Source: an optimization exercise on an open RTL-to-GDS flow (aim: small area). Production flows keep margins and buffers that such runs may drop.
Function was checked by simulation only, so behaviour that the tests miss may differ from the original.
The series may have gaps, and a smaller design here may also do less where the tests do not look.

**Run 1: flops by top-level scope**

Other sequential cells in the stronger gray, the rest of the logic in the fainter gray.
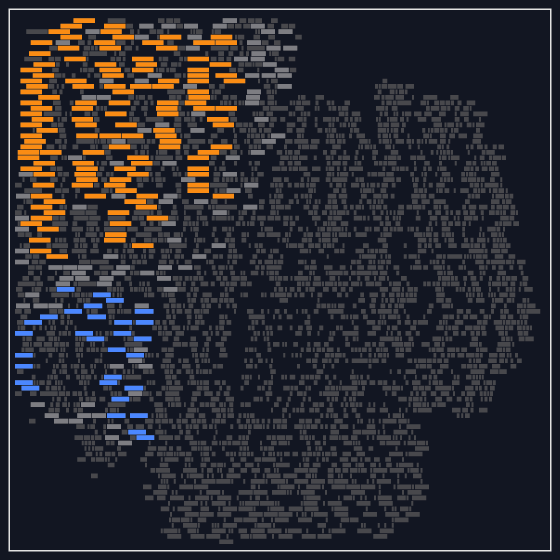
**Run 1: cells by drive strength**

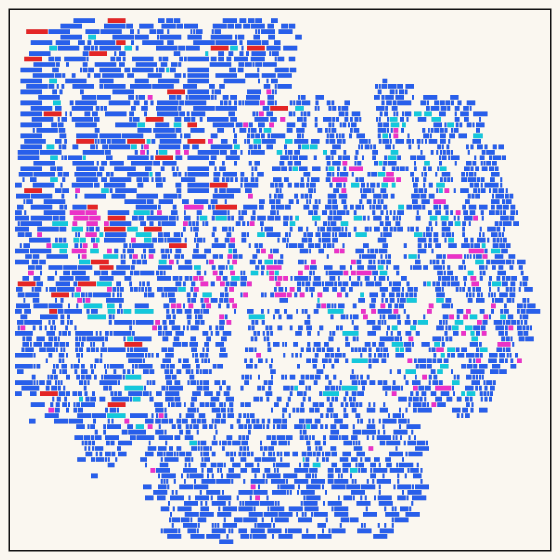
**Run 1: metal 4**

Supply wires on this layer in gray. Cells faint in the background.
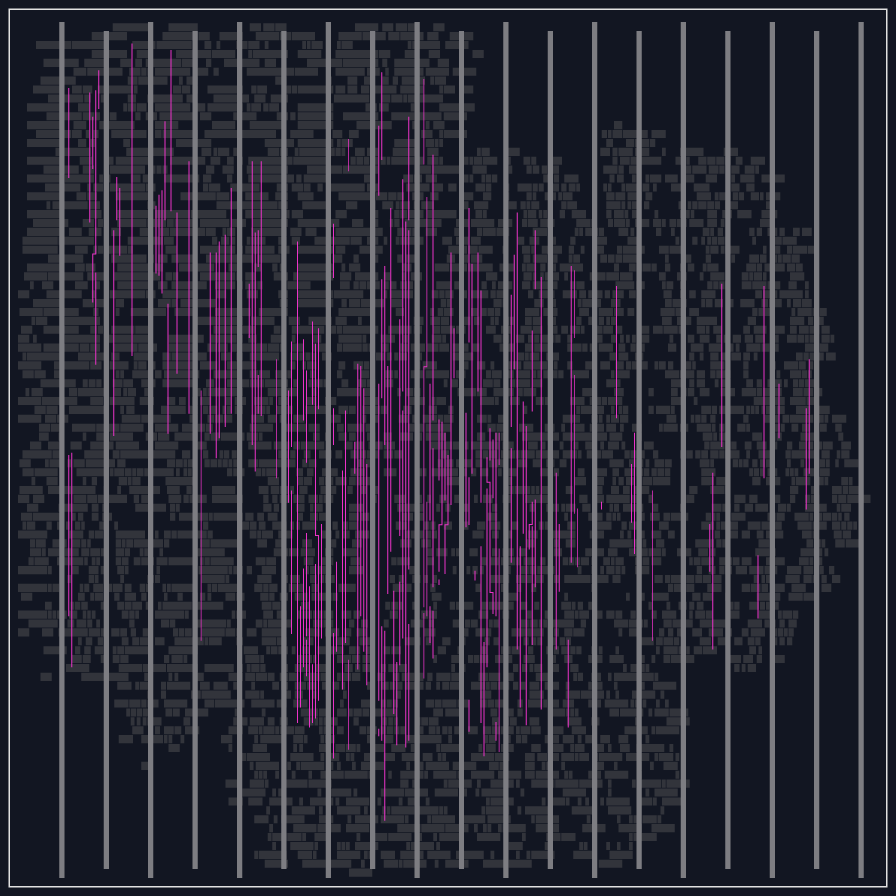
<file path="flow/config.mk">
export PLATFORM = sky130hd
export DESIGN_NAME = ERM16_microprocessor
export DESIGN_NICKNAME = ERM16_microprocessor
export VERILOG_FILES = /design/flow/design.v
export SDC_FILE = /design/flow/constraint.sdc
export NUM_CORES = 4
export LEC_CHECK = 0
export CAP_MARGIN = 20
export CORE_MARGIN = 2
export CORE_UTILIZATION = 40
export SLEW_MARGIN = 20
</file>
<file path="flow/constraint.sdc">
create_clock -name core_clock -period 30.0 [get_ports {clk}]
set_input_delay 6.0000 -clock core_clock [delete_from_list [all_inputs] [get_ports {clk}]]
set_output_delay 6.0000 -clock core_clock [all_outputs]
set_load 0.01 [all_outputs]
</file>
<file path="flow/design.v">
module muxflags (input logic [5:0] DI, input logic [2:0] sel, output logic DO);
  always_comb begin
    case (sel)
      3'd0: DO = DI[0];
      3'd1: DO = DI[1];
      3'd3: DO = DI[3];
      3'd4: DO = DI[4];
      3'd5: DO = DI[5];
      default: DO = 1'b0;
    endcase
  end
endmodule
module reg_file (input logic clk, rst, input logic [2:0] RA1, RA2, WA3, input logic WE3,
                 input logic [15:0] WD3, output logic [15:0] RD1, RD2);
  logic [15:0] sram [0:7];
  logic [15:0] wd;
  logic [7:0]  en, s1, s2;
  assign wd = WD3 & {16{~rst}};
  always_comb begin
    for (int i = 0; i < 8; i++) begin
      en[i] = rst | (WE3 & (WA3 == 3'(i)));
      s1[i] = (RA1 == 3'(i));
      s2[i] = (RA2 == 3'(i));
    end
  end
  always_ff @(posedge clk) begin
    for (int i = 0; i < 8; i++)
      if (en[i]) sram[i] <= wd;
  end
  always_comb begin
    RD1 = 16'h0;
    RD2 = 16'h0;
    for (int i = 0; i < 8; i++) begin
      RD1 = RD1 | (sram[i] & {16{s1[i]}});
      RD2 = RD2 | (sram[i] & {16{s2[i]}});
    end
  end
endmodule
module alu16 (input logic [15:0] a, b, input logic [4:0] func, input logic f3in,
              output logic [5:0] flagsout, output logic [15:0] y);
  logic sub;
  logic [16:0] sum;
  assign sub = (func == 5'd1);
  assign sum = {1'b0, a} + {1'b0, b ^ {16{sub}}} + {16'b0, f3in ^ sub};
  logic [16:0] prod;
  mul17 u_mul(.a(a), .b(b), .p(prod));
  logic [15:0] quo, rem;
  divmod16 u_div(.a(a), .b(b), .q(quo), .r(rem));
  logic [16:0] shl;
  logic [15:0] shr;
  assign shl = {1'b0, a} << b;
  assign shr = a >> b;
  logic cmp_eq, cmp_lt;
  assign cmp_lt = (a[15:1] == 15'd0);
  assign cmp_eq = (a[15:2] == 14'd0) & a[1] & ~a[0];
  always_comb begin
    flagsout = 6'b0;
    y = 16'b0;
    case (func)
      5'd0, 5'd1: begin y = sum[15:0]; flagsout[4] = sum[16] ^ sub; end
      5'd2:  begin y = prod[15:0]; flagsout[4] = prod[16]; end
      5'd3:  y = quo;
      5'd4:  y = rem;
      5'd5:  y = ~b;
      5'd6:  y = a | b;
      5'd7:  y = a & b;
      5'd8:  y = ~(a | b);
      5'd9:  y = ~(a & b);
      5'd10: y = a ^ b;
      5'd11: y = ~(a ^ b);
      5'd12: y = {b[7:0], b[15:8]};
      5'd13: begin y = shl[15:0]; flagsout[3] = shl[16]; end
      5'd14, 5'd15: y = shr;
      5'd17: begin flagsout[5] = cmp_eq; flagsout[0] = cmp_lt; flagsout[1] = ~cmp_eq & ~cmp_lt; end
      default: ;
    endcase
  end
endmodule
module mul17 (input logic [15:0] a, b, output logic [16:0] p);
  logic [16:0] s, c, pp, ns, nc;
  always_comb begin
    s = {1'b0, a & {16{b[0]}}};
    c = 17'd0;
    for (int j = 1; j < 16; j++) begin
      pp = ({1'b0, a} << j) & {17{b[j]}};
      for (int k = 0; k < 17; k++) begin
        ns[k] = s[k] ^ c[k] ^ pp[k];
        nc[k] = (s[k] & c[k]) | (s[k] & pp[k]) | (c[k] & pp[k]);
      end
      s = ns;
      c = {nc[15:0], 1'b0};
    end
  end
  assign p = s + c;
endmodule
module divmod16 (input logic [15:0] a, b, output logic [15:0] q, r);
  logic [16:0] hz;
  always_comb begin
    hz[16] = 1'b1;
    for (int k = 15; k >= 0; k--) hz[k] = hz[k+1] & ~b[k];
  end
  genvar i;
  generate for (i = 15; i >= 0; i--) begin : row
    localparam int W = 16 - i;
    logic [W-1:0] s, rr;
    logic [W:0] d;
    if (W == 1) begin : f
      assign s = a[i];
    end else begin : n
      assign s = {row[i+1].rr[W-2:0], a[i]};
    end
    assign d = {1'b0, s} - {1'b0, b[W-1:0]};
    assign q[i] = hz[W] & ~d[W];
    assign rr = q[i] ? d[W-1:0] : s;
  end endgenerate
  assign r = row[0].rr;
endmodule
module control_unit (
  input  logic [6:0] opcode, input logic clk, state_flag_bit, init,
  output logic wrmem, ioe, intreq, we3, rst, hlt, wrpc, pcen, prefix, jump, ch, ret, wrflags, seladdr,
  output logic [2:0] jsel, output logic [4:0] func, output logic [2:0] stwr,
  output logic spc_a, output logic [1:0] spc_b);
  typedef enum logic [5:0] {LDW = 6'b0,STW,MOV,HLT,RST,INT,IN,OUT,CH,RET,
    ADD,SUB,MUL,DIV,MVN,OR,AND,ORN,ANDN,EOR,EON,LSL,LSR,ASR,REV,
    J,JZ,JNZ,JC,JNC,JO,JNO,JP,JNP,JG,JL,JNG,JNL,CMP,MOD} instr;
  localparam logic [4:0] ADD_OP=0, SUB_OP=1, MUL_OP=2, DIV_OP=3, MOD_OP=4, MVN_OP=5, OR_OP=6, AND_OP=7,
    ORN_OP=8, ANDN_OP=9, EOR_OP=10, EON_OP=11, REV_OP=12, LSL_OP=13, LSR_OP=14, ASR_OP=15, NOP_OP=16, CMP_OP=17;
  instr command;
  logic ext;
  logic [2:0] state;
  assign {command, ext} = opcode;
  assign pcen = wrpc & ~(state == 3'd3 && command == HLT);
  always_ff @(posedge clk, posedge init) begin
    if (init) begin
      func <= NOP_OP; wrmem <= 0; ioe <= 0; intreq <= 0; stwr <= 0; we3 <= 0; rst <= 1; wrpc <= 0;
      prefix <= 0; jump <= 0; ch <= 0; hlt <= 0; ret <= 0; spc_a <= 0; spc_b <= 0; wrflags <= 0;
      jsel <= 0; seladdr <= 0; state <= 0;
    end else begin
      if (!hlt) state <= state + 3'd1;
      case (state)
        3'd0: begin
          func <= NOP_OP; wrmem <= 0; ioe <= 0; intreq <= 0; stwr <= 0; we3 <= 0; rst <= 0; wrpc <= 0;
          prefix <= 0; jump <= 0; ch <= 0; hlt <= 0; ret <= 0; spc_a <= 0; spc_b <= 0; wrflags <= 0;
          jsel <= 0; seladdr <= 0;
        end
        3'd1: begin
          spc_a <= 1; spc_b <= 2; func <= ADD_OP;
        end
        3'd2: wrpc <= 1;
        3'd3: begin
          case (command)
            LDW, STW, IN, OUT, INT: begin seladdr <= 1; wrpc <= 0; func <= NOP_OP; end
            MOV: begin func <= NOP_OP; wrpc <= 0; we3 <= 1; stwr <= ext ? 3'd1 : 3'd2; state <= 0; end
            RST: begin rst <= 1; state <= 0; end
            HLT: begin hlt <= 1; wrpc <= 0; state <= 7; end
            CH:  begin wrpc <= 0; ch <= 1; prefix <= ext; jump <= 1; stwr <= 0; end
            RET: begin wrpc <= 0; func <= NOP_OP; ret <= 1; prefix <= 0; jump <= 1; end
            CMP: begin spc_a <= 0; func <= CMP_OP; wrflags <= 1; wrpc <= 0; state <= 0; end
            ADD, SUB, MUL, DIV, MOD, MVN, OR, AND, ANDN, ORN, EOR, EON, REV, LSL, LSR, ASR: begin
              spc_a <= 0; wrflags <= 1; wrpc <= 0; stwr <= 0; we3 <= 1; state <= 0; spc_b <= {1'b0, ext};
              case (command)
                ADD: func <= ADD_OP;   SUB: func <= SUB_OP;   MUL: func <= MUL_OP;   DIV: func <= DIV_OP;
                MOD: func <= MOD_OP;   MVN: func <= MVN_OP;   OR:  func <= OR_OP;    AND: func <= AND_OP;
                ANDN: func <= ANDN_OP; ORN: func <= ORN_OP;   EOR: func <= EOR_OP;   EON: func <= EON_OP;
                REV: func <= REV_OP;   LSL: func <= LSL_OP;   LSR: func <= LSR_OP;   default: func <= ASR_OP;
              endcase
            end
            J, JZ, JNZ, JC, JNC, JO, JNO, JP, JNP, JG, JL, JNG, JNL: begin
              prefix <= ext; jump <= 1; func <= NOP_OP; wrpc <= 0;
              case (command)
                JZ, JNZ: jsel <= 5;
                JC, JNC: jsel <= 3;
                JO, JNO: jsel <= 4;
                JP, JNP: jsel <= 2;
                JG, JNG: jsel <= 1;
                default: jsel <= 0;
              endcase
            end
            default: begin wrpc <= 0; state <= 0; end
          endcase
        end
        3'd4: begin
          case (command)
            LDW: begin stwr <= 4; we3 <= 1; seladdr <= 0; state <= 0; end
            STW: begin wrmem <= 1; state <= 0; end
            IN:  ioe <= 1;
            OUT: begin ioe <= 1; state <= 0; end
            INT: begin intreq <= 1; state <= 0; end
            CH:  begin we3 <= 1; ch <= 0; end
            RET, J: begin wrpc <= 1; state <= 0; end
            JZ, JC, JO, JP, JG, JL: begin wrpc <= state_flag_bit; state <= 0; end
            JNZ, JNC, JNO, JNP, JNG, JNL: begin wrpc <= ~state_flag_bit; state <= 0; end
            default: ;
          endcase
        end
        3'd5: begin
          if (command == CH) begin wrpc <= 1; state <= 0; end
          else if (command == IN) begin stwr <= 4; we3 <= 1; state <= 0; end
        end
        default: ;
      endcase
    end
  end
endmodule
module ERM16_microprocessor (input logic init,clk,input logic [15:0] DI,output logic [15:0] ADDR_BUS,DO,output logic wrmem,ioe,intreq);
  logic we3, rst, hlt, wrpc, pcen, prefix, jump, ch, ret, wrflags, seladdr, spc_a, flagbit;
  logic [1:0] spc_b;
  logic [2:0] stwr;
  logic [4:0] func;
  logic [6:0]  q_ir;
  logic [8:0]  q_op;
  logic [15:0] RD1, RD2, a, b, imm, PC, A_ALU, B_ALU, y, WD3;
  logic [2:0]  A1, A3;
  logic [5:0]  flags, flags_in;
  always_ff @(posedge clk) begin
    q_ir <= DI[15:9];
    q_op <= DI[8:0];
  end
  assign imm = {{10{q_op[5]}}, q_op[5:0]};
  assign A1  = ret ? 3'b111 : q_op[8:6];
  assign A3  = ch  ? 3'b111 : q_op[8:6];
  always_comb begin
    case (stwr)
      3'd1:    WD3 = imm;
      3'd2:    WD3 = b;
      3'd4:    WD3 = DI;
      default: WD3 = y;
    endcase
  end
  reg_file regfile(.clk(clk), .rst(rst), .RA1(A1), .RA2(q_op[5:3]), .WA3(A3), .WE3(we3), .WD3(WD3), .RD1(RD1), .RD2(RD2));
  always_ff @(posedge clk) begin
    if (rst) a <= 16'h0; else if (!hlt) a <= RD1;
    b <= RD2;
  end
  assign A_ALU = spc_a ? PC : a;
  always_comb begin
    case (spc_b)
      2'd0:    B_ALU = b;
      2'd1:    B_ALU = imm;
      default: B_ALU = 16'd2;
    endcase
  end
  alu16 ALU(.a(A_ALU), .b(B_ALU), .func(func), .f3in(flags[3]), .flagsout(flags_in), .y(y));
  always_ff @(posedge clk) begin
    if (rst) flags <= 6'h0; else if (wrflags) flags <= flags_in;
  end
  muxflags mux_Jcc(.DI(flags), .sel(jsel), .DO(flagbit));
  logic [2:0] jsel;
  always_ff @(posedge clk) begin
    if (rst) PC <= 16'h0;
    else if (pcen) PC <= jump ? (prefix ? imm : a) : y;
  end
  always_ff @(posedge clk) begin
    if (rst) ADDR_BUS <= 16'h0; else ADDR_BUS <= seladdr ? b : PC;
    if (rst) DO <= 16'h0; else if (!hlt) DO <= a;
  end
  control_unit cb(.opcode(q_ir), .clk(clk), .state_flag_bit(flagbit), .init(init),
    .wrmem(wrmem), .ioe(ioe), .intreq(intreq), .we3(we3), .rst(rst), .hlt(hlt), .wrpc(wrpc), .pcen(pcen),
    .prefix(prefix), .jump(jump), .ch(ch), .ret(ret), .wrflags(wrflags), .seladdr(seladdr),
    .jsel(jsel), .func(func), .stwr(stwr), .spc_a(spc_a), .spc_b(spc_b));
endmodule
</file>
<file path="flow/run.sh">
#!/bin/bash
# synth_recipe.tcl (not shown) runs the flow's synth.tcl, then flattens the netlist and writes it again
# the make line also repeats each setting of config.mk as NAME=value (left out here)
make -C /OpenROAD-flow-scripts/flow DESIGN_CONFIG=/design/flow/config.mk WORK_HOME=/design/flow/orfs CLKGATE_MAP_FILE= SYNTH_SCRIPT=/design/flow/synth_recipe.tcl finish
</file>
==> flow_summary.toml, run 1 <==
[clock_network]
clk_latency_ps = 560
clockBufferDepth = 3
cts.sink_count = 263
clockRootBuffer = "clkbuf_16"
cts_max_level = 1
numCtsBuffers = 25
cts.clk_slew.worst_paths_ps = 60
cts_tree = "done"
cts-hold-fix-buffers = 0

[critical_path]
rr_endpoint = "regfile.sram[6][7]"
worst_setup_path_end_kind = "flip-flop"
rr_worst_depth = 115
critPathMostFrequentCell = "ha_1"
cp_max_fo = 26
cp_slowest_cell = "a31oi_1"
slowest_delay_ps = 650
worst-endpoint-required_ps = 30250
worstSetupStartpoint = "cb.spc_b[0]"
worstPathArrival_ps = 28490
regToRegSetupSlack_ps = 1760
critical_path_depth = 115
path_delay_family = "compound AO/OA/AOI/OAI gates"
worstSetupStartpointType = "flip-flop"
worst-setup-path-type = "flip-flop to flip-flop"
path_buf_inv = 11
r2r-start = "cb.spc_b[0]"
worstSetupEndpoint = "regfile.sram[6][7]"

[synthesis]
synth_compound_area_share_pct = 24.37
synth_nets = 3589
synth_fa_ha_area_share_pct = 18.85
async_flop_share_pct = 11.41
synth_top_area_cell = "edfxtp_1"
synthCells = 3225
syn_area_per_cell_um2 = 8.628
yosysTopAreaCellShare_pct = 13.81
synth_top_family_by_area = "compound AO/OA/AOI/OAI gates"
synth_seq_area_share_pct = 24.07
ys_dominant_reg_cell = "edfxtp_1"
syn_area_um2 = 27830
synthDistinctLibCells = 112
synthXorXnorAreaFrac_pct = 4.721
ys_top_cells_by_count = "nand2_1, nor2_1, ha_1, a21oi_1, o21ai_0"
yosysWarnings = 8
synth_seq_cells = 263
yosysMostFrequentCell = "nand2_1"
synth_area_leaders = "edfxtp_1, ha_1, fa_1, dfxtp_1, mux2i_1"
synth_edf_count = 128
synth_simple_gate_area_share_pct = 16.76
synthMuxAreaShare_pct = 6.817

[hold_path]
hold_depth = 1
hp-class = "flip-flop to flip-flop"

[drt]
first_pass_iters = 6
vias_per_cell = 6.339
ant_nets = 0
avgRoutedWirePerCell_um = 25.94
totalWireLength_um = 109300
drt_iter0_markers = 3187
drc = 0
vias = 26720

[finish]
fillCellCount = 6851
diodes = 0
syn2layout_area_growth_pct = 11.49
drive_gt1_share_pct = 10.17
fin_area_um2 = 31020
final_nets = 3629

[floorplanning]
die-width_um = 267.8
rows = 96
die_h_um = 267.8
io-pin-count = 53
core_um2 = 68710
start_util_pct = 40.50

[place]
dp.cells = 4162
place_ws_ps = 13.82
hpwl_um = 79970
gp_congestion = 1.014
portBuffers = 52
postPlaceCellArea_um2 = 29900

[job]
cap_violations = 0

[global_route]
grt_pass1_wl_um = 162800
grt_overflow = 0
grt_max_degree = 54
antenna_found_initial = 2
grt_usage_pct = 29.93
grt_pass1_vias = 25780

[sta]
setup_violations = 0
finalHoldViolations = 0
min_period_ps = 28240
tightest_slew_ps = 1237
fin_crit_sh_pct = 94.15
whs_ps = 448.1
rsz0062_at_grt = "false"
tns_ps = 0
max_freq_ghz = 0.03541
clock-skew-final_ps = 15.61
drv_slew = 0
slew_headroom_pct = 15.40

[outcome]
status = "finished clean"
Notes on 'flops by top-level scope' above:
- `regfile`: orange (sequential cells 128; where top left)
- `cb`: blue (sequential cells 30; where left middle)
final std cells w/o fill: 4215
DIE AREA: 71690 um2
Util after Layout: 45.15%

Notes on 'cells by drive strength' above:
- drive 1 or less: blue (cells 2950)
- drive 6 and up: red (cells 33)
- drive 3 to 4: magenta (cells 147)
- drive 2: cyan (cells 154)
non-clock buffer total of the final layout: 172
final worst setup slack: 1755 ps

Notes on 'metal 4' above:
- share of all routed wire: 6.0%
- main direction: vertical
- wire length on this layer: 6530 um

run 1: cells in the final DEF (no fill, tap or decap), types with 56 or more instances in the layout:
cell type	instances
nand2_1	290
nor2_1	275
ha_1	224
a21oi_1	208
o21ai_0	175
inv_1	148
edfxtp_1	128
fa_1	122
buf_4	119
mux2i_1	108
xnor2_1	107
dfxtp_1	103
nor3_1	88
nand3_1	56
run 1: sequential cells by signal (all words and copies together) (netlist names), 2 cells and up, named ones only:
name / cells
ADDR_BUS: 16
DO: 16
PC: 16
a: 16
b: 16
cb.func: 5
cb.jsel: 3
cb.spc_b: 2
cb.state: 3
cb.stwr: 3
flags: 5
q_ir: 7
q_op: 9
regfile.sram: 128
run 1: worst register-to-register path, delay by kind of cell (launching register included):
family                     cells  cell delay, ps
adders and majority gates     16            5470
muxes                          6            2120
AOI/OAI and AO/OA             53           12080
DFF                            1             620
buffers and inverters         11            1840
and+or+nand+nor               29            5780
run 1: cells by family after synthesis:
family / after synthesis
compound gates: 991
simple gates: 986
fa+ha+maj: 346
buf+inv: 320
flops: 263
mux: 169
xor+xnor: 150
run 1: cell type report:
type	instances	area, um2	area share, %
sequential	263	6705	21.61
clock inverter	15	181.4	0.5848
clock buffer	31	668.1	2.154
multi-input combinational	2642	20270	65.34
timing repair buffer	172	1429	4.606
inverter	161	604.3	1.948
tap	931	1165	3.755
run 1: metal layers:
layer  global-route usage (%)  part of all wire [%]  vias up
li1                         -                     -    12040
met1                    40.97                    42    12890
met2                    46.19                    43     1461
met3                    4.279                   9.4      330
met4                    14.99                   6.0        4
met5                        0                 0.021        -
run 1: how the worst min path moves through the flow:
stage / from / to / slack, ps
final: flip-flop / cb.func[2] / 450
after CTS: flip-flop / cb.func[1] / 450
after detailed placement: flip-flop / cb.func[1] / 440
after global placement: flip-flop / cb.func[3] / 430
after global routing: flip-flop / cb.func[1] / 480
after floorplan: flip-flop / cb.func[1] / 430
run 1: timing repair:
item | CTS | global route
setup endpoints to repair | 16 | 144
pin swaps | 0 | 5
resized for setup | 2 | 49
setup buffers | 0 | 6
**Run 1: clock network drawn from the DEF**

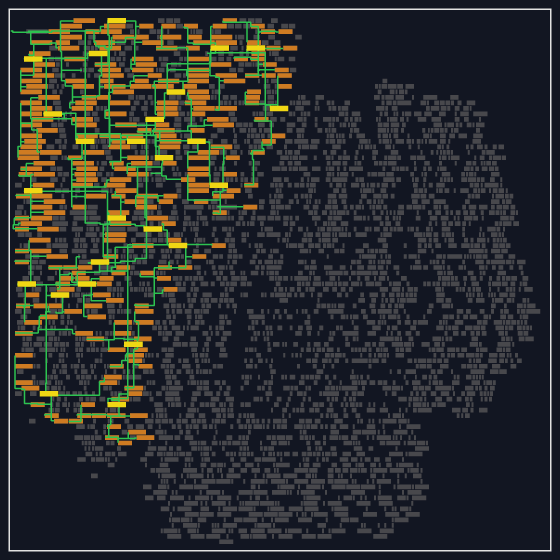

## Run 2: what changed since run 1
--- a/flow/design.v
+++ b/flow/design.v
@@ -38,43 +38,54 @@
 endmodule
 module alu16 (input logic [15:0] a, b, input logic [4:0] func, input logic f3in,
               output logic [5:0] flagsout, output logic [15:0] y);
-  logic sub;
+  logic is_logic, is_as, is_sub, is_mul, is_div, is_mod, is_rev, is_lsl, is_lsr, is_cmp;
+  assign is_logic = func[4];
+  assign is_as  = (func[4:1] == 4'b0000);
+  assign is_sub = is_as & func[0];
+  assign is_mul = (func == 5'b00010);
+  assign is_div = (func == 5'b00011);
+  assign is_mod = (func == 5'b00100);
+  assign is_rev = (func == 5'b00101);
+  assign is_lsl = (func == 5'b00110);
+  assign is_lsr = (func == 5'b00111);
+  assign is_cmp = (func == 5'b01000);
   logic [16:0] sum;
-  assign sub = (func == 5'd1);
-  assign sum = {1'b0, a} + {1'b0, b ^ {16{sub}}} + {16'b0, f3in ^ sub};
+  assign sum = {1'b0, a} + {1'b0, b ^ {16{func[0]}}} + {16'b0, f3in ^ func[0]};
   logic [16:0] prod;
   mul17 u_mul(.a(a), .b(b), .p(prod));
   logic [15:0] quo, rem;
   divmod16 u_div(.a(a), .b(b), .q(quo), .r(rem));
-  logic [16:0] shl;
-  logic [15:0] shr;
-  assign shl = {1'b0, a} << b;
-  assign shr = a >> b;
+  logic [15:0] lg;
+  always_comb
+    for (int i = 0; i < 16; i++) lg[i] = func[{a[i], b[i]}];
+  logic [16:0] sx, sz;
+  always_comb begin
+    for (int i = 0; i < 17; i++) sx[i] = is_lsl ? (i == 0 ? 1'b0 : a[16-i]) : (i == 16 ? 1'b0 : a[i]);
+    sz = (b[15:5] != 11'd0) ? 17'd0 : (sx >> b[4:0]);
+  end
+  logic [15:0] shl, shr;
+  always_comb
+    for (int i = 0; i < 16; i++) begin
+      shl[i] = sz[16-i];
+      shr[i] = sz[i];
+    end
   logic cmp_eq, cmp_lt;
   assign cmp_lt = (a[15:1] == 15'd0);
   assign cmp_eq = (a[15:2] == 14'd0) & a[1] & ~a[0];
-  always_comb begin
-    flagsout = 6'b0;
-    y = 16'b0;
-    case (func)
-      5'd0, 5'd1: begin y = sum[15:0]; flagsout[4] = sum[16] ^ sub; end
-      5'd2:  begin y = prod[15:0]; flagsout[4] = prod[16]; end
-      5'd3:  y = quo;
-      5'd4:  y = rem;
-      5'd5:  y = ~b;
-      5'd6:  y = a | b;
-      5'd7:  y = a & b;
-      5'd8:  y = ~(a | b);
-      5'd9:  y = ~(a & b);
-      5'd10: y = a ^ b;
-      5'd11: y = ~(a ^ b);
-      5'd12: y = {b[7:0], b[15:8]};
-      5'd13: begin y = shl[15:0]; flagsout[3] = shl[16]; end
-      5'd14, 5'd15: y = shr;
-      5'd17: begin flagsout[5] = cmp_eq; flagsout[0] = cmp_lt; flagsout[1] = ~cmp_eq & ~cmp_lt; end
-      default: ;
-    endcase
-  end
+  assign y = ({16{is_logic}} & lg)
+           | ({16{is_as}}    & sum[15:0])
+           | ({16{is_mul}}   & prod[15:0])
+           | ({16{is_div}}   & quo)
+           | ({16{is_mod}}   & rem)
+           | ({16{is_rev}}   & {b[7:0], b[15:8]})
+           | ({16{is_lsl}}   & shl)
+           | ({16{is_lsr}}   & shr);
+  assign flagsout[5] = is_cmp & cmp_eq;
+  assign flagsout[4] = (is_as & (sum[16] ^ func[0])) | (is_mul & prod[16]);
+  assign flagsout[3] = is_lsl & sz[0];
+  assign flagsout[2] = 1'b0;
+  assign flagsout[1] = is_cmp & ~cmp_eq & ~cmp_lt;
+  assign flagsout[0] = is_cmp & cmp_lt;
 endmodule
 module mul17 (input logic [15:0] a, b, output logic [16:0] p);
   logic [16:0] s, c, pp, ns, nc;
@@ -123,8 +134,10 @@
   typedef enum logic [5:0] {LDW = 6'b0,STW,MOV,HLT,RST,INT,IN,OUT,CH,RET,
     ADD,SUB,MUL,DIV,MVN,OR,AND,ORN,ANDN,EOR,EON,LSL,LSR,ASR,REV,
     J,JZ,JNZ,JC,JNC,JO,JNO,JP,JNP,JG,JL,JNG,JNL,CMP,MOD} instr;
-  localparam logic [4:0] ADD_OP=0, SUB_OP=1, MUL_OP=2, DIV_OP=3, MOD_OP=4, MVN_OP=5, OR_OP=6, AND_OP=7,
-    ORN_OP=8, ANDN_OP=9, EOR_OP=10, EON_OP=11, REV_OP=12, LSL_OP=13, LSR_OP=14, ASR_OP=15, NOP_OP=16, CMP_OP=17;
+  localparam logic [4:0] ADD_OP=5'b00000, SUB_OP=5'b00001, MUL_OP=5'b00010, DIV_OP=5'b00011, MOD_OP=5'b00100,
+    REV_OP=5'b00101, LSL_OP=5'b00110, LSR_OP=5'b00111, ASR_OP=5'b00111, CMP_OP=5'b01000,
+    MVN_OP=5'b10101, OR_OP=5'b11110, AND_OP=5'b11000, ORN_OP=5'b10001, ANDN_OP=5'b10111,
+    EOR_OP=5'b10110, EON_OP=5'b11001, NOP_OP=5'b10000;
   instr command;
   logic ext;
   logic [2:0] state;
--- a/flow/config.mk
+++ b/flow/config.mk
@@ -5,6 +5,7 @@
 export SDC_FILE = /design/flow/constraint.sdc
 export NUM_CORES = 4
 export LEC_CHECK = 0
+export ABC_AREA = 1
 export CAP_MARGIN = 20
 export CORE_MARGIN = 2
 export CORE_UTILIZATION = 40
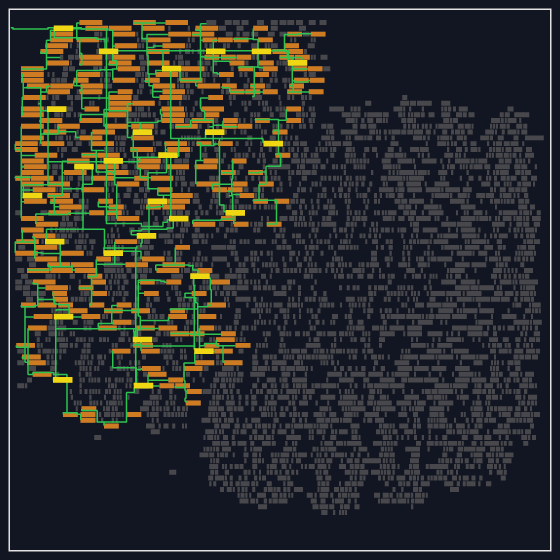
**Above:** run 2 (clock network drawn from the DEF).
- cells driving clock nets: yellow (count 26)
- clock wires: green (length 3180 um)
- flip-flops: orange (count 264)
- routed clock nets: 27
Clock Latency Late Sink: 550 ps
skew final: 24.23 ps

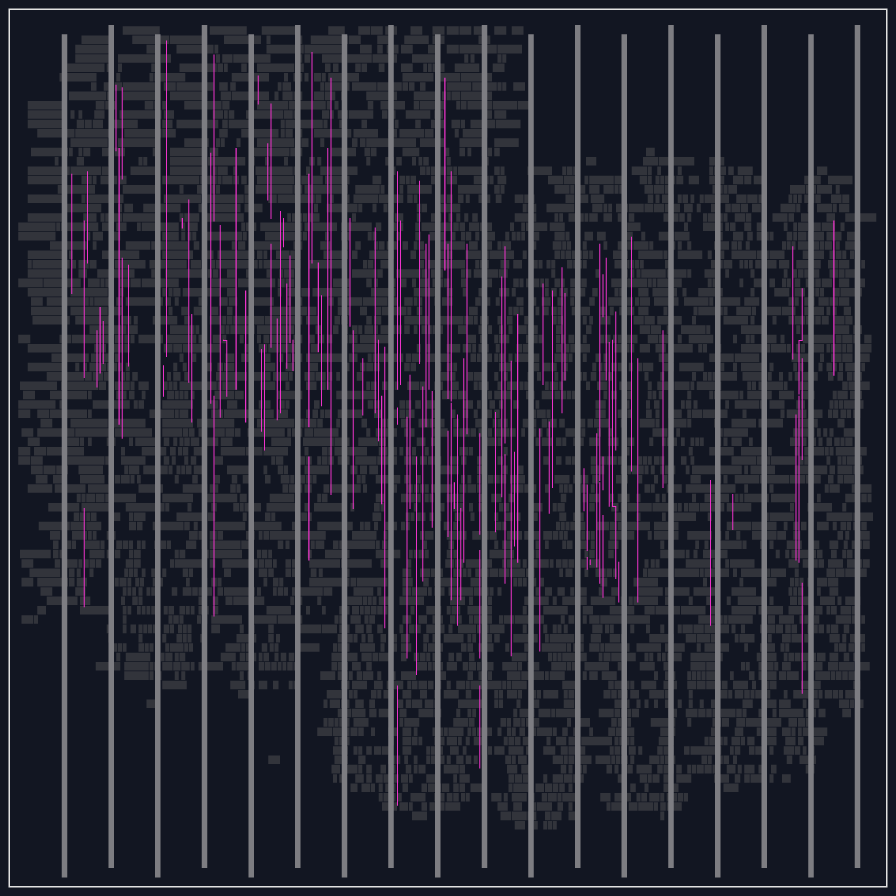
**Above:** run 2 (metal 4).
Supply wires on this layer in gray. Cells faint in the background.
- wire length on this layer: 4610 um
- main direction: vertical

==> run 2 against run 1 <==
Synthesized area decreased by 9.6%. Still clean. Synthesized cell count increased by 2.5%. Critical path depth increased by 79. Non-clock buffer count increased by 18. Final cell count increased by 1.3%. Maximum frequency increased by 2.7%.
==> flow_summary.toml, run 2 <==
[critical_path]
critPathMostFrequentCell = "nand2_1"
worst-endpoint-required_ps = 30270
path_buf_inv = 23
worst-setup-path-type = "flip-flop to flip-flop"
worstSetupStartpointType = "flip-flop"
worstPathArrival_ps = 27770
cp_slowest_cell = "fa_1"
slowest_delay_ps = 460
path_delay_family = "compound AO/OA/AOI/OAI gates"
worst_setup_path_end_kind = "flip-flop"
cp_max_fo = 21

[sta]
tns_ps = 0
drv_slew = 0
whs_ps = 457.9
min_period_ps = 27500
fin_crit_sh_pct = 91.66
setup_violations = 0
tightest_slew_ps = 1096
slew_headroom_pct = 25.03
max_freq_ghz = 0.03637
finalHoldViolations = 0

[finish]
largest_reg_flops = 128
final_cell_mix = "nand2_1, inv_1, a21oi_1"
fillCellCount = 6271
syn2layout_area_growth_pct = 13.43
diodes = 0
fin_area_um2 = 28540
drive_gt1_share_pct = 11.42
final_nets = 3746
multi_input_area_um2 = 16590
seqCellArea_um2 = 6720
final_common_cell = "nand2_1"
utilization_pct = 46.09
largest-register = "regfile.sram"

[drt]
first_pass_iters = 6
avgRoutedWirePerCell_um = 21.09
vias = 24030
totalWireLength_um = 90060
drt_iter0_markers = 2695
vias_per_cell = 5.627
ant_nets = 0
drc = 0

[clock_network]
clockBufferDepth = 3
clockRootBuffer = "clkbuf_16"
cts.clk_slew.worst_paths_ps = 70
numCtsBuffers = 26
cts.sink_count = 264
cts_tree = "done"
cts_max_level = 1

[synthesis]
synth_top_area_cell = "edfxtp_1"
syn_area_per_cell_um2 = 7.612
synth_compound_area_share_pct = 20.35
synthXorXnorAreaFrac_pct = 4.003
synth_top_family_by_area = "simple AND/OR/NAND/NOR gates"
ys_top_cells_by_count = "nand2_1, inv_1, a21oi_1, o21ai_0, nor2_1"
synth_edf_count = 128
synth_simple_gate_area_share_pct = 20.66
synth_area_leaders = "edfxtp_1, nand2_1, fa_1, ha_1, dfxtp_1"
synthDistinctLibCells = 70
yosysTopAreaCellShare_pct = 15.27
synth_nets = 3639
synth_seq_cells = 264
syn_area_um2 = 25160
synthMuxAreaShare_pct = 0.1691
synth_fa_ha_area_share_pct = 19.30
ys_dominant_reg_cell = "edfxtp_1"
synth_seq_area_share_pct = 26.70
async_flop_share_pct = 11.36
yosysMostFrequentCell = "nand2_1"
synthCells = 3306
yosysWarnings = 8

[place]
hpwl_um = 67090
postPlaceCellArea_um2 = 27030
portBuffers = 52
gp_congestion = 0.9953

[floorplanning]
rows = 91
die_area_um2 = 64930
core_um2 = 61940
die-width_um = 254.8
start_util_pct = 40.63
die_h_um = 254.8
io-pin-count = 53

[outcome]
status = "finished clean"

[job]
cap_violations = 0

[global_route]
grt_usage_pct = 27.37
grt_overflow = 0
grt_pass1_vias = 22670
grt_pass1_wl_um = 135800
grt_max_degree = 49
antenna_found_initial = 0

[hold_path]
hp-class = "flip-flop to flip-flop"
run 2: cell type report:
class / instances / share of cell area (%)
clock inverters: 8 / 0.2893
well taps: 837 / 3.669
flip-flops and latches: 264 / 23.54
repair buffers: 190 / 5.536
inverters: 456 / 6.049
repair inverters: 2 / 0.05260
multi-input cells: 2473 / 58.14
clock buffers: 40 / 2.726
run 2: what timing repair did:
action,in CTS,in global routing
hold buffers,0,0
endpoints found under the setup margin,134,144
resized for setup,8,88
pin swaps,0,33
gates cloned,1,6
setup buffers,0,40
run 2: final timing paths:
check                           slack [ps]         from  depth (start not counted)            endpoint
worst max-delay path                  2500  cb.spc_b[0]                        194  regfile.sram[6][7]
worst min-delay path                   460    flip-flop                          2          cb.func[3]
worst max register to register        2500  cb.spc_b[0]                        194  regfile.sram[6][7]
worst min register to register         460    flip-flop                          2          cb.func[3]
max in group asynchronous            23830         init                          3          cb.func[4]
min in group asynchronous             5830         init                          3           cb.intreq
run 2: kinds of logic (layout without fill, tap and decap cells):
family / count (synthesis) / count (layout)
and+or+nand+nor: 1200 / 1204
xor gates and xnor gates: 115 / 115
DFF: 264 / 264
muxes: 3 / 3
AOI/OAI and AO/OA: 835 / 836
adders and majority gates: 315 / 315
buffers and inverters: 574 / 696
run 2: tightest hold or removal path, delay by kind of cell, from the launching register on:
| kind | cells | cell delay, ps |
|---|---|---|
| flip-flops | 1 | 300 |
| AO/OA/AOI/OAI | 1 | 70 |
| AND/OR/NAND/NOR | 1 | 50 |
run 2: routing by layer:
layer	vias to the layer above	wire length, um	share of wire [%]	track usage (%)
met2	1078	40380	45	44.01
met1	11320	37720	42	36.62
met5	-	0	0	0
met3	244	7350	8.2	4.037
met4	0	4610	5.1	12.00
li1	11390	-	-	-
run 2: metrics by stage:
stage | setup WS (ps) | instances
6_report | 2503 | 4270
2_1_floorplan | 2708 | 3306
4_1_cts | 12.00 | 4224
3_3_place_gp | -295.3 | 4175
3_5_place_dp | -957.7 | 4175
5_1_grt | -126.0 | 4270
**Run 2: cells by drive strength**

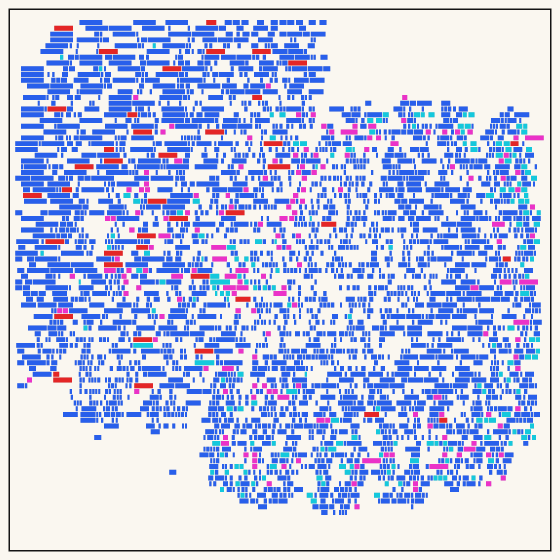

## Run 3: what changed since run 2
--- a/flow/design.v
+++ b/flow/design.v
@@ -51,10 +51,6 @@
   assign is_cmp = (func == 5'b01000);
   logic [16:0] sum;
   assign sum = {1'b0, a} + {1'b0, b ^ {16{func[0]}}} + {16'b0, f3in ^ func[0]};
-  logic [16:0] prod;
-  mul17 u_mul(.a(a), .b(b), .p(prod));
-  logic [15:0] quo, rem;
-  divmod16 u_div(.a(a), .b(b), .q(quo), .r(rem));
   logic [15:0] lg;
   always_comb
     for (int i = 0; i < 16; i++) lg[i] = func[{a[i], b[i]}];
@@ -74,57 +70,52 @@
   assign cmp_eq = (a[15:2] == 14'd0) & a[1] & ~a[0];
   assign y = ({16{is_logic}} & lg)
            | ({16{is_as}}    & sum[15:0])
-           | ({16{is_mul}}   & prod[15:0])
-           | ({16{is_div}}   & quo)
-           | ({16{is_mod}}   & rem)
            | ({16{is_rev}}   & {b[7:0], b[15:8]})
            | ({16{is_lsl}}   & shl)
            | ({16{is_lsr}}   & shr);
   assign flagsout[5] = is_cmp & cmp_eq;
-  assign flagsout[4] = (is_as & (sum[16] ^ func[0])) | (is_mul & prod[16]);
+  assign flagsout[4] = is_as & (sum[16] ^ func[0]);
   assign flagsout[3] = is_lsl & sz[0];
   assign flagsout[2] = 1'b0;
   assign flagsout[1] = is_cmp & ~cmp_eq & ~cmp_lt;
   assign flagsout[0] = is_cmp & cmp_lt;
 endmodule
-module mul17 (input logic [15:0] a, b, output logic [16:0] p);
-  logic [16:0] s, c, pp, ns, nc;
-  always_comb begin
-    s = {1'b0, a & {16{b[0]}}};
-    c = 17'd0;
-    for (int j = 1; j < 16; j++) begin
-      pp = ({1'b0, a} << j) & {17{b[j]}};
-      for (int k = 0; k < 17; k++) begin
-        ns[k] = s[k] ^ c[k] ^ pp[k];
-        nc[k] = (s[k] & c[k]) | (s[k] & pp[k]) | (c[k] & pp[k]);
-      end
-      s = ns;
-      c = {nc[15:0], 1'b0};
-    end
-  end
-  assign p = s + c;
-endmodule
-module divmod16 (input logic [15:0] a, b, output logic [15:0] q, r);
-  logic [16:0] hz;
+module mdu_rows #(parameter int TLO = 0, THI = 15) (
+  input  logic [TLO:0] rin, input logic [15-TLO:15-THI] abit, input logic [15:0] b, input logic mul,
+  output logic [15-TLO:15-THI] q, output logic [THI+1:0] rout);
+  logic [16:0] hz;    
   always_comb begin
     hz[16] = 1'b1;
     for (int k = 15; k >= 0; k--) hz[k] = hz[k+1] & ~b[k];
   end
-  genvar i;
-  generate for (i = 15; i >= 0; i--) begin : row
-    localparam int W = 16 - i;
-    logic [W-1:0] s, rr;
-    logic [W:0] d;
-    if (W == 1) begin : f
-      assign s = a[i];
+  genvar t, k;
+  generate for (t = TLO; t <= THI; t++) begin : row
+    logic [t+1:0] s, yv, sm, r;
+    logic [t+2:0] c;
+    logic sel;
+    assign s[0] = ~mul & abit[15-t];
+    if (t == TLO) begin : f
+      assign s[t+1:1] = rin;
     end else begin : n
-      assign s = {row[i+1].rr[W-2:0], a[i]};
-    end
-    assign d = {1'b0, s} - {1'b0, b[W-1:0]};
-    assign q[i] = hz[W] & ~d[W];
-    assign rr = q[i] ? d[W-1:0] : s;
+      assign s[t+1:1] = row[t-1].r;
+    end
+    for (k = 0; k <= t + 1; k++) begin : bitk
+      if (k < 16) begin : lo
+        assign yv[k] = mul ? (abit[15-t] & b[k]) : ~b[k];
+      end else begin : hi
+        assign yv[k] = ~mul;
+      end
+    end
+    assign c[0] = ~mul;
+    for (k = 0; k <= t + 1; k++) begin : add
+      assign sm[k] = s[k] ^ yv[k] ^ c[k];
+      assign c[k+1] = (s[k] & yv[k]) | (s[k] & c[k]) | (yv[k] & c[k]);
+    end
+    assign q[15-t] = hz[t+1] & c[t+1];
+    assign sel = mul | q[15-t];
+    assign r = sel ? sm : s;
   end endgenerate
-  assign r = row[0].rr;
+  assign rout = row[THI].r;
 endmodule
 module control_unit (
   input  logic [6:0] opcode, input logic clk, state_flag_bit, init,
@@ -240,10 +231,39 @@
       default: WD3 = y;
     endcase
   end
-  reg_file regfile(.clk(clk), .rst(rst), .RA1(A1), .RA2(q_op[5:3]), .WA3(A3), .WE3(we3), .WD3(WD3), .RD1(RD1), .RD2(RD2));
-  always_ff @(posedge clk) begin
-    if (rst) a <= 16'h0; else if (!hlt) a <= RD1;
-    b <= RD2;
+  logic md_e, mul_e;
+  assign md_e  = (func == 5'b00010) | (func == 5'b00011) | (func == 5'b00100);
+  assign mul_e = (func == 5'b00010);
+  logic [15:8] q1;  logic [8:0]  r1o;
+  logic [7:3]  q2;  logic [13:0] r2o;
+  logic [2:0]  q3;  logic [16:0] r3o;
+  logic v1, v2, m1, m2, dv1, dv2, a_stale;
+  logic [2:0] d1, d2;
+  logic [8:0]  r1;
+  logic [13:0] r2;
+  logic [15:0] x1, x2, mdres;
+  mdu_rows #(0, 7)   mdu1(.rin(1'b0), .abit(A_ALU[15:8]), .b(B_ALU), .mul(mul_e), .q(q1), .rout(r1o));
+  mdu_rows #(8, 12)  mdu2(.rin(r1), .abit(x1[7:3]), .b(b), .mul(m1), .q(q2), .rout(r2o));
+  mdu_rows #(13, 15) mdu3(.rin(r2), .abit(x2[2:0]), .b(b), .mul(m2), .q(q3), .rout(r3o));
+  always_ff @(posedge clk) begin
+    v1 <= md_e; m1 <= mul_e; dv1 <= (func == 5'b00011); d1 <= A3;
+    r1 <= r1o; x1 <= {q1, A_ALU[7:0]};
+    v2 <= v1 & ~rst; m2 <= m1; dv2 <= dv1; d2 <= d1;
+    r2 <= r2o; x2 <= {x1[15:8], q2, x1[2:0]};
+    a_stale <= (A1 == d1);
+  end
+  assign mdres = (dv2 & ~m2) ? {x2[15:3], q3} : r3o[15:0];
+  logic fwd1, rf_we;
+  logic [2:0] rf_wa;
+  logic [15:0] rf_wd;
+  assign fwd1  = v2 & (A1 == d2);
+  assign rf_we = (we3 & ~md_e) | v2;
+  assign rf_wa = v2 ? d2 : A3;
+  assign rf_wd = v2 ? mdres : WD3;
+  reg_file regfile(.clk(clk), .rst(rst), .RA1(A1), .RA2(q_op[5:3]), .WA3(rf_wa), .WE3(rf_we), .WD3(rf_wd), .RD1(RD1), .RD2(RD2));
+  always_ff @(posedge clk) begin
+    if (rst) a <= 16'h0; else if (!hlt) a <= fwd1 ? mdres : RD1;
+    b <= (md_e | v1) ? B_ALU : RD2;
   end
   assign A_ALU = spc_a ? PC : a;
   always_comb begin
@@ -255,7 +275,9 @@
   end
   alu16 ALU(.a(A_ALU), .b(B_ALU), .func(func), .f3in(flags[3]), .flagsout(flags_in), .y(y));
   always_ff @(posedge clk) begin
-    if (rst) flags <= 6'h0; else if (wrflags) flags <= flags_in;
+    if (rst) flags <= 6'h0;
+    else if (wrflags) flags <= flags_in;
+    else if (v2 & m2) flags[4] <= r3o[16];
   end
   muxflags mux_Jcc(.DI(flags), .sel(jsel), .DO(flagbit));
   logic [2:0] jsel;
@@ -265,7 +287,7 @@
   end
   always_ff @(posedge clk) begin
     if (rst) ADDR_BUS <= 16'h0; else ADDR_BUS <= seladdr ? b : PC;
-    if (rst) DO <= 16'h0; else if (!hlt) DO <= a;
+    if (rst) DO <= 16'h0; else if (!hlt) DO <= (v2 & a_stale) ? mdres : a;
   end
   control_unit cb(.opcode(q_ir), .clk(clk), .state_flag_bit(flagbit), .init(init),
     .wrmem(wrmem), .ioe(ioe), .intreq(intreq), .we3(we3), .rst(rst), .hlt(hlt), .wrpc(wrpc), .pcen(pcen),
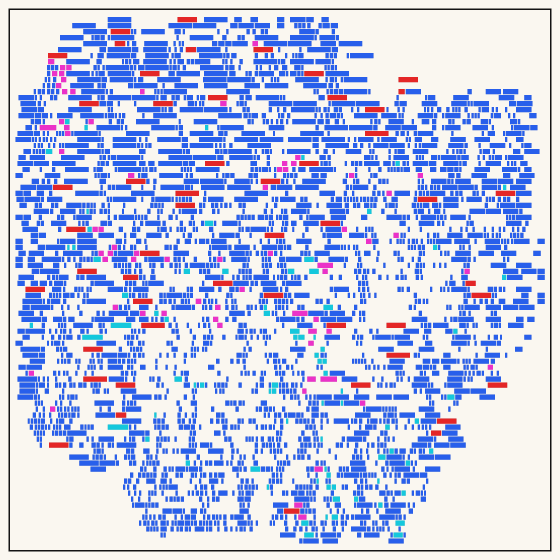
**Above:** run 3 (cells by drive strength).
- drive 3 to 4: magenta (cells 68)
- drive 2: cyan (cells 80)
- drive 1 or less: blue (cells 2931)
- drive 6 and up: red (cells 51)
final worst setup slack: 5165 ps
non-clock buffer total of the final layout: 101

==> run 3 against run 2 <==
Still clean on timing, DRC and antenna. Routed wire length increased by 2.1%. Utilization decreased by 1.1 points. First-iteration DRC count decreased by 3.0%. Maximum frequency increased by 11%. Die area decreased by 7.5%. Synthesized area decreased by 7.6%. Critical path depth decreased by 116. Worst hold slack got worse by 140 ps. Critical path type unchanged. Critical endpoint is now r2[3]. Highest routed layer is now met5.
==> flow_summary.toml, run 3 <==
[critical_path]
worstSetupStartpointType = "flip-flop"
cp_slowest_cell = "inv_1"
path_delay_family = "adder cells"
worstPathArrival_ps = 25260
worst_setup_path_end_kind = "flip-flop"
rr_worst_depth = 78
cp_max_fo = 59
path_buf_inv = 9
worst-endpoint-required_ps = 30430
slowest_delay_ps = 630

[finish]
fillCellCount = 5749
final_nets = 3264
drive_gt1_share_pct = 6.358
fin_area_um2 = 25910
largest_reg_flops = 128
final_cell_mix = "nand2_1, o21ai_0, inv_1"
largest-register = "regfile.sram"

[clock_network]
clk_latency_ps = 600
ctsResizeCount = 0
clockRootBuffer = "clkbuf_16"
post-cts-setup-buffers = 0
cts.sink_count = 332
clockBufferDepth = 3
cts.clk_slew.worst_paths_ps = 50

[synthesis]
synth_seq_cells = 332
syn_area_um2 = 23250
synth_nets = 3254
yosysWarnings = 9
yosysMostFrequentCell = "nand2_1"
synthDistinctLibCells = 68
ys_dominant_reg_cell = "dfxtp_1"
synth_edf_count = 128
synth_area_leaders = "edfxtp_1, dfxtp_1, nand2_1, fa_1, o21ai_0"
synth_seq_area_share_pct = 34.75
synthCells = 3090
yosysTopAreaCellShare_pct = 16.53

[sta]
tns_ps = 0
setup_violations = 0
whs_ps = 322.1
drv_slew = 0
tightest_slew_ps = 1128
max_freq_ghz = 0.04027
fin_crit_sh_pct = 82.78

[floorplanning]
die_h_um = 245.1
io-pin-count = 53
start_util_pct = 40.38
die-width_um = 245.1
rows = 88
core_um2 = 57590
die_area_um2 = 60080

[global_route]
grt_max_degree = 65
grt_usage_pct = 30.56
grt_overflow = 0
grt_pass1_vias = 21900
antenna_found_initial = 2

[place]
hpwl_um = 68850
postPlaceCellArea_um2 = 24590
portBuffers = 52

[drt]
avgRoutedWirePerCell_um = 23.61
ant_nets = 0
vias = 22790
dr_wl_met2_um = 40700
drc = 0
drt-met1-wl_um = 38020
drt_iter0_markers = 2614
vias_per_cell = 5.850

[outcome]
status = "finished clean"

[job]
cap_violations = 0

[hold_path]
hold_depth = 0
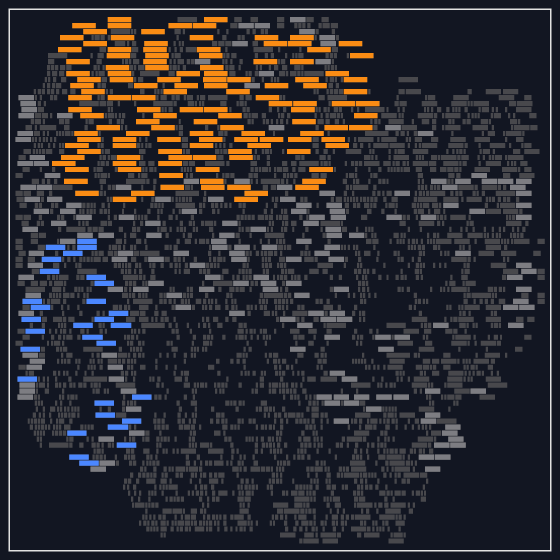
**Above:** run 3 (flops by top-level scope).
Other sequential cells in the stronger gray, the rest of the logic in the fainter gray.
- `regfile`: orange (sequential cells 128)
- `cb`: blue (sequential cells 30)
- not colored: 174

## run 3: cell types whose count changed in the layout (fill, tap and decap cells not counted), sizes merged, moves of 21 or more
cell / before / now
a21oi: 257 / 218
buf: 138 / 49
dfxtp: 106 / 174
ha: 193 / 26
inv: 440 / 363
mux2i: 3 / 41
nand2: 712 / 780
nand3: 142 / 111
nor2: 246 / 222
o21ai: 309 / 401
o21bai: 32 / 1
o22ai: 36 / 57
xor2: 76 / 26
## run 3: path summary, 6_finish.rpt
check                           startpoint  slack, ps    endpoint
worst max-delay path                    m1       5170       r2[3]
worst min register to register       x1[9]        320       x2[9]
worst max register to register          m1       5170       r2[3]
worst min-delay path                 x1[9]        320       x2[9]
min in group asynchronous             init       5560      cb.ioe
max in group asynchronous             init      23850  cb.func[4]
## run 3: logic make-up after synthesis
logic type	after synthesis	share of synthesized area, %
AO/OA/AOI/OAI	818	20.06
XOR/XNOR	50	1.883
adder cells (fa/ha/maj)	146	11.73
buffers and inverters	497	8.238
flip-flops	332	34.75
multiplexers	42	1.813
AND/OR/NAND/NOR	1205	21.52
## run 3: layout make-up
class / instances / area [um2] / share of cell area (%)
multi-input combinational: 2261 / 13290 / 51.28
inverter: 366 / 1376 / 5.312
clock inverter: 23 / 284.0 / 1.096
sequential: 332 / 8082 / 31.19
timing repair buffer: 101 / 888.4 / 3.429
clock buffer: 47 / 1035 / 3.994
tap: 765 / 957.2 / 3.694
## run 3: stage by stage
stage	std cells	utilization (%)	worst slack, ps
3_5_place_dp	3825	42.70	5323
4_1_cts	3895	44.99	5246
2_1_floorplan	3090	-	7327
5_1_grt	3895	44.99	3898
3_3_place_gp	3825	42.70	5691
6_report	3895	44.99	5165
## run 3: metal layers
metal	track usage [%]	up-vias
li1	-	10390
met1	40.98	10930
met2	47.78	1241
met3	5.292	225
met4	14.63	2
met5	0	-
**Run 3: clock network drawn from the DEF**

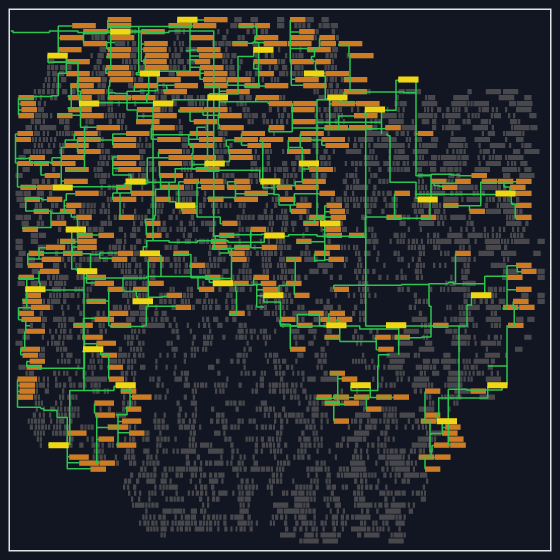

## Run 4: files that changed since run 3, shown whole
==> flow/design.v <==
module muxflags (input logic [5:0] DI, input logic [2:0] sel, output logic DO);
  always_comb begin
    case (sel)
      3'd0: DO = DI[0];
      3'd1: DO = DI[1];
      3'd3: DO = DI[3];
      3'd4: DO = DI[4];
      3'd5: DO = DI[5];
      default: DO = 1'b0;
    endcase
  end
endmodule
module reg_file (input logic clk, rst, input logic [2:0] RA1, RA2, WA3, input logic WE3,
                 input logic [15:0] WD3, output logic [15:0] RD1, RD2);
  logic [15:0] sram [0:7];
  logic [15:0] wd;
  logic [7:0]  en, s1, s2;
  assign wd = WD3 & {16{~rst}};
  always_comb begin
    for (int i = 0; i < 8; i++) begin
      en[i] = rst | (WE3 & (WA3 == 3'(i)));
      s1[i] = (RA1 == 3'(i));
      s2[i] = (RA2 == 3'(i));
    end
  end
  always_ff @(posedge clk) begin
    for (int i = 0; i < 8; i++)
      if (en[i]) sram[i] <= wd;
  end
  always_comb begin
    RD1 = 16'h0;
    RD2 = 16'h0;
    for (int i = 0; i < 8; i++) begin
      RD1 = RD1 | (sram[i] & {16{s1[i]}});
      RD2 = RD2 | (sram[i] & {16{s2[i]}});
    end
  end
endmodule
module alu16 (input logic [15:0] a, b, input logic [4:0] func, input logic f3in,
              output logic [5:0] flagsout, output logic [15:0] y);
  logic is_logic, is_as, is_sub, is_mul, is_div, is_mod, is_rev, is_lsl, is_lsr, is_cmp;
  assign is_logic = func[4];
  assign is_as  = (func[4:1] == 4'b0000);
  assign is_sub = is_as & func[0];
  assign is_mul = (func == 5'b00010);
  assign is_div = (func == 5'b00011);
  assign is_mod = (func == 5'b00100);
  assign is_rev = (func == 5'b00101);
  assign is_lsl = (func == 5'b00110);
  assign is_lsr = (func == 5'b00111);
  assign is_cmp = (func == 5'b01000);
  logic [16:0] sum;
  assign sum = {1'b0, a} + {1'b0, b ^ {16{func[0]}}} + {16'b0, f3in ^ func[0]};
  logic [15:0] lg;
  always_comb
    for (int i = 0; i < 16; i++) lg[i] = func[{a[i], b[i]}];
  logic [16:0] sx, sz;
  always_comb begin
    for (int i = 0; i < 17; i++) sx[i] = is_lsl ? (i == 0 ? 1'b0 : a[16-i]) : (i == 16 ? 1'b0 : a[i]);
    sz = (b[15:5] != 11'd0) ? 17'd0 : (sx >> b[4:0]);
  end
  logic [15:0] shl, shr;
  always_comb
    for (int i = 0; i < 16; i++) begin
      shl[i] = sz[16-i];
      shr[i] = sz[i];
    end
  logic cmp_eq, cmp_lt;
  assign cmp_lt = (a[15:1] == 15'd0);
  assign cmp_eq = (a[15:2] == 14'd0) & a[1] & ~a[0];
  assign y = ({16{is_logic}} & lg)
           | ({16{is_as}}    & sum[15:0])
           | ({16{is_rev}}   & {b[7:0], b[15:8]})
           | ({16{is_lsl}}   & shl)
           | ({16{is_lsr}}   & shr);
  assign flagsout[5] = is_cmp & cmp_eq;
  assign flagsout[4] = is_as & (sum[16] ^ func[0]);
  assign flagsout[3] = is_lsl & sz[0];
  assign flagsout[2] = 1'b0;
  assign flagsout[1] = is_cmp & ~cmp_eq & ~cmp_lt;
  assign flagsout[0] = is_cmp & cmp_lt;
endmodule
module mdu_rows #(parameter int TLO = 0, THI = 15) (
  input  logic [TLO:0] rin, input logic [15-TLO:15-THI] abit, input logic [15:0] b, input logic mul,
  output logic [15-TLO:15-THI] q, output logic [THI+1:0] rout);
  logic [16:0] hz;    
  always_comb begin
    hz[16] = 1'b1;
    for (int k = 15; k >= 0; k--) hz[k] = hz[k+1] & ~b[k];
  end
  genvar t, k;
  generate for (t = TLO; t <= THI; t++) begin : row
    logic [t+1:0] s, yv, sm, r;
    logic [t+2:0] c;
    logic sel;
    assign s[0] = ~mul & abit[15-t];
    if (t == TLO) begin : f
      assign s[t+1:1] = rin;
    end else begin : n
      assign s[t+1:1] = row[t-1].r;
    end
    for (k = 0; k <= t + 1; k++) begin : bitk
      if (k < 16) begin : lo
        assign yv[k] = mul ? (abit[15-t] & b[k]) : ~b[k];
      end else begin : hi
        assign yv[k] = ~mul;
      end
    end
    assign c[0] = ~mul;
    for (k = 0; k <= t + 1; k++) begin : add
      assign sm[k] = s[k] ^ yv[k] ^ c[k];
      assign c[k+1] = (s[k] & yv[k]) | (s[k] & c[k]) | (yv[k] & c[k]);
    end
    assign q[15-t] = hz[t+1] & c[t+1];
    assign sel = mul | q[15-t];
    assign r = sel ? sm : s;
  end endgenerate
  assign rout = row[THI].r;
endmodule
module control_unit (
  input  logic [6:0] opcode, input logic clk, state_flag_bit, init,
  output logic wrmem, ioe, intreq, we3, rst, hlt, wrpc, pcen, prefix, jump, ch, ret, wrflags, seladdr,
  output logic [2:0] jsel, output logic [4:0] func, output logic [2:0] stwr,
  output logic spc_a, output logic [1:0] spc_b);
  localparam logic [4:0] ADD_OP=5'b00000, NOP_OP=5'b10000, CMP_OP=5'b01000;
  logic [5:0] c;
  logic e;
  logic [2:0] state;
  assign {c, e} = opcode;
  logic i_ldw, i_stw, i_mov, i_hlt, i_rst, i_int, i_in, i_out, i_ch, i_ret, i_cmp, i_j;
  logic c_mem, c_alu, c_jmp, c_jpos, c_jneg, c_def;
  assign i_ldw = (c == 6'd0);
  assign i_stw = (c == 6'd1);
  assign i_mov = (c == 6'd2);
  assign i_hlt = (c == 6'd3);
  assign i_rst = (c == 6'd4);
  assign i_int = (c == 6'd5);
  assign i_in  = (c == 6'd6);
  assign i_out = (c == 6'd7);
  assign i_ch  = (c == 6'd8);
  assign i_ret = (c == 6'd9);
  assign i_j   = (c == 6'd25);
  assign i_cmp = (c == 6'd38);
  assign c_mem = i_ldw | i_stw | i_int | i_in | i_out;
  assign c_alu = ((c >= 6'd10) && (c <= 6'd24)) | (c == 6'd39);
  assign c_jmp = (c >= 6'd25) && (c <= 6'd37);
  assign c_jpos = (c == 6'd26) | (c == 6'd28) | (c == 6'd30) | (c == 6'd32) | (c == 6'd34) | (c == 6'd35);
  assign c_jneg = (c == 6'd27) | (c == 6'd29) | (c == 6'd31) | (c == 6'd33) | (c == 6'd36) | (c == 6'd37);
  assign c_def = (c >= 6'd40);
  logic [4:0] alu_code;
  always_comb begin
    case (c)
      6'd10: alu_code = 5'b00000;  
      6'd11: alu_code = 5'b00001;  
      6'd12: alu_code = 5'b00010;  
      6'd13: alu_code = 5'b00011;  
      6'd39: alu_code = 5'b00100;  
      6'd14: alu_code = 5'b10101;  
      6'd15: alu_code = 5'b11110;  
      6'd16: alu_code = 5'b11000;  
      6'd17: alu_code = 5'b10001;  
      6'd18: alu_code = 5'b10111;  
      6'd19: alu_code = 5'b10110;  
      6'd20: alu_code = 5'b11001;  
      6'd21: alu_code = 5'b00110;  
      6'd24: alu_code = 5'b00101;  
      default: alu_code = 5'b00111;  
    endcase
  end
  logic [2:0] jcode;
  always_comb begin
    case (c)
      6'd26, 6'd27: jcode = 3'd5;
      6'd28, 6'd29: jcode = 3'd3;
      6'd30, 6'd31: jcode = 3'd4;
      6'd32, 6'd33: jcode = 3'd2;
      6'd34, 6'd36: jcode = 3'd1;
      default:      jcode = 3'd0;
    endcase
  end
  logic s0, s1, s2, s3, s4, s5;
  assign s0 = (state == 3'd0);
  assign s1 = (state == 3'd1);
  assign s2 = (state == 3'd2);
  assign s3 = (state == 3'd3);
  assign s4 = (state == 3'd4);
  assign s5 = (state == 3'd5);
  assign pcen = wrpc & ~(s3 & i_hlt);
  always_ff @(posedge clk, posedge init) begin
    if (init) begin
      func <= NOP_OP; wrmem <= 0; ioe <= 0; intreq <= 0; stwr <= 0; we3 <= 0; rst <= 1; wrpc <= 0;
      prefix <= 0; jump <= 0; ch <= 0; hlt <= 0; ret <= 0; spc_a <= 0; spc_b <= 0; wrflags <= 0;
      jsel <= 0; seladdr <= 0; state <= 0;
    end else begin
      if ((s3 & (i_mov | i_rst | i_cmp | c_alu | c_def)) |
          (s4 & (i_ldw | i_stw | i_out | i_int | i_ret | i_j | c_jpos | c_jneg)) |
          (s5 & (i_ch | i_in)))
        state <= 3'd0;
      else if ((s3 & i_hlt) | hlt)
        state <= 3'd7;
      else
        state <= state + 3'd1;
      if (s0) func <= NOP_OP;
      else if (s1) func <= ADD_OP;
      else if (s3 & (c_mem | i_mov | i_ret | c_jmp)) func <= NOP_OP;
      else if (s3 & i_cmp) func <= CMP_OP;
      else if (s3 & c_alu) func <= alu_code;
      wrmem  <= s4 & i_stw;
      intreq <= s4 & i_int;
      if (s0) ioe <= 0; else if (s4 & (i_in | i_out)) ioe <= 1;
      if (s0) stwr <= 0;
      else if (s3 & i_mov) stwr <= e ? 3'd1 : 3'd2;
      else if (s3 & (i_ch | c_alu)) stwr <= 0;
      else if ((s4 & i_ldw) | (s5 & i_in)) stwr <= 3'd4;
      if (s0) we3 <= 0;
      else if ((s3 & (i_mov | c_alu)) | (s4 & (i_ldw | i_ch)) | (s5 & i_in)) we3 <= 1;
      if (s0) rst <= 0; else if (s3 & i_rst) rst <= 1;
      if (s0) wrpc <= 0;
      else if (s2) wrpc <= 1;
      else if (s3 & ~i_rst) wrpc <= 0;
      else if (s4 & (i_ret | i_j)) wrpc <= 1;
      else if (s4 & c_jpos) wrpc <= state_flag_bit;
      else if (s4 & c_jneg) wrpc <= ~state_flag_bit;
      else if (s5 & i_ch) wrpc <= 1;
      if (s0) prefix <= 0; else if (s3 & (i_ch | c_jmp)) prefix <= e; else if (s3 & i_ret) prefix <= 0;
      if (s0) jump <= 0; else if (s3 & (i_ch | i_ret | c_jmp)) jump <= 1;
      if (s0) ch <= 0; else if (s3 & i_ch) ch <= 1; else if (s4 & i_ch) ch <= 0;
      if (s0) hlt <= 0; else if (s3 & i_hlt) hlt <= 1;
      if (s0) ret <= 0; else if (s3 & i_ret) ret <= 1;
      if (s0) spc_a <= 0; else if (s1) spc_a <= 1; else if (s3 & (i_cmp | c_alu)) spc_a <= 0;
      if (s0) spc_b <= 0; else if (s1) spc_b <= 2; else if (s3 & c_alu) spc_b <= {1'b0, e};
      if (s0) wrflags <= 0; else if (s3 & (i_cmp | c_alu)) wrflags <= 1;
      if (s0) jsel <= 0; else if (s3 & c_jmp) jsel <= jcode;
      if (s0) seladdr <= 0; else if (s3 & c_mem) seladdr <= 1; else if (s4 & i_ldw) seladdr <= 0;
    end
  end
endmodule
module ERM16_microprocessor (input logic init,clk,input logic [15:0] DI,output logic [15:0] ADDR_BUS,DO,output logic wrmem,ioe,intreq);
  logic we3, rst, hlt, wrpc, pcen, prefix, jump, ch, ret, wrflags, seladdr, spc_a, flagbit;
  logic [1:0] spc_b;
  logic [2:0] stwr;
  logic [4:0] func;
  logic [6:0]  q_ir;
  logic [8:0]  q_op;
  logic [15:0] RD1, RD2, a, b, imm, PC, A_ALU, B_ALU, y, WD3;
  logic [2:0]  A1, A3;
  logic [5:0]  flags, flags_in;
  always_ff @(posedge clk) begin
    q_ir <= DI[15:9];
    q_op <= DI[8:0];
  end
  assign imm = {{10{q_op[5]}}, q_op[5:0]};
  assign A1  = ret ? 3'b111 : q_op[8:6];
  assign A3  = ch  ? 3'b111 : q_op[8:6];
  always_comb begin
    case (stwr)
      3'd1:    WD3 = imm;
      3'd2:    WD3 = b;
      3'd4:    WD3 = DI;
      default: WD3 = y;
    endcase
  end
  logic md_e, mul_e;
  assign md_e  = (func == 5'b00010) | (func == 5'b00011) | (func == 5'b00100);
  assign mul_e = (func == 5'b00010);
  logic v1, v2, m1, m2, dv1, dv2, a_stale, smul;
  logic [2:0] d1, d2;
  logic [12:0] R;           
  logic [15:0] X;           
  logic [6:0]  rin0;
  logic [5:0]  abs;
  logic [15:10] qs;
  logic [12:0] rs;
  logic [3:0]  q3;
  logic [16:0] r3o;
  logic [15:0] mdres;
  assign smul = mul_e | m1;
  assign rin0 = v1 ? R[6:0] : 7'd0;
  assign abs  = v1 ? X[15:10] : A_ALU[15:10];
  mdu_rows #(6, 11)  mdus(.rin(rin0), .abit(abs), .b(B_ALU), .mul(smul), .q(qs), .rout(rs));
  mdu_rows #(12, 15) mdu3(.rin(R), .abit(X[15:12]), .b(b), .mul(m2), .q(q3), .rout(r3o));
  always_ff @(posedge clk) begin
    v1 <= md_e; m1 <= mul_e; dv1 <= (func == 5'b00011); d1 <= A3;
    v2 <= v1 & ~rst; m2 <= m1; dv2 <= dv1; d2 <= d1;
    R <= rs;
    X <= {v1 ? X[9:0] : A_ALU[9:0], qs};
    a_stale <= (A1 == d1);
  end
  assign mdres = (dv2 & ~m2) ? {X[11:0], q3} : r3o[15:0];
  logic fwd1, rf_we;
  logic [2:0] rf_wa;
  logic [15:0] rf_wd;
  assign fwd1  = v2 & (A1 == d2);
  assign rf_we = (we3 & ~md_e) | v2;
  assign rf_wa = v2 ? d2 : A3;
  assign rf_wd = v2 ? mdres : WD3;
  reg_file regfile(.clk(clk), .rst(rst), .RA1(A1), .RA2(q_op[5:3]), .WA3(rf_wa), .WE3(rf_we), .WD3(rf_wd), .RD1(RD1), .RD2(RD2));
  always_ff @(posedge clk) begin
    if (rst) a <= 16'h0; else if (!hlt) a <= fwd1 ? mdres : RD1;
    b <= (md_e | v1) ? B_ALU : RD2;
  end
  assign A_ALU = spc_a ? PC : a;
  always_comb begin
    case (spc_b)
      2'd0:    B_ALU = b;
      2'd1:    B_ALU = imm;
      default: B_ALU = 16'd2;
    endcase
  end
  alu16 ALU(.a(A_ALU), .b(B_ALU), .func(func), .f3in(flags[3]), .flagsout(flags_in), .y(y));
  always_ff @(posedge clk) begin
    if (rst) flags <= 6'h0;
    else if (wrflags) flags <= flags_in;
    else if (v2 & m2) flags[4] <= r3o[16];
  end
  muxflags mux_Jcc(.DI(flags), .sel(jsel), .DO(flagbit));
  logic [2:0] jsel;
  always_ff @(posedge clk) begin
    if (rst) PC <= 16'h0;
    else if (pcen) PC <= jump ? (prefix ? imm : a) : y;
  end
  always_ff @(posedge clk) begin
    if (rst) ADDR_BUS <= 16'h0; else ADDR_BUS <= seladdr ? b : PC;
    if (rst) DO <= 16'h0; else if (!hlt) DO <= (v2 & a_stale) ? mdres : a;
  end
  control_unit cb(.opcode(q_ir), .clk(clk), .state_flag_bit(flagbit), .init(init),
    .wrmem(wrmem), .ioe(ioe), .intreq(intreq), .we3(we3), .rst(rst), .hlt(hlt), .wrpc(wrpc), .pcen(pcen),
    .prefix(prefix), .jump(jump), .ch(ch), .ret(ret), .wrflags(wrflags), .seladdr(seladdr),
    .jsel(jsel), .func(func), .stwr(stwr), .spc_a(spc_a), .spc_b(spc_b));
endmodule
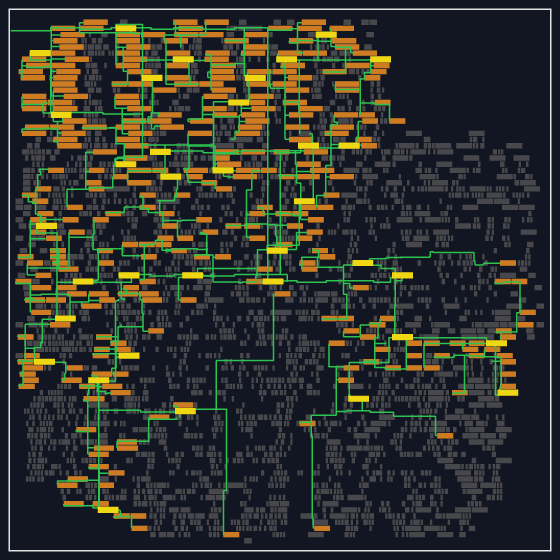
**Above:** run 4 (clock network drawn from the DEF).
- cells driving clock nets: yellow (count 35)
- clock wires: green (length 4440 um)
- flip-flops: orange (count 306)
- routed clock nets: 36
skew final: 32.54 ps
Clock Latency Late Sink: 570 ps

==> run 4 against run 3 <==
Die area down 5.7%. Critical path depth grew 16. Via count fell by 2.2%. Global-route usage grew 1.5 points. Utilization rose by 0.36 points. Largest cell class unchanged.
==> flow_summary.toml, run 4 <==
[outcome]
status = "finished clean"

[finish]
syn2layout_area_growth_pct = 11.69
final_cell_mix = "nand2_1, o21ai_0, inv_1"
final_common_cell = "nand2_1"
drive_gt1_share_pct = 6.691
largest-register = "regfile.sram"
utilization_pct = 45.35
instances_no_fill = 3702
final_nets = 3123
largest_reg_flops = 128

[floorplanning]
io-pin-count = 53
rows = 85
die_h_um = 238.0
start_util_pct = 40.61
die_area_um2 = 56630
die-width_um = 238.0
core_um2 = 53920

[clock_network]
ctsResizeCount = 0
cts.clk_slew.worst_paths_ps = 70
clockBufferDepth = 3
cts.sink_count = 306
clockRootBuffer = "clkbuf_16"
numCtsBuffers = 35
post-cts-setup-buffers = 0

[critical_path]
worstPathArrival_ps = 27910
worst_setup_path_end_kind = "flip-flop"
rr_worst_depth = 94
cp_max_fo = 48
worstSetupStartpointType = "flip-flop"
path_buf_inv = 14
worst-endpoint-required_ps = 30470
worst-setup-path-type = "flip-flop to flip-flop"
r2r-start = "cb.func[1]"
regToRegSetupSlack_ps = 2560
path_delay_family = "adder cells"
cp_slowest_cell = "inv_1"
slowest_delay_ps = 610
rr_endpoint = "R[12]"

[sta]
fin_crit_sh_pct = 91.47
max_freq_ghz = 0.03644
drv_slew = 0
finalHoldViolations = 0
min_period_ps = 27440
rsz0062_at_grt = "false"
slew_headroom_pct = 25.72
setup_violations = 0
tns_ps = 0
tightest_slew_ps = 1110

[drt]
avgRoutedWirePerCell_um = 24.66
drc = 0
first_pass_iters = 8
vias = 22290
ant_nets = 0
drt_iter0_markers = 2520
vias_per_cell = 6.022

[job]
cap_violations = 0

[synthesis]
synth_area_leaders = "edfxtp_1, dfxtp_1, nand2_1, fa_1, o21ai_0"
yosysTopAreaCellShare_pct = 17.56
synth_seq_cells = 306
synth_edf_count = 128
synth_nets = 3110
synthCells = 2964
synth_seq_area_share_pct = 34.53
yosysMostFrequentCell = "nand2_1"
syn_area_um2 = 21890
yosysWarnings = 8
ys_dominant_reg_cell = "dfxtp_1"
synthDistinctLibCells = 68

[global_route]
grt_overflow = 0
antenna_found_initial = 1
grt_pass1_vias = 21270
grt_usage_pct = 32.04
grt_max_degree = 77

[hold_path]
hold_depth = 0
hp-start = "dv1"
hold_path_end = "dv2"

[place]
portBuffers = 52
dp.cells = 3635
hpwl_um = 69050
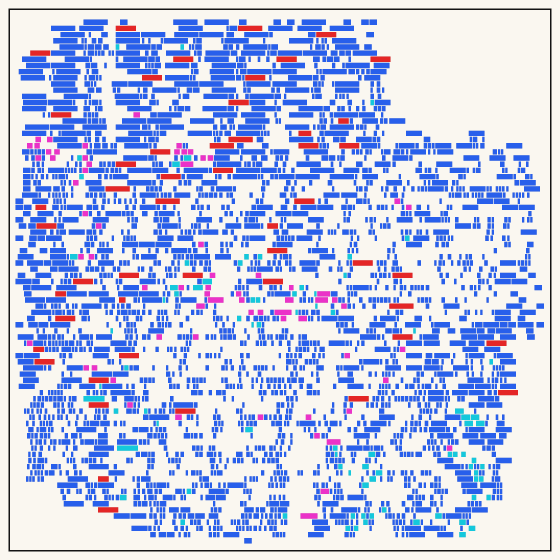
**Above:** run 4 (cells by drive strength).
- drive 2: cyan (cells 83)
- drive 1 or less: blue (cells 2803)
- drive 3 to 4: magenta (cells 68)
- drive 6 and up: red (cells 50)
final worst setup slack: 2558 ps
non-clock buffer total of the final layout: 106
fin area: 24450 um2

==> run 4: cell types whose count changed after synthesis, moves of 17 or more <==
| cell | previous run | this run |
|---|---|---|
| o21ai_1 | 42 | 19 |
| o22ai_1 | 53 | 23 |
| nand2_1 | 771 | 735 |
| a22oi_1 | 6 | 25 |
| dfxtp_1 | 174 | 148 |
| o21ai_0 | 353 | 382 |
| inv_1 | 344 | 327 |
| fa_1 | 120 | 102 |
| a21oi_1 | 217 | 235 |
| mux2i_1 | 41 | 17 |
==> run 4: worst max path at each step <==
stage,start,endpoint,slack [ps]
2_1_floorplan,m2,regfile.sram[0][1],5530
3_3_place_gp,m2,regfile.sram[3][1],3320
3_5_place_dp,m2,regfile.sram[4][1],2810
4_1_cts,cb.func[1],R[12],2790
5_1_grt,cb.func[1],R[12],1180
6_report,cb.func[1],R[12],2560
==> run 4: stage by stage <==
| stage | hold WS [ps] | area (um2) | worst slack, ps |
|---|---|---|---|
| after global routing | 345.6 | 24450 | 1182 |
| after global placement | 316.8 | 23180 | 3317 |
| after floorplan | 309.6 | 21890 | 5527 |
| final | 338.2 | 24450 | 2558 |
| after detailed placement | 321.4 | 23180 | 2808 |
| after CTS | 335.3 | 24440 | 2790 |
==> run 4: cells by family (layout without fill, tap and decap cells) <==
| kind of cell | after synthesis | count (layout) | share of synthesized area, % |
|---|---|---|---|
| xor gates and xnor gates | 25 | 25 | 1.000 |
| muxes | 17 | 17 | 0.7772 |
| and+or+nand+nor | 1166 | 1166 | 22.16 |
| other | 0 | 2 | 0 |
| DFF | 306 | 306 | 34.53 |
| AOI/OAI and AO/OA | 850 | 850 | 22.38 |
| adders and majority gates | 128 | 128 | 10.81 |
| buffers and inverters | 472 | 512 | 8.343 |
==> run 4: layout make-up <==
cell class	instances	area, um2
well taps	696	870.8
multi-input cells	2186	12550
clock buffers	47	1002
flip-flops and latches	306	7560
repair buffers	106	923.4
fillers	5413	29470
inverters	342	1286
clock inverters	17	259.0
diodes	2	5.005
==> run 4: routing by layer <==
metal,global-route usage [%],routed length (um),up-vias
li1,-,-,10050
met1,43.38,37950,10740
met2,50.51,40760,1264
met3,5.796,8351,247
met4,13.36,4249,0
met5,0,0,-
**Run 4: metal 4**

Supply wires on this layer in gray. Cells faint in the background.
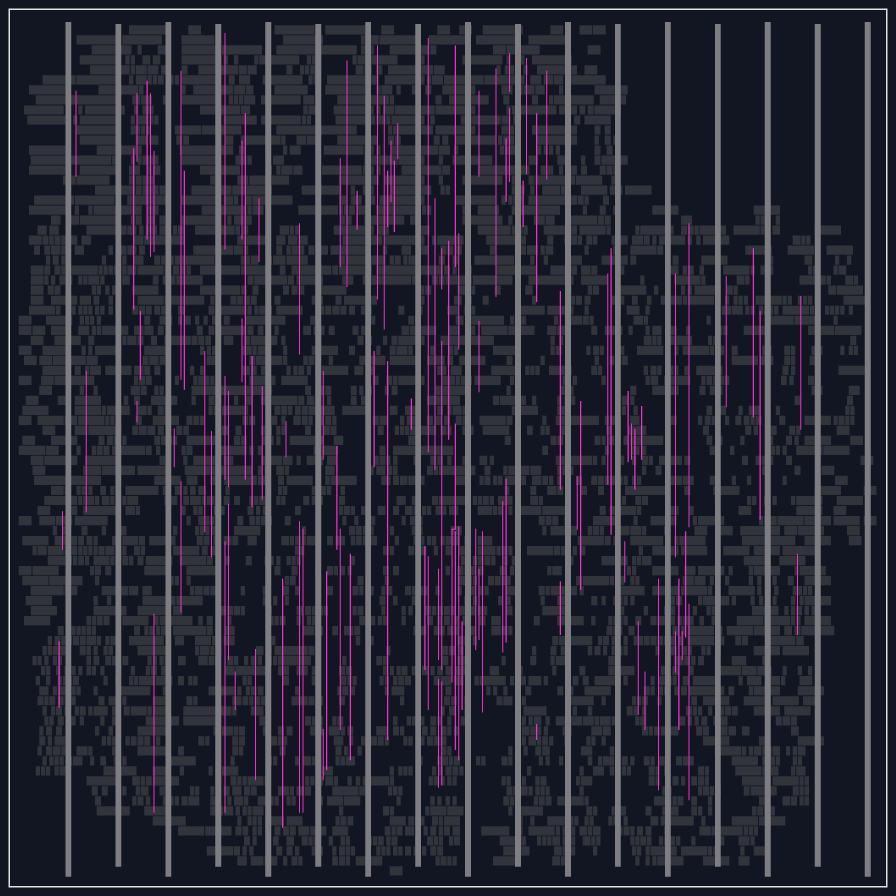

## Run 5: what changed since run 4
--- a/flow/design.v
+++ b/flow/design.v
@@ -37,51 +37,35 @@
   end
 endmodule
 module alu16 (input logic [15:0] a, b, input logic [4:0] func, input logic f3in,
+              input logic md_v, input logic [15:0] md_res,
               output logic [5:0] flagsout, output logic [15:0] y);
-  logic is_logic, is_as, is_sub, is_mul, is_div, is_mod, is_rev, is_lsl, is_lsr, is_cmp;
+  logic is_logic, is_as, is_sub, is_rev, is_cmp;
   assign is_logic = func[4];
   assign is_as  = (func[4:1] == 4'b0000);
   assign is_sub = is_as & func[0];
-  assign is_mul = (func == 5'b00010);
-  assign is_div = (func == 5'b00011);
-  assign is_mod = (func == 5'b00100);
   assign is_rev = (func == 5'b00101);
-  assign is_lsl = (func == 5'b00110);
-  assign is_lsr = (func == 5'b00111);
   assign is_cmp = (func == 5'b01000);
   logic [16:0] sum;
   assign sum = {1'b0, a} + {1'b0, b ^ {16{func[0]}}} + {16'b0, f3in ^ func[0]};
   logic [15:0] lg;
   always_comb
     for (int i = 0; i < 16; i++) lg[i] = func[{a[i], b[i]}];
-  logic [16:0] sx, sz;
-  always_comb begin
-    for (int i = 0; i < 17; i++) sx[i] = is_lsl ? (i == 0 ? 1'b0 : a[16-i]) : (i == 16 ? 1'b0 : a[i]);
-    sz = (b[15:5] != 11'd0) ? 17'd0 : (sx >> b[4:0]);
-  end
-  logic [15:0] shl, shr;
-  always_comb
-    for (int i = 0; i < 16; i++) begin
-      shl[i] = sz[16-i];
-      shr[i] = sz[i];
-    end
   logic cmp_eq, cmp_lt;
   assign cmp_lt = (a[15:1] == 15'd0);
   assign cmp_eq = (a[15:2] == 14'd0) & a[1] & ~a[0];
   assign y = ({16{is_logic}} & lg)
-           | ({16{is_as}}    & sum[15:0])
-           | ({16{is_rev}}   & {b[7:0], b[15:8]})
-           | ({16{is_lsl}}   & shl)
-           | ({16{is_lsr}}   & shr);
+           | ({16{is_as & ~md_v}} & sum[15:0])
+           | ({16{md_v}}     & md_res)
+           | ({16{is_rev}}   & {b[7:0], b[15:8]});
   assign flagsout[5] = is_cmp & cmp_eq;
   assign flagsout[4] = is_as & (sum[16] ^ func[0]);
-  assign flagsout[3] = is_lsl & sz[0];
+  assign flagsout[3] = 1'b0;
   assign flagsout[2] = 1'b0;
   assign flagsout[1] = is_cmp & ~cmp_eq & ~cmp_lt;
   assign flagsout[0] = is_cmp & cmp_lt;
 endmodule
 module mdu_rows #(parameter int TLO = 0, THI = 15) (
-  input  logic [TLO:0] rin, input logic [15-TLO:15-THI] abit, input logic [15:0] b, input logic mul,
+  input  logic [TLO:0] rin, input logic [15-TLO:15-THI] abit, input logic [15:0] b, input logic b16, input logic mul,
   output logic [15-TLO:15-THI] q, output logic [THI+1:0] rout);
   logic [16:0] hz;    
   always_comb begin
@@ -103,7 +87,7 @@
       if (k < 16) begin : lo
         assign yv[k] = mul ? (abit[15-t] & b[k]) : ~b[k];
       end else begin : hi
-        assign yv[k] = ~mul;
+        assign yv[k] = mul ? (abit[15-t] & b16) : 1'b1;
       end
     end
     assign c[0] = ~mul;
@@ -243,6 +227,7 @@
   logic [6:0]  q_ir;
   logic [8:0]  q_op;
   logic [15:0] RD1, RD2, a, b, imm, PC, A_ALU, B_ALU, y, WD3;
+  logic bh;
   logic [2:0]  A1, A3;
   logic [5:0]  flags, flags_in;
   always_ff @(posedge clk) begin
@@ -260,10 +245,19 @@
       default: WD3 = y;
     endcase
   end
-  logic md_e, mul_e;
-  assign md_e  = (func == 5'b00010) | (func == 5'b00011) | (func == 5'b00100);
-  assign mul_e = (func == 5'b00010);
-  logic v1, v2, m1, m2, dv1, dv2, a_stale, smul;
+  logic md_e, mul_e, sh_e;
+  logic [15:0] boh, bin;
+  logic b16e, bz;
+  assign md_e  = (func == 5'b00010) | (func == 5'b00011) | (func == 5'b00100) | (func[4:1] == 4'b0011);
+  assign mul_e = (func == 5'b00010) | (func == 5'b00110);
+  assign sh_e  = (func[4:1] == 4'b0011);
+  always_comb begin
+    boh = 16'd0;
+    if (B_ALU[15:4] == 12'd0) boh[B_ALU[3:0]] = 1'b1;
+  end
+  assign b16e = sh_e & (B_ALU == 16'd16);
+  assign bin  = sh_e ? boh : B_ALU;
+  logic v1, v2, m1, m2, qs1, qs2, k1, k2, a_stale, smul;
   logic [2:0] d1, d2;
   logic [12:0] R;           
   logic [15:0] X;           
@@ -277,29 +271,31 @@
   assign smul = mul_e | m1;
   assign rin0 = v1 ? R[6:0] : 7'd0;
   assign abs  = v1 ? X[15:10] : A_ALU[15:10];
-  mdu_rows #(6, 11)  mdus(.rin(rin0), .abit(abs), .b(B_ALU), .mul(smul), .q(qs), .rout(rs));
-  mdu_rows #(12, 15) mdu3(.rin(R), .abit(X[15:12]), .b(b), .mul(m2), .q(q3), .rout(r3o));
+  mdu_rows #(6, 11)  mdus(.rin(rin0), .abit(abs), .b(bin), .b16(1'b0), .mul(smul), .q(qs), .rout(rs));
+  mdu_rows #(12, 15) mdu3(.rin(R), .abit(X[15:12]), .b(b), .b16(bh), .mul(m2), .q(q3), .rout(r3o));
   always_ff @(posedge clk) begin
-    v1 <= md_e; m1 <= mul_e; dv1 <= (func == 5'b00011); d1 <= A3;
-    v2 <= v1 & ~rst; m2 <= m1; dv2 <= dv1; d2 <= d1;
+    v1 <= md_e; m1 <= mul_e; qs1 <= (func == 5'b00011) | (func == 5'b00111); k1 <= sh_e; d1 <= A3;
+    v2 <= v1 & ~rst; m2 <= m1; qs2 <= qs1; k2 <= k1; d2 <= d1;
     R <= rs;
     X <= {v1 ? X[9:0] : A_ALU[9:0], qs};
     a_stale <= (A1 == d1);
   end
-  assign mdres = (dv2 & ~m2) ? {X[11:0], q3} : r3o[15:0];
+  assign bz = (b == 16'd0);
+  assign mdres = qs2 ? ((k2 & bz) ? 16'd0 : {X[11:0], q3}) : r3o[15:0];
   logic fwd1, rf_we;
   logic [2:0] rf_wa;
   logic [15:0] rf_wd;
   assign fwd1  = v2 & (A1 == d2);
   assign rf_we = (we3 & ~md_e) | v2;
   assign rf_wa = v2 ? d2 : A3;
-  assign rf_wd = v2 ? mdres : WD3;
+  assign rf_wd = WD3;    
   reg_file regfile(.clk(clk), .rst(rst), .RA1(A1), .RA2(q_op[5:3]), .WA3(rf_wa), .WE3(rf_we), .WD3(rf_wd), .RD1(RD1), .RD2(RD2));
   always_ff @(posedge clk) begin
-    if (rst) a <= 16'h0; else if (!hlt) a <= fwd1 ? mdres : RD1;
-    b <= (md_e | v1) ? B_ALU : RD2;
+    if (rst) a <= 16'h0; else a <= fwd1 ? mdres : RD1;
+    b <= (md_e | v1) ? bin : RD2;
+    bh <= md_e ? b16e : bh;
   end
-  assign A_ALU = spc_a ? PC : a;
+  assign A_ALU = wrflags ? a : PC;
   always_comb begin
     case (spc_b)
       2'd0:    B_ALU = b;
@@ -307,11 +303,12 @@
       default: B_ALU = 16'd2;
     endcase
   end
-  alu16 ALU(.a(A_ALU), .b(B_ALU), .func(func), .f3in(flags[3]), .flagsout(flags_in), .y(y));
+  alu16 ALU(.a(A_ALU), .b(B_ALU), .func(func), .f3in(flags[3]), .md_v(v2), .md_res(mdres), .flagsout(flags_in), .y(y));
   always_ff @(posedge clk) begin
     if (rst) flags <= 6'h0;
     else if (wrflags) flags <= flags_in;
-    else if (v2 & m2) flags[4] <= r3o[16];
+    else if (v2 & m2 & ~k2) flags[4] <= r3o[16];
+    else if (v2 & m2 & k2) flags[3] <= r3o[16];
   end
   muxflags mux_Jcc(.DI(flags), .sel(jsel), .DO(flagbit));
   logic [2:0] jsel;
--- a/flow/config.mk
+++ b/flow/config.mk
@@ -9,4 +9,7 @@
 export CAP_MARGIN = 20
 export CORE_MARGIN = 2
 export CORE_UTILIZATION = 40
+export CTS_BUF_LIST = sky130_fd_sc_hd__clkbuf_16
+export CTS_CLUSTER_DIAMETER = 100
+export CTS_CLUSTER_SIZE = 30
 export SLEW_MARGIN = 20
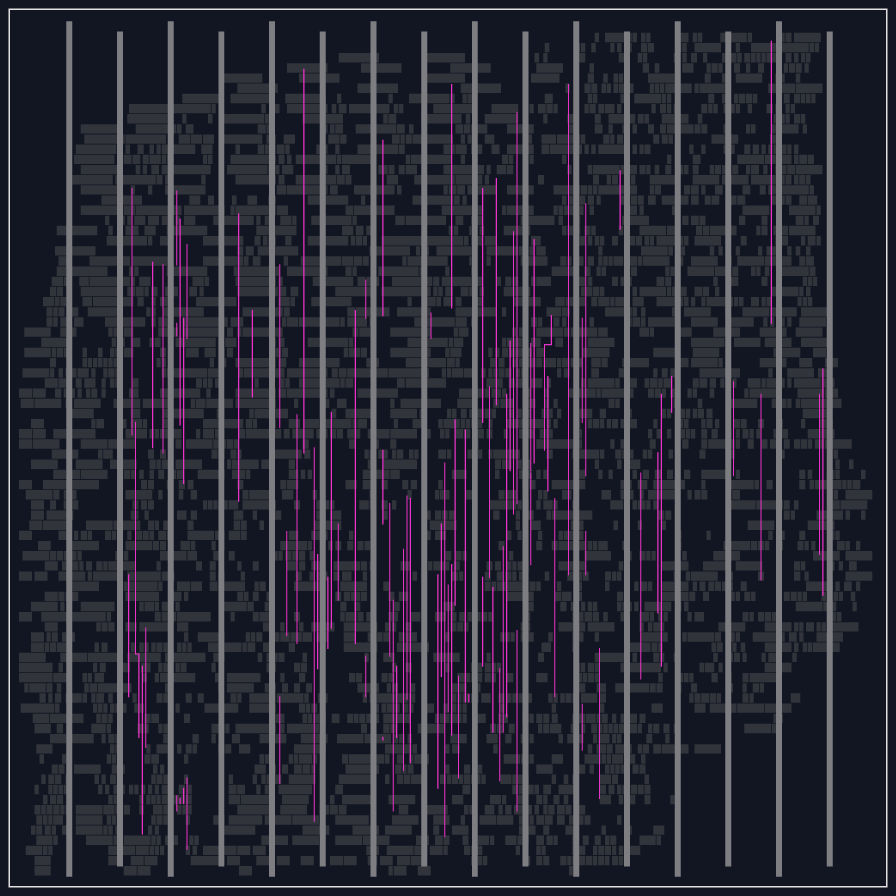
**Above:** run 5 (metal 4).
Supply wires on this layer in gray. Cells faint in the background.
- nets with wire on the layer: 72
- wire length on this layer: 3750 um

==> run 5 against run 4 <==
Still clean on timing, DRC and antenna. Register-to-register slack improved by 30 ps. Die area fell by 2.9%. Maximum frequency rose by 0.11%. Synthesized cell count fell by 6.4%. Via count fell by 8.9%. Critical path depth fell by 12. Global-route usage fell by 1.6 points. Routed wire length fell by 8.1%.
==> flow_summary.toml, run 5 <==
[outcome]
status = "finished clean"

[finish]
fin_area_um2 = 23210
largest_reg_flops = 128
largest-register = "regfile.sram"
drive_gt1_share_pct = 5.293
instances_no_fill = 3485
final_nets = 2941
syn2layout_area_growth_pct = 9.222
final_cell_mix = "nand2_1, inv_1, o21ai_0"

[critical_path]
cp_slowest_cell = "inv_1"
worst-setup-path-type = "flip-flop to flip-flop"
regToRegSetupSlack_ps = 2590
worstSetupStartpointType = "flip-flop"
worst_setup_path_end_kind = "flip-flop"
worst-endpoint-required_ps = 30270
path_buf_inv = 8
slowest_delay_ps = 530
path_delay_family = "adder cells"
rr_worst_depth = 82

[synthesis]
synthDistinctLibCells = 63
yosysMostFrequentCell = "nand2_1"
synth_nets = 2928
synth_seq_area_share_pct = 35.79
ys_dominant_reg_cell = "dfxtp_1"
syn_area_um2 = 21250
synth_seq_cells = 308
synth_edf_count = 129
synth_area_leaders = "edfxtp_1, dfxtp_1, nand2_1, fa_1, o21ai_0"
synthCells = 2773
yosysWarnings = 8
yosysTopAreaCellShare_pct = 18.23

[floorplanning]
die-width_um = 234.5
core_um2 = 52550
die_h_um = 234.5
start_util_pct = 40.43
die_area_um2 = 54980
io-pin-count = 53
rows = 84

[sta]
rsz0062_at_grt = "false"
tns_ps = 0
setup_violations = 0
max_freq_ghz = 0.03648
drv_slew = 0
min_period_ps = 27410
tightest_slew_ps = 1135

[job]
cap_violations = 0

[global_route]
grt_pass1_vias = 19220
grt_overflow = 0
antenna_found_initial = 2
grt_max_degree = 66

[clock_network]
post-cts-setup-buffers = 0
ctsResizeCount = 0
cts.sink_count = 308
clk_latency_ps = 550
numCtsBuffers = 16
clockBufferDepth = 3
cts.clk_slew.worst_paths_ps = 120

[drt]
ant_nets = 0
vias = 20310
first_pass_iters = 5
drt_iter0_markers = 2348
avgRoutedWirePerCell_um = 24.07

[place]
dp.cells = 3456
hpwl_um = 64300
portBuffers = 52

[pwr]
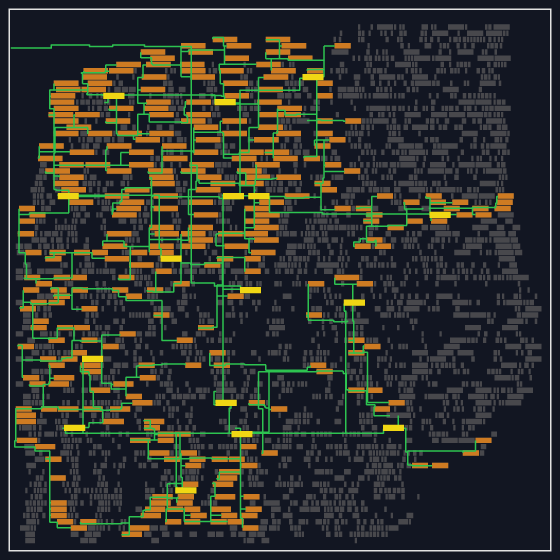
**Above:** run 5 (clock network drawn from the DEF).
- cells driving clock nets: yellow (count 16)
- clock wires: green (length 3870 um)
- flip-flops: orange (count 308)
- routed clock nets: 17

[run 5: worst reg2reg max path: cells and delay by family, from the launching register on]
kind | cells | cell delay (ps)
compound gates | 9 | 1790
fa+ha+maj | 54 | 21610
simple gates | 11 | 1690
flops | 1 | 310
buf+inv | 8 | 1780
[run 5: final cells by class]
| cell class | count | area (um2) | area share (%) |
|---|---|---|---|
| multi-input cells | 1923 | 11650 | 50.18 |
| well taps | 688 | 860.8 | 3.709 |
| clock inverters | 11 | 128.9 | 0.5553 |
| clock buffers | 17 | 425.4 | 1.833 |
| flip-flops and latches | 308 | 7605 | 32.77 |
| repair buffers | 103 | 907.1 | 3.909 |
| diodes | 1 | 2.502 | 0.01078 |
| inverters | 434 | 1632 | 7.030 |
[run 5: path summary, 6_finish.rpt]
path | from | end
worst max-delay path | m2 | regfile.sram[3][9]
worst min-delay path | qs1 | qs2
worst max register to register | m2 | regfile.sram[3][9]
worst min register to register | qs1 | qs2
max in group asynchronous | init | cb.rst
min in group asynchronous | init | cb.stwr[1]
[run 5: layer usage]
metal / global-route usage, % / vias to the layer above / routed length [um] / share of wire (%)
li1: - / 9322 / - / -
met1: 41.83 / 9820 / 35680 / 43
met2: 48.01 / 986 / 37410 / 45
met3: 5.002 / 180 / 7019 / 8.4
met4: 12.09 / 2 / 3747 / 4.5
met5: 0 / - / 12 / 0.014
[run 5: logic make-up after synthesis]
kind of cell    synth area share [%]
compound gates                 20.44
xor+xnor                       1.443
fa+ha+maj                      11.85
buf+inv                        9.675
flops                          35.79
mux                           0.6654
simple gates                   20.14
[run 5: per-stage QoR]
step           worst slack (ps)  utilization [%]
2_1_floorplan              5347                -
3_3_place_gp               3179            43.06
3_5_place_dp               2775            43.09
4_1_cts                    2783            44.14
5_1_grt                    1481            44.16
6_report                   2589            44.16
**Run 5: cells by drive strength**

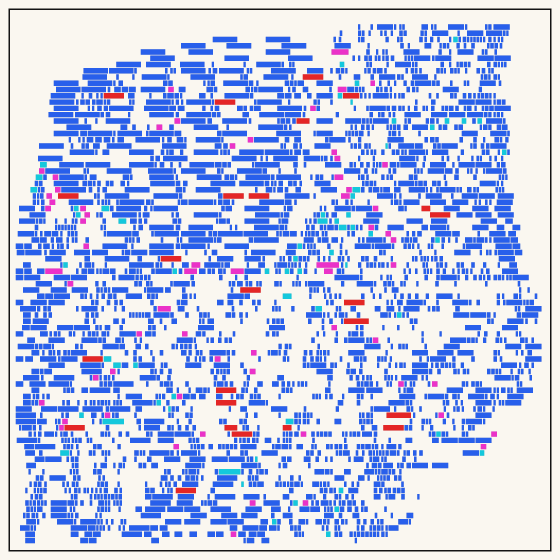

## Run 6: what changed since run 5
--- a/flow/config.mk
+++ b/flow/config.mk
@@ -9,7 +9,4 @@
 export CAP_MARGIN = 20
 export CORE_MARGIN = 2
 export CORE_UTILIZATION = 40
-export CTS_BUF_LIST = sky130_fd_sc_hd__clkbuf_16
-export CTS_CLUSTER_DIAMETER = 100
-export CTS_CLUSTER_SIZE = 30
 export SLEW_MARGIN = 20
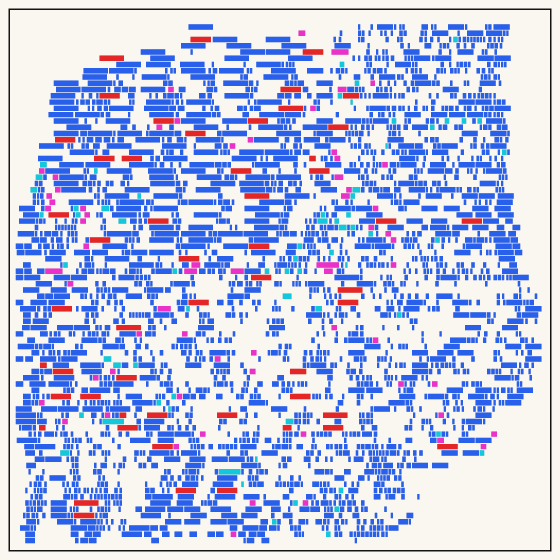
**Above:** run 6 (cells by drive strength).
- drive 2: cyan (cells 65)
- drive 1 or less: blue (cells 2655)
- drive 3 to 4: magenta (cells 64)
- drive 6 and up: red (cells 52)
final worst setup slack: 2472 ps
Layout area overhead: 12.73%
fin area: 23950 um2

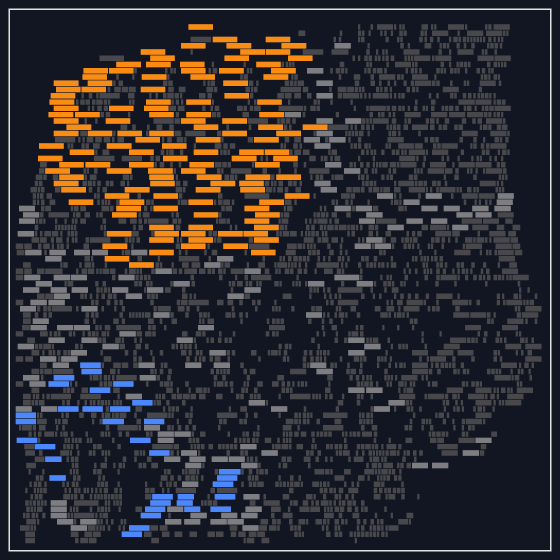
**Above:** run 6 (flops by top-level scope).
Other sequential cells in the stronger gray, the rest of the logic in the fainter gray.
- `cb`: blue (sequential cells 34; where bottom left)
- `regfile`: orange (sequential cells 128)

==> run 6 against run 5 <==
Still clean. Sequential share of layout area shrank 1.0 points. Routed wire length increased by 0.88%. Global-route usage up 0.30 points. Critical path depth unchanged. Final cell count is 1.1% higher. Sequential cell count stayed put. Register-to-register slack worse by 120 ps. Die area is the same.
==> flow_summary.toml, run 6 <==
[synthesis]
yosysTopAreaCellShare_pct = 18.23
synth_seq_cells = 308
synth_nets = 2928
synth_edf_count = 129
ys_dominant_reg_cell = "dfxtp_1"
yosysWarnings = 8
synthDistinctLibCells = 63
synth_area_leaders = "edfxtp_1, dfxtp_1, nand2_1, fa_1, o21ai_0"
synthCells = 2773
async_flop_share_pct = 9.416
synth_seq_area_share_pct = 35.79
syn_area_um2 = 21250
yosysMostFrequentCell = "nand2_1"

[clock_network]
numCtsBuffers = 37
post-cts-setup-buffers = 0
cts.clk_slew.worst_paths_ps = 60
ctsResizeCount = 0
cts.sink_count = 308
clk_latency_ps = 570

[drt]
dr_wl_met2_um = 37560
drc = 0
first_pass_iters = 7
topRoutingLayerUsed = "met5"
drt-met1-wl_um = 35700
drt_iter0_markers = 2314
avgRoutedWirePerCell_um = 24.00
vias = 20540
ant_nets = 0
wl_met3_um = 7294

[global_route]
met2_usage_pct = 47.87
grt_use_met3_pct = 5.911
grt_overflow = 0
busiest_layer = "met2"
antenna_found_initial = 2
grtUsageMet1_pct = 41.56

[critical_path]
worstSetupStartpointType = "flip-flop"
r2r-start = "m2"
critPathMostFrequentCell = "fa_1"
rr_worst_depth = 82
regToRegSetupSlack_ps = 2470
worstSetupEndpoint = "regfile.sram[3][9]"
rr_endpoint = "regfile.sram[3][9]"
cp_slowest_cell = "inv_1"
worst-endpoint-required_ps = 30270
worst-setup-path-type = "flip-flop to flip-flop"

[finish]
largest_reg_flops = 128
largest-register = "regfile.sram"
fillCellCount = 5282
final_nets = 2962
final_cell_mix = "nand2_1, inv_1, o21ai_0"
drive_gt1_share_pct = 6.382

[floorplanning]
die_area_um2 = 54980
core_um2 = 52550
rows = 84
die_h_um = 234.5
start_util_pct = 40.43
die-width_um = 234.5
io-pin-count = 53

[place]
portBuffers = 52
hpwl_um = 64300

[sta]
tightest_slew_ps = 1164
drv_slew = 0
tns_ps = 0
min_period_ps = 27530
setup_violations = 0

[outcome]
status = "finished clean"

[job]
cap_violations = 0
-- run 6: cell counts after synthesis --
Identical to the previous run, type by type.
-- run 6: how the worst min path moves through the flow --
| stage | to | slack, ps | from |
|---|---|---|---|
| 2_1_floorplan | k2 | 310 | k1 |
| 3_3_place_gp | k2 | 310 | k1 |
| 3_5_place_dp | k2 | 310 | k1 |
| 4_1_cts | qs2 | 330 | qs1 |
| 5_1_grt | qs2 | 330 | qs1 |
| 6_report | qs2 | 330 | qs1 |
-- run 6: kinds of logic after synthesis --
kind of cell               Yosys count  share of synthesized area (%)
AOI/OAI and AO/OA                  738                          20.44
muxes                               14                         0.6654
xor gates and xnor gates            35                          1.443
buffers and inverters              542                          9.675
adders and majority gates          137                          11.85
and+or+nand+nor                    999                          20.14
DFF                                308                          35.79
-- run 6: cell type report --
cell class                      count  area (um2)  share of cell area, %
Tap cell                          688       860.8                  3.594
Clock buffer                       45       977.2                  4.080
Clock inverter                     23       321.6                  1.343
Antenna cell                        1       2.502                0.01045
Timing Repair Buffer              103       907.1                  3.787
Inverter                          434        1632                  6.812
Multi-Input combinational cell   1923       11650                  48.62
Sequential cell                   308        7605                  31.75
-- run 6: critical path: cells and delay by family, from the launching register on --
kind                       cells  cell delay [ps]
DFF                            1              290
buffers and inverters          8             1760
and+or+nand+nor               11             1700
adders and majority gates     54            21650
AOI/OAI and AO/OA              9             1800
-- run 6: through the flow --
| stage | hold slack, ps | worst slack, ps | utilization, % | cell area (um2) | cells |
|---|---|---|---|---|---|
| 6_report | 327.1 | 2472 | 45.58 | 23950 | 3525 |
| 5_1_grt | 333.0 | 1449 | 45.57 | 23950 | 3524 |
| 4_1_cts | 327.2 | 2754 | 45.56 | 23940 | 3524 |
| 3_5_place_dp | 314.4 | 2775 | 43.09 | 22640 | 3456 |
| 3_3_place_gp | 311.2 | 3179 | 43.06 | 22630 | 3455 |
| 2_1_floorplan | 309.6 | 5347 | - | 21250 | 2773 |
**Run 6: clock network drawn from the DEF**

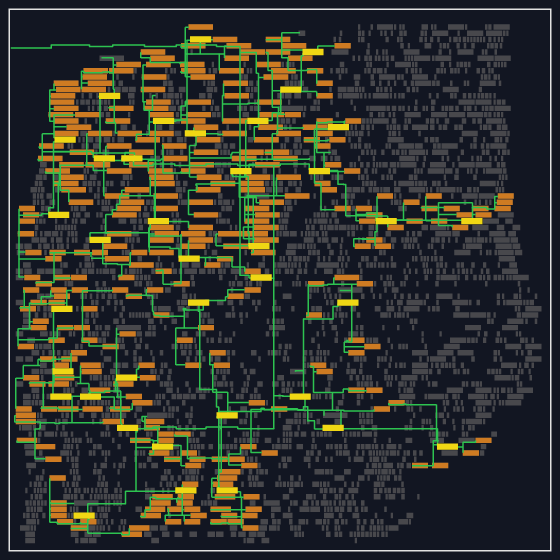

## Run 7: what changed since run 6
--- a/flow/config.mk
+++ b/flow/config.mk
@@ -9,4 +9,7 @@
 export CAP_MARGIN = 20
 export CORE_MARGIN = 2
 export CORE_UTILIZATION = 40
+export CTS_BUF_LIST = sky130_fd_sc_hd__clkbuf_8
+export CTS_CLUSTER_DIAMETER = 60
+export CTS_CLUSTER_SIZE = 16
 export SLEW_MARGIN = 20
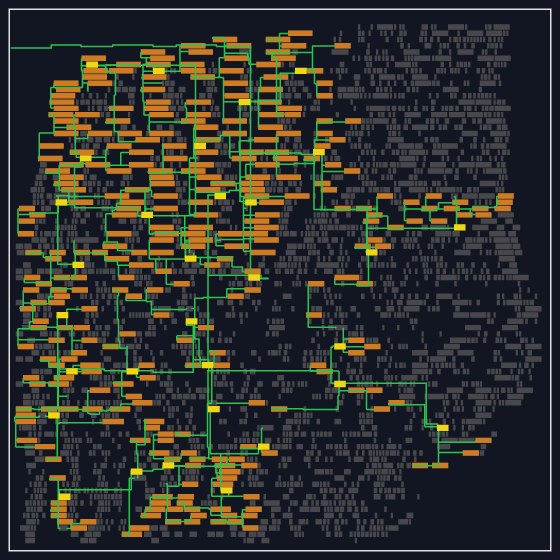
**Above:** run 7 (clock network drawn from the DEF).
- cells driving clock nets: yellow (count 31)
- clock wires: green (length 4110 um)
- flip-flops: orange (count 308)
- routed clock nets: 32
skew final: 34.01 ps

==> run 7 against run 6 <==
Clock skew down 4.3 ps. Utilization shrank 1.2 points. Die area did not move. Synthesized area did not move. Critical path type unchanged. Critical endpoint is now regfile.sram[5][9]. Largest cell class unchanged. Sequential cell count is the same.
==> flow_summary.toml, run 7 <==
[drt]
vias = 20480
drt-met1-wl_um = 35580
drc = 0
topRoutingLayerUsed = "met4"
avgRoutedWirePerCell_um = 23.94
first_pass_iters = 6
dr_wl_met2_um = 37570
wl_met3_um = 7263
ant_nets = 0
drt_iter0_markers = 2293
vias_per_cell = 5.830

[clock_network]
cts-hold-fix-buffers = 0
numCtsBuffers = 31
cts.clk_slew.worst_paths_ps = 100
post-cts-setup-buffers = 0
cts.sink_count = 308
ctsResizeCount = 0
clk_latency_ps = 660

[floorplanning]
core_um2 = 52550
io-pin-count = 53
die-width_um = 234.5
die_area_um2 = 54980
die_h_um = 234.5
rows = 84
start_util_pct = 40.43

[synthesis]
synth_seq_cells = 308
synth_top_area_cell = "edfxtp_1"
synth_seq_area_share_pct = 35.79
ys_dominant_reg_cell = "dfxtp_1"
yosysTopAreaCellShare_pct = 18.23
async_flop_share_pct = 9.416
yosysWarnings = 8
synthDistinctLibCells = 63
synth_nets = 2928
syn_area_um2 = 21250
synth_edf_count = 129
synthCells = 2773
yosysMostFrequentCell = "nand2_1"
synth_area_leaders = "edfxtp_1, dfxtp_1, nand2_1, fa_1, o21ai_0"

[sta]
slew_headroom_pct = 21.91
drv_slew = 0
tns_ps = 0
min_period_ps = 27550
tightest_slew_ps = 1159
setup_violations = 0
whs_ps = 336.5

[finish]
diodes = 0
utilization_pct = 44.43
fin_area_um2 = 23350
largest-register = "regfile.sram"
final_cell_mix = "nand2_1, inv_1, o21ai_0"
largest_reg_flops = 128
drive_gt1_share_pct = 6.159
final_nets = 2956
fillCellCount = 5349
syn2layout_area_growth_pct = 9.875

[critical_path]
worstSetupStartpointType = "flip-flop"
worst-endpoint-required_ps = 30380
critPathMostFrequentCell = "fa_1"
path_delay_family = "adder cells"
path_buf_inv = 8
cp_slowest_cell = "inv_1"
worst-setup-path-type = "flip-flop to flip-flop"

[outcome]
status = "finished clean"

[global_route]
antenna_found_initial = 1
grt_overflow = 0

[place]
hpwl_um = 64300
postPlaceCellArea_um2 = 22640
portBuffers = 52

[job]
cap_violations = 0
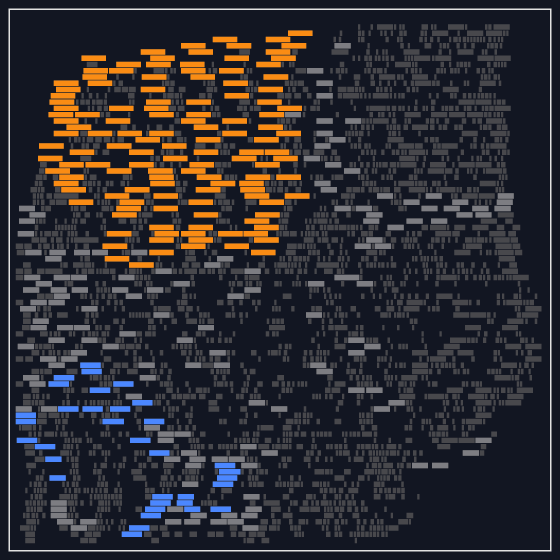
**Above:** run 7 (flops by top-level scope).
Other sequential cells in the stronger gray, the rest of the logic in the fainter gray.
- `cb`: blue (sequential cells 34; where bottom left)
- `regfile`: orange (sequential cells 128)
- not colored: 146

==> run 7: cell counts after synthesis <==
Identical to the previous run, type by type.
==> run 7: final cells by class <==
type	instances	area, um2	share of cell area, %
sequential	308	7605	32.57
clock inverter	25	255.2	1.093
tap	688	860.8	3.687
timing repair buffer	103	907.1	3.886
inverter	434	1632	6.989
multi-input combinational	1923	11650	49.88
clock buffer	32	440.4	1.886
==> run 7: cells by family (layout without fill, tap and decap cells) <==
logic type | Yosys count | count (layout) | synth area share, %
XOR/XNOR | 35 | 35 | 1.443
AND/OR/NAND/NOR | 999 | 999 | 20.14
flip-flops | 308 | 308 | 35.79
buffers and inverters | 542 | 594 | 9.675
adder cells (fa/ha/maj) | 137 | 137 | 11.85
multiplexers | 14 | 14 | 0.6654
AO/OA/AOI/OAI | 738 | 738 | 20.44
==> run 7: per-layer routing <==
layer	vias to the layer above	global-route usage (%)
li1	9374	-
met1	9895	41.79
met2	1023	48.05
met3	189	5.099
met4	0	12.26
met5	-	0
==> run 7: stage by stage <==
step | std cells | setup slack, ps
4_1_cts | 3513 | 2792
2_1_floorplan | 2773 | 5347
3_5_place_dp | 3456 | 2775
6_report | 3513 | 2455
3_3_place_gp | 3455 | 3179
5_1_grt | 3513 | 1478
==> run 7: final timing paths <==
kind | to | depth (start not counted) | start | slack, ps
worst min-delay path | k2 | 0 | k1 | 340
worst max-delay path | regfile.sram[5][9] | 82 | m2 | 2450
min in group asynchronous | cb.func[0] | 3 | init | 5730
worst min register to register | k2 | 0 | k1 | 340
worst max register to register | regfile.sram[5][9] | 82 | m2 | 2450
max in group asynchronous | cb.rst | 3 | init | 23930
**Run 7: cells by drive strength**

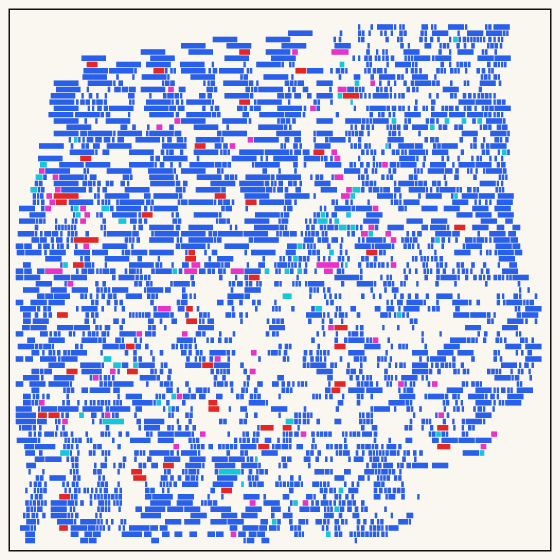

## Run 8: what changed since run 7
--- a/flow/design.v
+++ b/flow/design.v
@@ -104,8 +104,8 @@
 module control_unit (
   input  logic [6:0] opcode, input logic clk, state_flag_bit, init,
   output logic wrmem, ioe, intreq, we3, rst, hlt, wrpc, pcen, prefix, jump, ch, ret, wrflags, seladdr,
-  output logic [2:0] jsel, output logic [4:0] func, output logic [2:0] stwr,
-  output logic spc_a, output logic [1:0] spc_b);
+  output logic [2:0] jsel, output logic [4:0] func, output logic [1:0] stwr,
+  output logic [1:0] spc_b);
   localparam logic [4:0] ADD_OP=5'b00000, NOP_OP=5'b10000, CMP_OP=5'b01000;
   logic [5:0] c;
   logic e;
@@ -173,7 +173,7 @@
   always_ff @(posedge clk, posedge init) begin
     if (init) begin
       func <= NOP_OP; wrmem <= 0; ioe <= 0; intreq <= 0; stwr <= 0; we3 <= 0; rst <= 1; wrpc <= 0;
-      prefix <= 0; jump <= 0; ch <= 0; hlt <= 0; ret <= 0; spc_a <= 0; spc_b <= 0; wrflags <= 0;
+      prefix <= 0; jump <= 0; ch <= 0; hlt <= 0; ret <= 0; spc_b <= 0; wrflags <= 0;
       jsel <= 0; seladdr <= 0; state <= 0;
     end else begin
       if ((s3 & (i_mov | i_rst | i_cmp | c_alu | c_def)) |
@@ -193,9 +193,9 @@
       intreq <= s4 & i_int;
       if (s0) ioe <= 0; else if (s4 & (i_in | i_out)) ioe <= 1;
       if (s0) stwr <= 0;
-      else if (s3 & i_mov) stwr <= e ? 3'd1 : 3'd2;
+      else if (s3 & i_mov) stwr <= e ? 2'd1 : 2'd2;
       else if (s3 & (i_ch | c_alu)) stwr <= 0;
-      else if ((s4 & i_ldw) | (s5 & i_in)) stwr <= 3'd4;
+      else if ((s4 & i_ldw) | (s5 & i_in)) stwr <= 2'd3;
       if (s0) we3 <= 0;
       else if ((s3 & (i_mov | c_alu)) | (s4 & (i_ldw | i_ch)) | (s5 & i_in)) we3 <= 1;
       if (s0) rst <= 0; else if (s3 & i_rst) rst <= 1;
@@ -211,7 +211,6 @@
       if (s0) ch <= 0; else if (s3 & i_ch) ch <= 1; else if (s4 & i_ch) ch <= 0;
       if (s0) hlt <= 0; else if (s3 & i_hlt) hlt <= 1;
       if (s0) ret <= 0; else if (s3 & i_ret) ret <= 1;
-      if (s0) spc_a <= 0; else if (s1) spc_a <= 1; else if (s3 & (i_cmp | c_alu)) spc_a <= 0;
       if (s0) spc_b <= 0; else if (s1) spc_b <= 2; else if (s3 & c_alu) spc_b <= {1'b0, e};
       if (s0) wrflags <= 0; else if (s3 & (i_cmp | c_alu)) wrflags <= 1;
       if (s0) jsel <= 0; else if (s3 & c_jmp) jsel <= jcode;
@@ -220,9 +219,9 @@
   end
 endmodule
 module ERM16_microprocessor (input logic init,clk,input logic [15:0] DI,output logic [15:0] ADDR_BUS,DO,output logic wrmem,ioe,intreq);
-  logic we3, rst, hlt, wrpc, pcen, prefix, jump, ch, ret, wrflags, seladdr, spc_a, flagbit;
+  logic we3, rst, hlt, wrpc, pcen, prefix, jump, ch, ret, wrflags, seladdr, flagbit;
   logic [1:0] spc_b;
-  logic [2:0] stwr;
+  logic [1:0] stwr;
   logic [4:0] func;
   logic [6:0]  q_ir;
   logic [8:0]  q_op;
@@ -239,9 +238,9 @@
   assign A3  = ch  ? 3'b111 : q_op[8:6];
   always_comb begin
     case (stwr)
-      3'd1:    WD3 = imm;
-      3'd2:    WD3 = b;
-      3'd4:    WD3 = DI;
+      2'd1:    WD3 = imm;
+      2'd2:    WD3 = b;
+      2'd3:    WD3 = DI;
       default: WD3 = y;
     endcase
   end
@@ -257,8 +256,8 @@
   end
   assign b16e = sh_e & (B_ALU == 16'd16);
   assign bin  = sh_e ? boh : B_ALU;
-  logic v1, v2, m1, m2, qs1, qs2, k1, k2, a_stale, smul;
-  logic [2:0] d1, d2;
+  logic v1, v2, m1, qs1, k1, a_stale, smul;
+  logic [2:0] d1;
   logic [12:0] R;           
   logic [15:0] X;           
   logic [6:0]  rin0;
@@ -268,26 +267,29 @@
   logic [3:0]  q3;
   logic [16:0] r3o;
   logic [15:0] mdres;
-  assign smul = mul_e | m1;
+  assign smul = v1 ? m1 : mul_e;
   assign rin0 = v1 ? R[6:0] : 7'd0;
-  assign abs  = v1 ? X[15:10] : A_ALU[15:10];
+  assign abs  = v1 ? X[15:10] : a[15:10];
   mdu_rows #(6, 11)  mdus(.rin(rin0), .abit(abs), .b(bin), .b16(1'b0), .mul(smul), .q(qs), .rout(rs));
-  mdu_rows #(12, 15) mdu3(.rin(R), .abit(X[15:12]), .b(b), .b16(bh), .mul(m2), .q(q3), .rout(r3o));
+  mdu_rows #(12, 15) mdu3(.rin(R), .abit(X[15:12]), .b(b), .b16(bh), .mul(m1), .q(q3), .rout(r3o));
   always_ff @(posedge clk) begin
-    v1 <= md_e; m1 <= mul_e; qs1 <= (func == 5'b00011) | (func == 5'b00111); k1 <= sh_e; d1 <= A3;
-    v2 <= v1 & ~rst; m2 <= m1; qs2 <= qs1; k2 <= k1; d2 <= d1;
+    v1 <= md_e;
+    v2 <= v1 & ~rst;
+    if (md_e) begin
+      m1 <= mul_e; qs1 <= (func == 5'b00011) | (func == 5'b00111); k1 <= sh_e; d1 <= A3;
+    end
     R <= rs;
-    X <= {v1 ? X[9:0] : A_ALU[9:0], qs};
+    X <= {v1 ? X[9:0] : a[9:0], qs};
     a_stale <= (A1 == d1);
   end
   assign bz = (b == 16'd0);
-  assign mdres = qs2 ? ((k2 & bz) ? 16'd0 : {X[11:0], q3}) : r3o[15:0];
+  assign mdres = qs1 ? ((k1 & bz) ? 16'd0 : {X[11:0], q3}) : r3o[15:0];
   logic fwd1, rf_we;
   logic [2:0] rf_wa;
   logic [15:0] rf_wd;
-  assign fwd1  = v2 & (A1 == d2);
+  assign fwd1  = v2 & (A1 == d1);
   assign rf_we = (we3 & ~md_e) | v2;
-  assign rf_wa = v2 ? d2 : A3;
+  assign rf_wa = v2 ? d1 : A3;
   assign rf_wd = WD3;    
   reg_file regfile(.clk(clk), .rst(rst), .RA1(A1), .RA2(q_op[5:3]), .WA3(rf_wa), .WE3(rf_we), .WD3(rf_wd), .RD1(RD1), .RD2(RD2));
   always_ff @(posedge clk) begin
@@ -307,8 +309,8 @@
   always_ff @(posedge clk) begin
     if (rst) flags <= 6'h0;
     else if (wrflags) flags <= flags_in;
-    else if (v2 & m2 & ~k2) flags[4] <= r3o[16];
-    else if (v2 & m2 & k2) flags[3] <= r3o[16];
+    else if (v2 & m1 & ~k1) flags[4] <= r3o[16];
+    else if (v2 & m1 & k1) flags[3] <= r3o[16];
   end
   muxflags mux_Jcc(.DI(flags), .sel(jsel), .DO(flagbit));
   logic [2:0] jsel;
@@ -323,5 +325,5 @@
   control_unit cb(.opcode(q_ir), .clk(clk), .state_flag_bit(flagbit), .init(init),
     .wrmem(wrmem), .ioe(ioe), .intreq(intreq), .we3(we3), .rst(rst), .hlt(hlt), .wrpc(wrpc), .pcen(pcen),
     .prefix(prefix), .jump(jump), .ch(ch), .ret(ret), .wrflags(wrflags), .seladdr(seladdr),
-    .jsel(jsel), .func(func), .stwr(stwr), .spc_a(spc_a), .spc_b(spc_b));
+    .jsel(jsel), .func(func), .stwr(stwr), .spc_b(spc_b));
 endmodule
--- a/flow/config.mk
+++ b/flow/config.mk
@@ -12,4 +12,5 @@
 export CTS_BUF_LIST = sky130_fd_sc_hd__clkbuf_8
 export CTS_CLUSTER_DIAMETER = 60
 export CTS_CLUSTER_SIZE = 16
+export GPL_TIMING_DRIVEN = 0
 export SLEW_MARGIN = 20
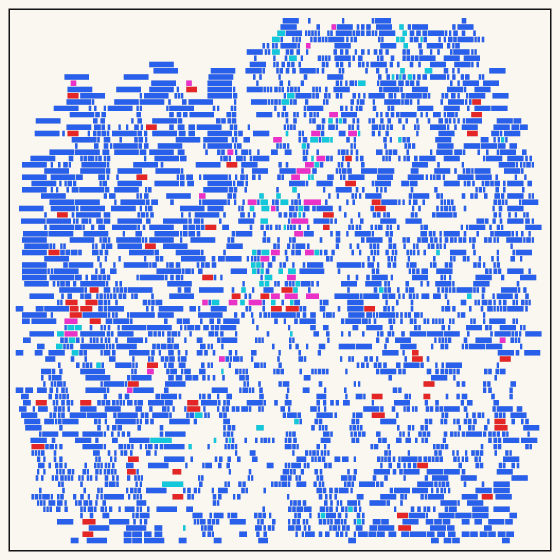
**Above:** run 8 (cells by drive strength).
- drive 1 or less: blue (cells 2693)
- drive 3 to 4: magenta (cells 35)
- drive 6 and up: red (cells 59)
- drive 2: cyan (cells 86)
final worst setup slack: 1037 ps
Layout area overhead: 10.78%
fin area: 23540 um2

==> run 8 against run 7 <==
Synthesized cell count is 0.79% lower. Worst hold slack better by 140 ps. First-iteration DRC count is 13% higher. Maximum frequency is 4.9% lower. Routed wire length is 4.3% higher. Setup slack worse by 1400 ps. Clock skew is 18 ps higher.
==> flow_summary.toml, run 8 <==
[drt]
dr_wl_met2_um = 38640
topRoutingLayerUsed = "met5"
drt-met1-wl_um = 37470
avgRoutedWirePerCell_um = 24.63

[place]
dp.cells = 3498

[clock_network]
ctsResizeCount = 0
post-cts-setup-buffers = 0

[outcome]
status = "finished clean"

[global_route]
grtUsageMet1_pct = 44.69
busiest_layer = "met2"

[critical_path]
r2r-start = "m1"
regToRegSetupSlack_ps = 1040
rr_worst_depth = 84
rr_endpoint = "regfile.sram[3][13]"

[floorplanning]
rows = 84
start_util_pct = 40.43
die-width_um = 234.5

[job]
cap_violations = 0

[finish]
utilization_pct = 44.79
drive_gt1_share_pct = 6.265
instances_no_fill = 3562

[synthesis]
synth_top_area_cell = "edfxtp_1"
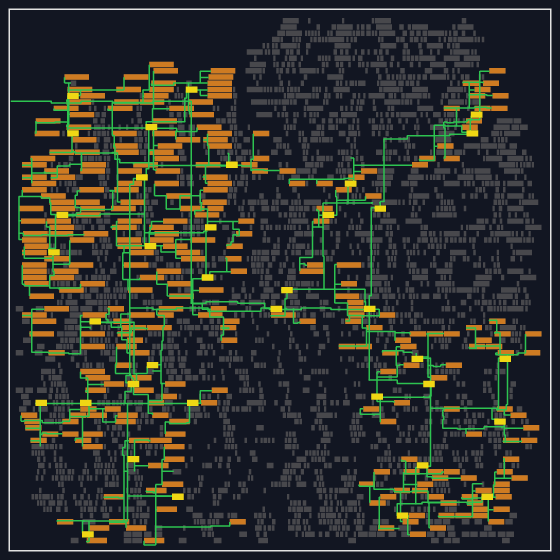
**Above:** run 8 (clock network drawn from the DEF).
- flip-flops: orange (count 301)
- cells driving clock nets: yellow (count 36)
- clock wires: green (length 4230 um)
- flops lie: all over the die
- routed clock nets: 37
skew final: 51.52 ps
Clock Latency Late Sink: 650 ps

## run 8: cell types whose count changed after synthesis, sizes merged, moves of 6 or more
cell / delta
o22ai: +7
dfxtp: -12
nor3: +7
o211ai: +15
o21ai: -11
nor4: -9
nor2: -18
nand4: +10
edfxtp: +6
o2111ai: -9
## run 8: logic make-up after synthesis
family	synth area share, %
DFF	35.39
muxes	0.6595
xor gates and xnor gates	1.278
buffers and inverters	9.711
AOI/OAI and AO/OA	20.35
adders and majority gates	11.85
and+or+nand+nor	20.76
## run 8: worst max path at each step
stage                                     end  slack (ps)  depth (start not counted)
after global placement    regfile.sram[3][13]        1840                         84
after detailed placement  regfile.sram[2][13]        1730                         84
after CTS                 regfile.sram[3][13]        1640                         84
after global routing      regfile.sram[3][13]         280                         84
final                     regfile.sram[3][13]        1040                         84
after floorplan            regfile.sram[0][1]        5340                         84
## run 8: layout make-up
class	instances	area, um2	share of cell area [%]
well taps	688	860.8	3.657
clock inverters	27	271.5	1.154
diodes	1	2.502	0.01063
repair buffers	59	610.6	2.594
multi-input cells	1909	11710	49.77
clock buffers	36	495.5	2.105
inverters	434	1638	6.958
flip-flops and latches	301	7520	31.95
plain buffers	107	425.4	1.807

==> screenshots <==
Metal 4.
Supply wires on this layer in gray. Cells faint in the background.
(a)
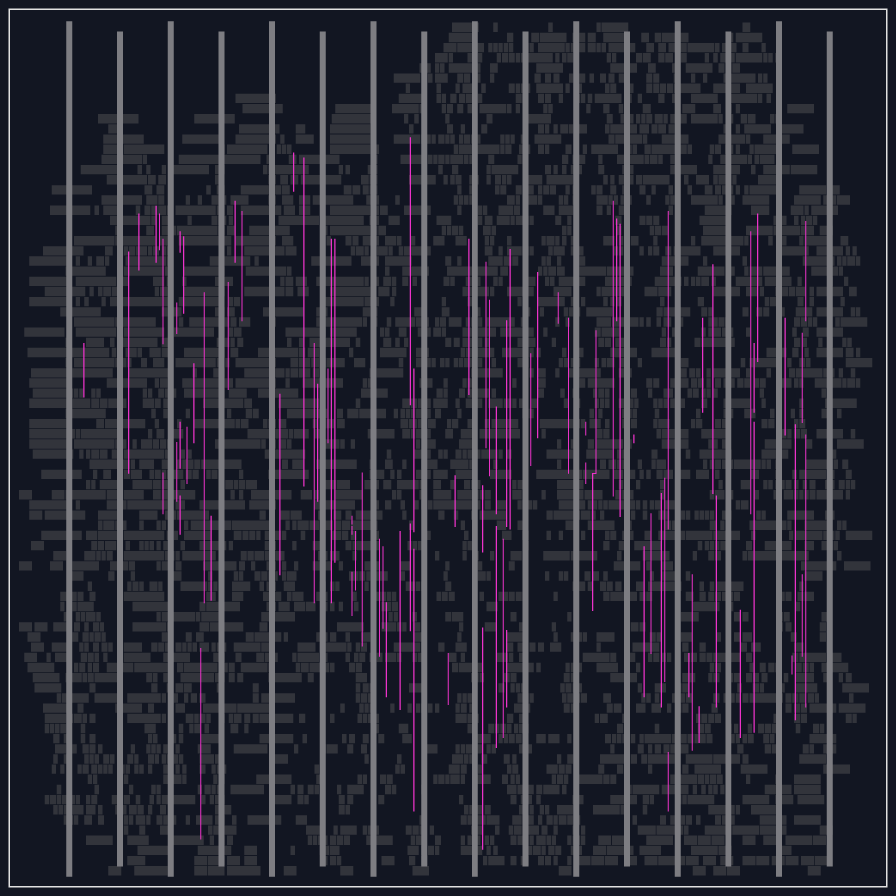
(b)
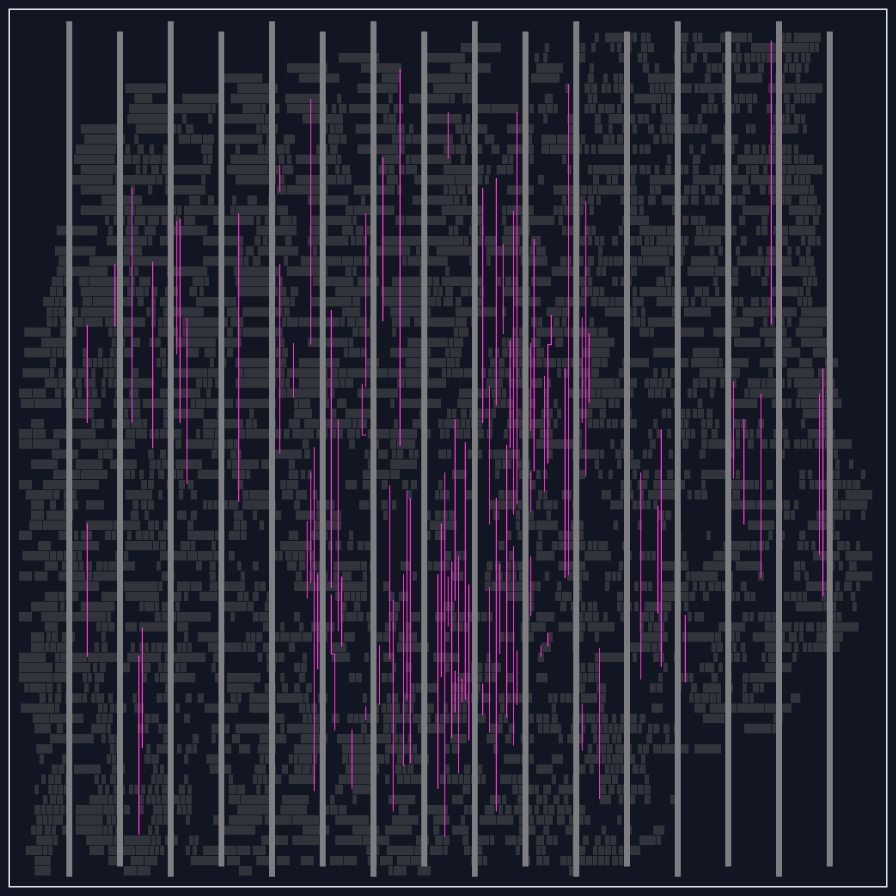
(c)
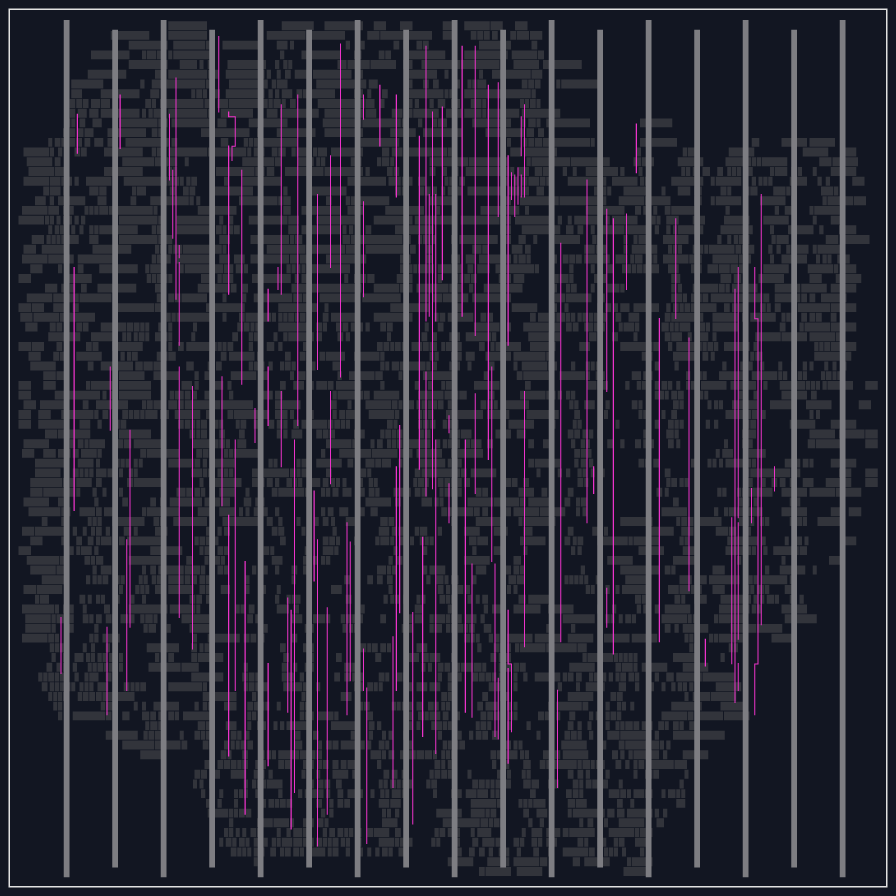
run 7 -> (b)
run 3 -> (c)
run 8 -> (a)

Key to (c):
- main direction: vertical
- nets with wire on the layer: 83
- share of all routed wire: 5.1%
- wire length on this layer: 4740 um

## static timing again, ports no longer ideal
The results above use ideal ports. As a check the final layouts listed here were re-extracted and re-timed, cells and wires unchanged.
Step 1, drivers: a clkbuf_16 drives clk and a buf_2 each remaining input, both assumed.
Step 2 moves the port delays by t, midway between the first and last clock arrival at a register: inputs arrive t later, outputs are due t later. That takes back most of the time a late clock gives input paths.
Three values: no drivers, after step 1, after step 2; two values: the first two.
| run | shift t [ns] | setup WS [ns] | cell pins on the clock port's net |
|---|---|---|---|
| run 1 | 0.608 | 1.755 / 1.755 / 1.755 | 1 |
| run 2 | 0.597 | 2.503 / 2.503 / 2.503 | 1 |
| run 3 | 0.633 | 5.165 / 5.165 / 5.165 | 1 |
| run 4 | 0.615 | 2.558 / 2.558 / 2.558 | 1 |
| run 5 | 0.595 | 2.589 / 2.589 / 2.589 | 1 |
| run 6 | 0.612 | 2.472 / 2.472 / 2.472 | 1 |
| run 7 | 0.695 | 2.455 / 2.455 / 2.455 | 1 |
| run 8 | 0.678 | 1.037 / 1.037 / 1.037 | 1 |
After both steps setup and hold are still met in every run listed.
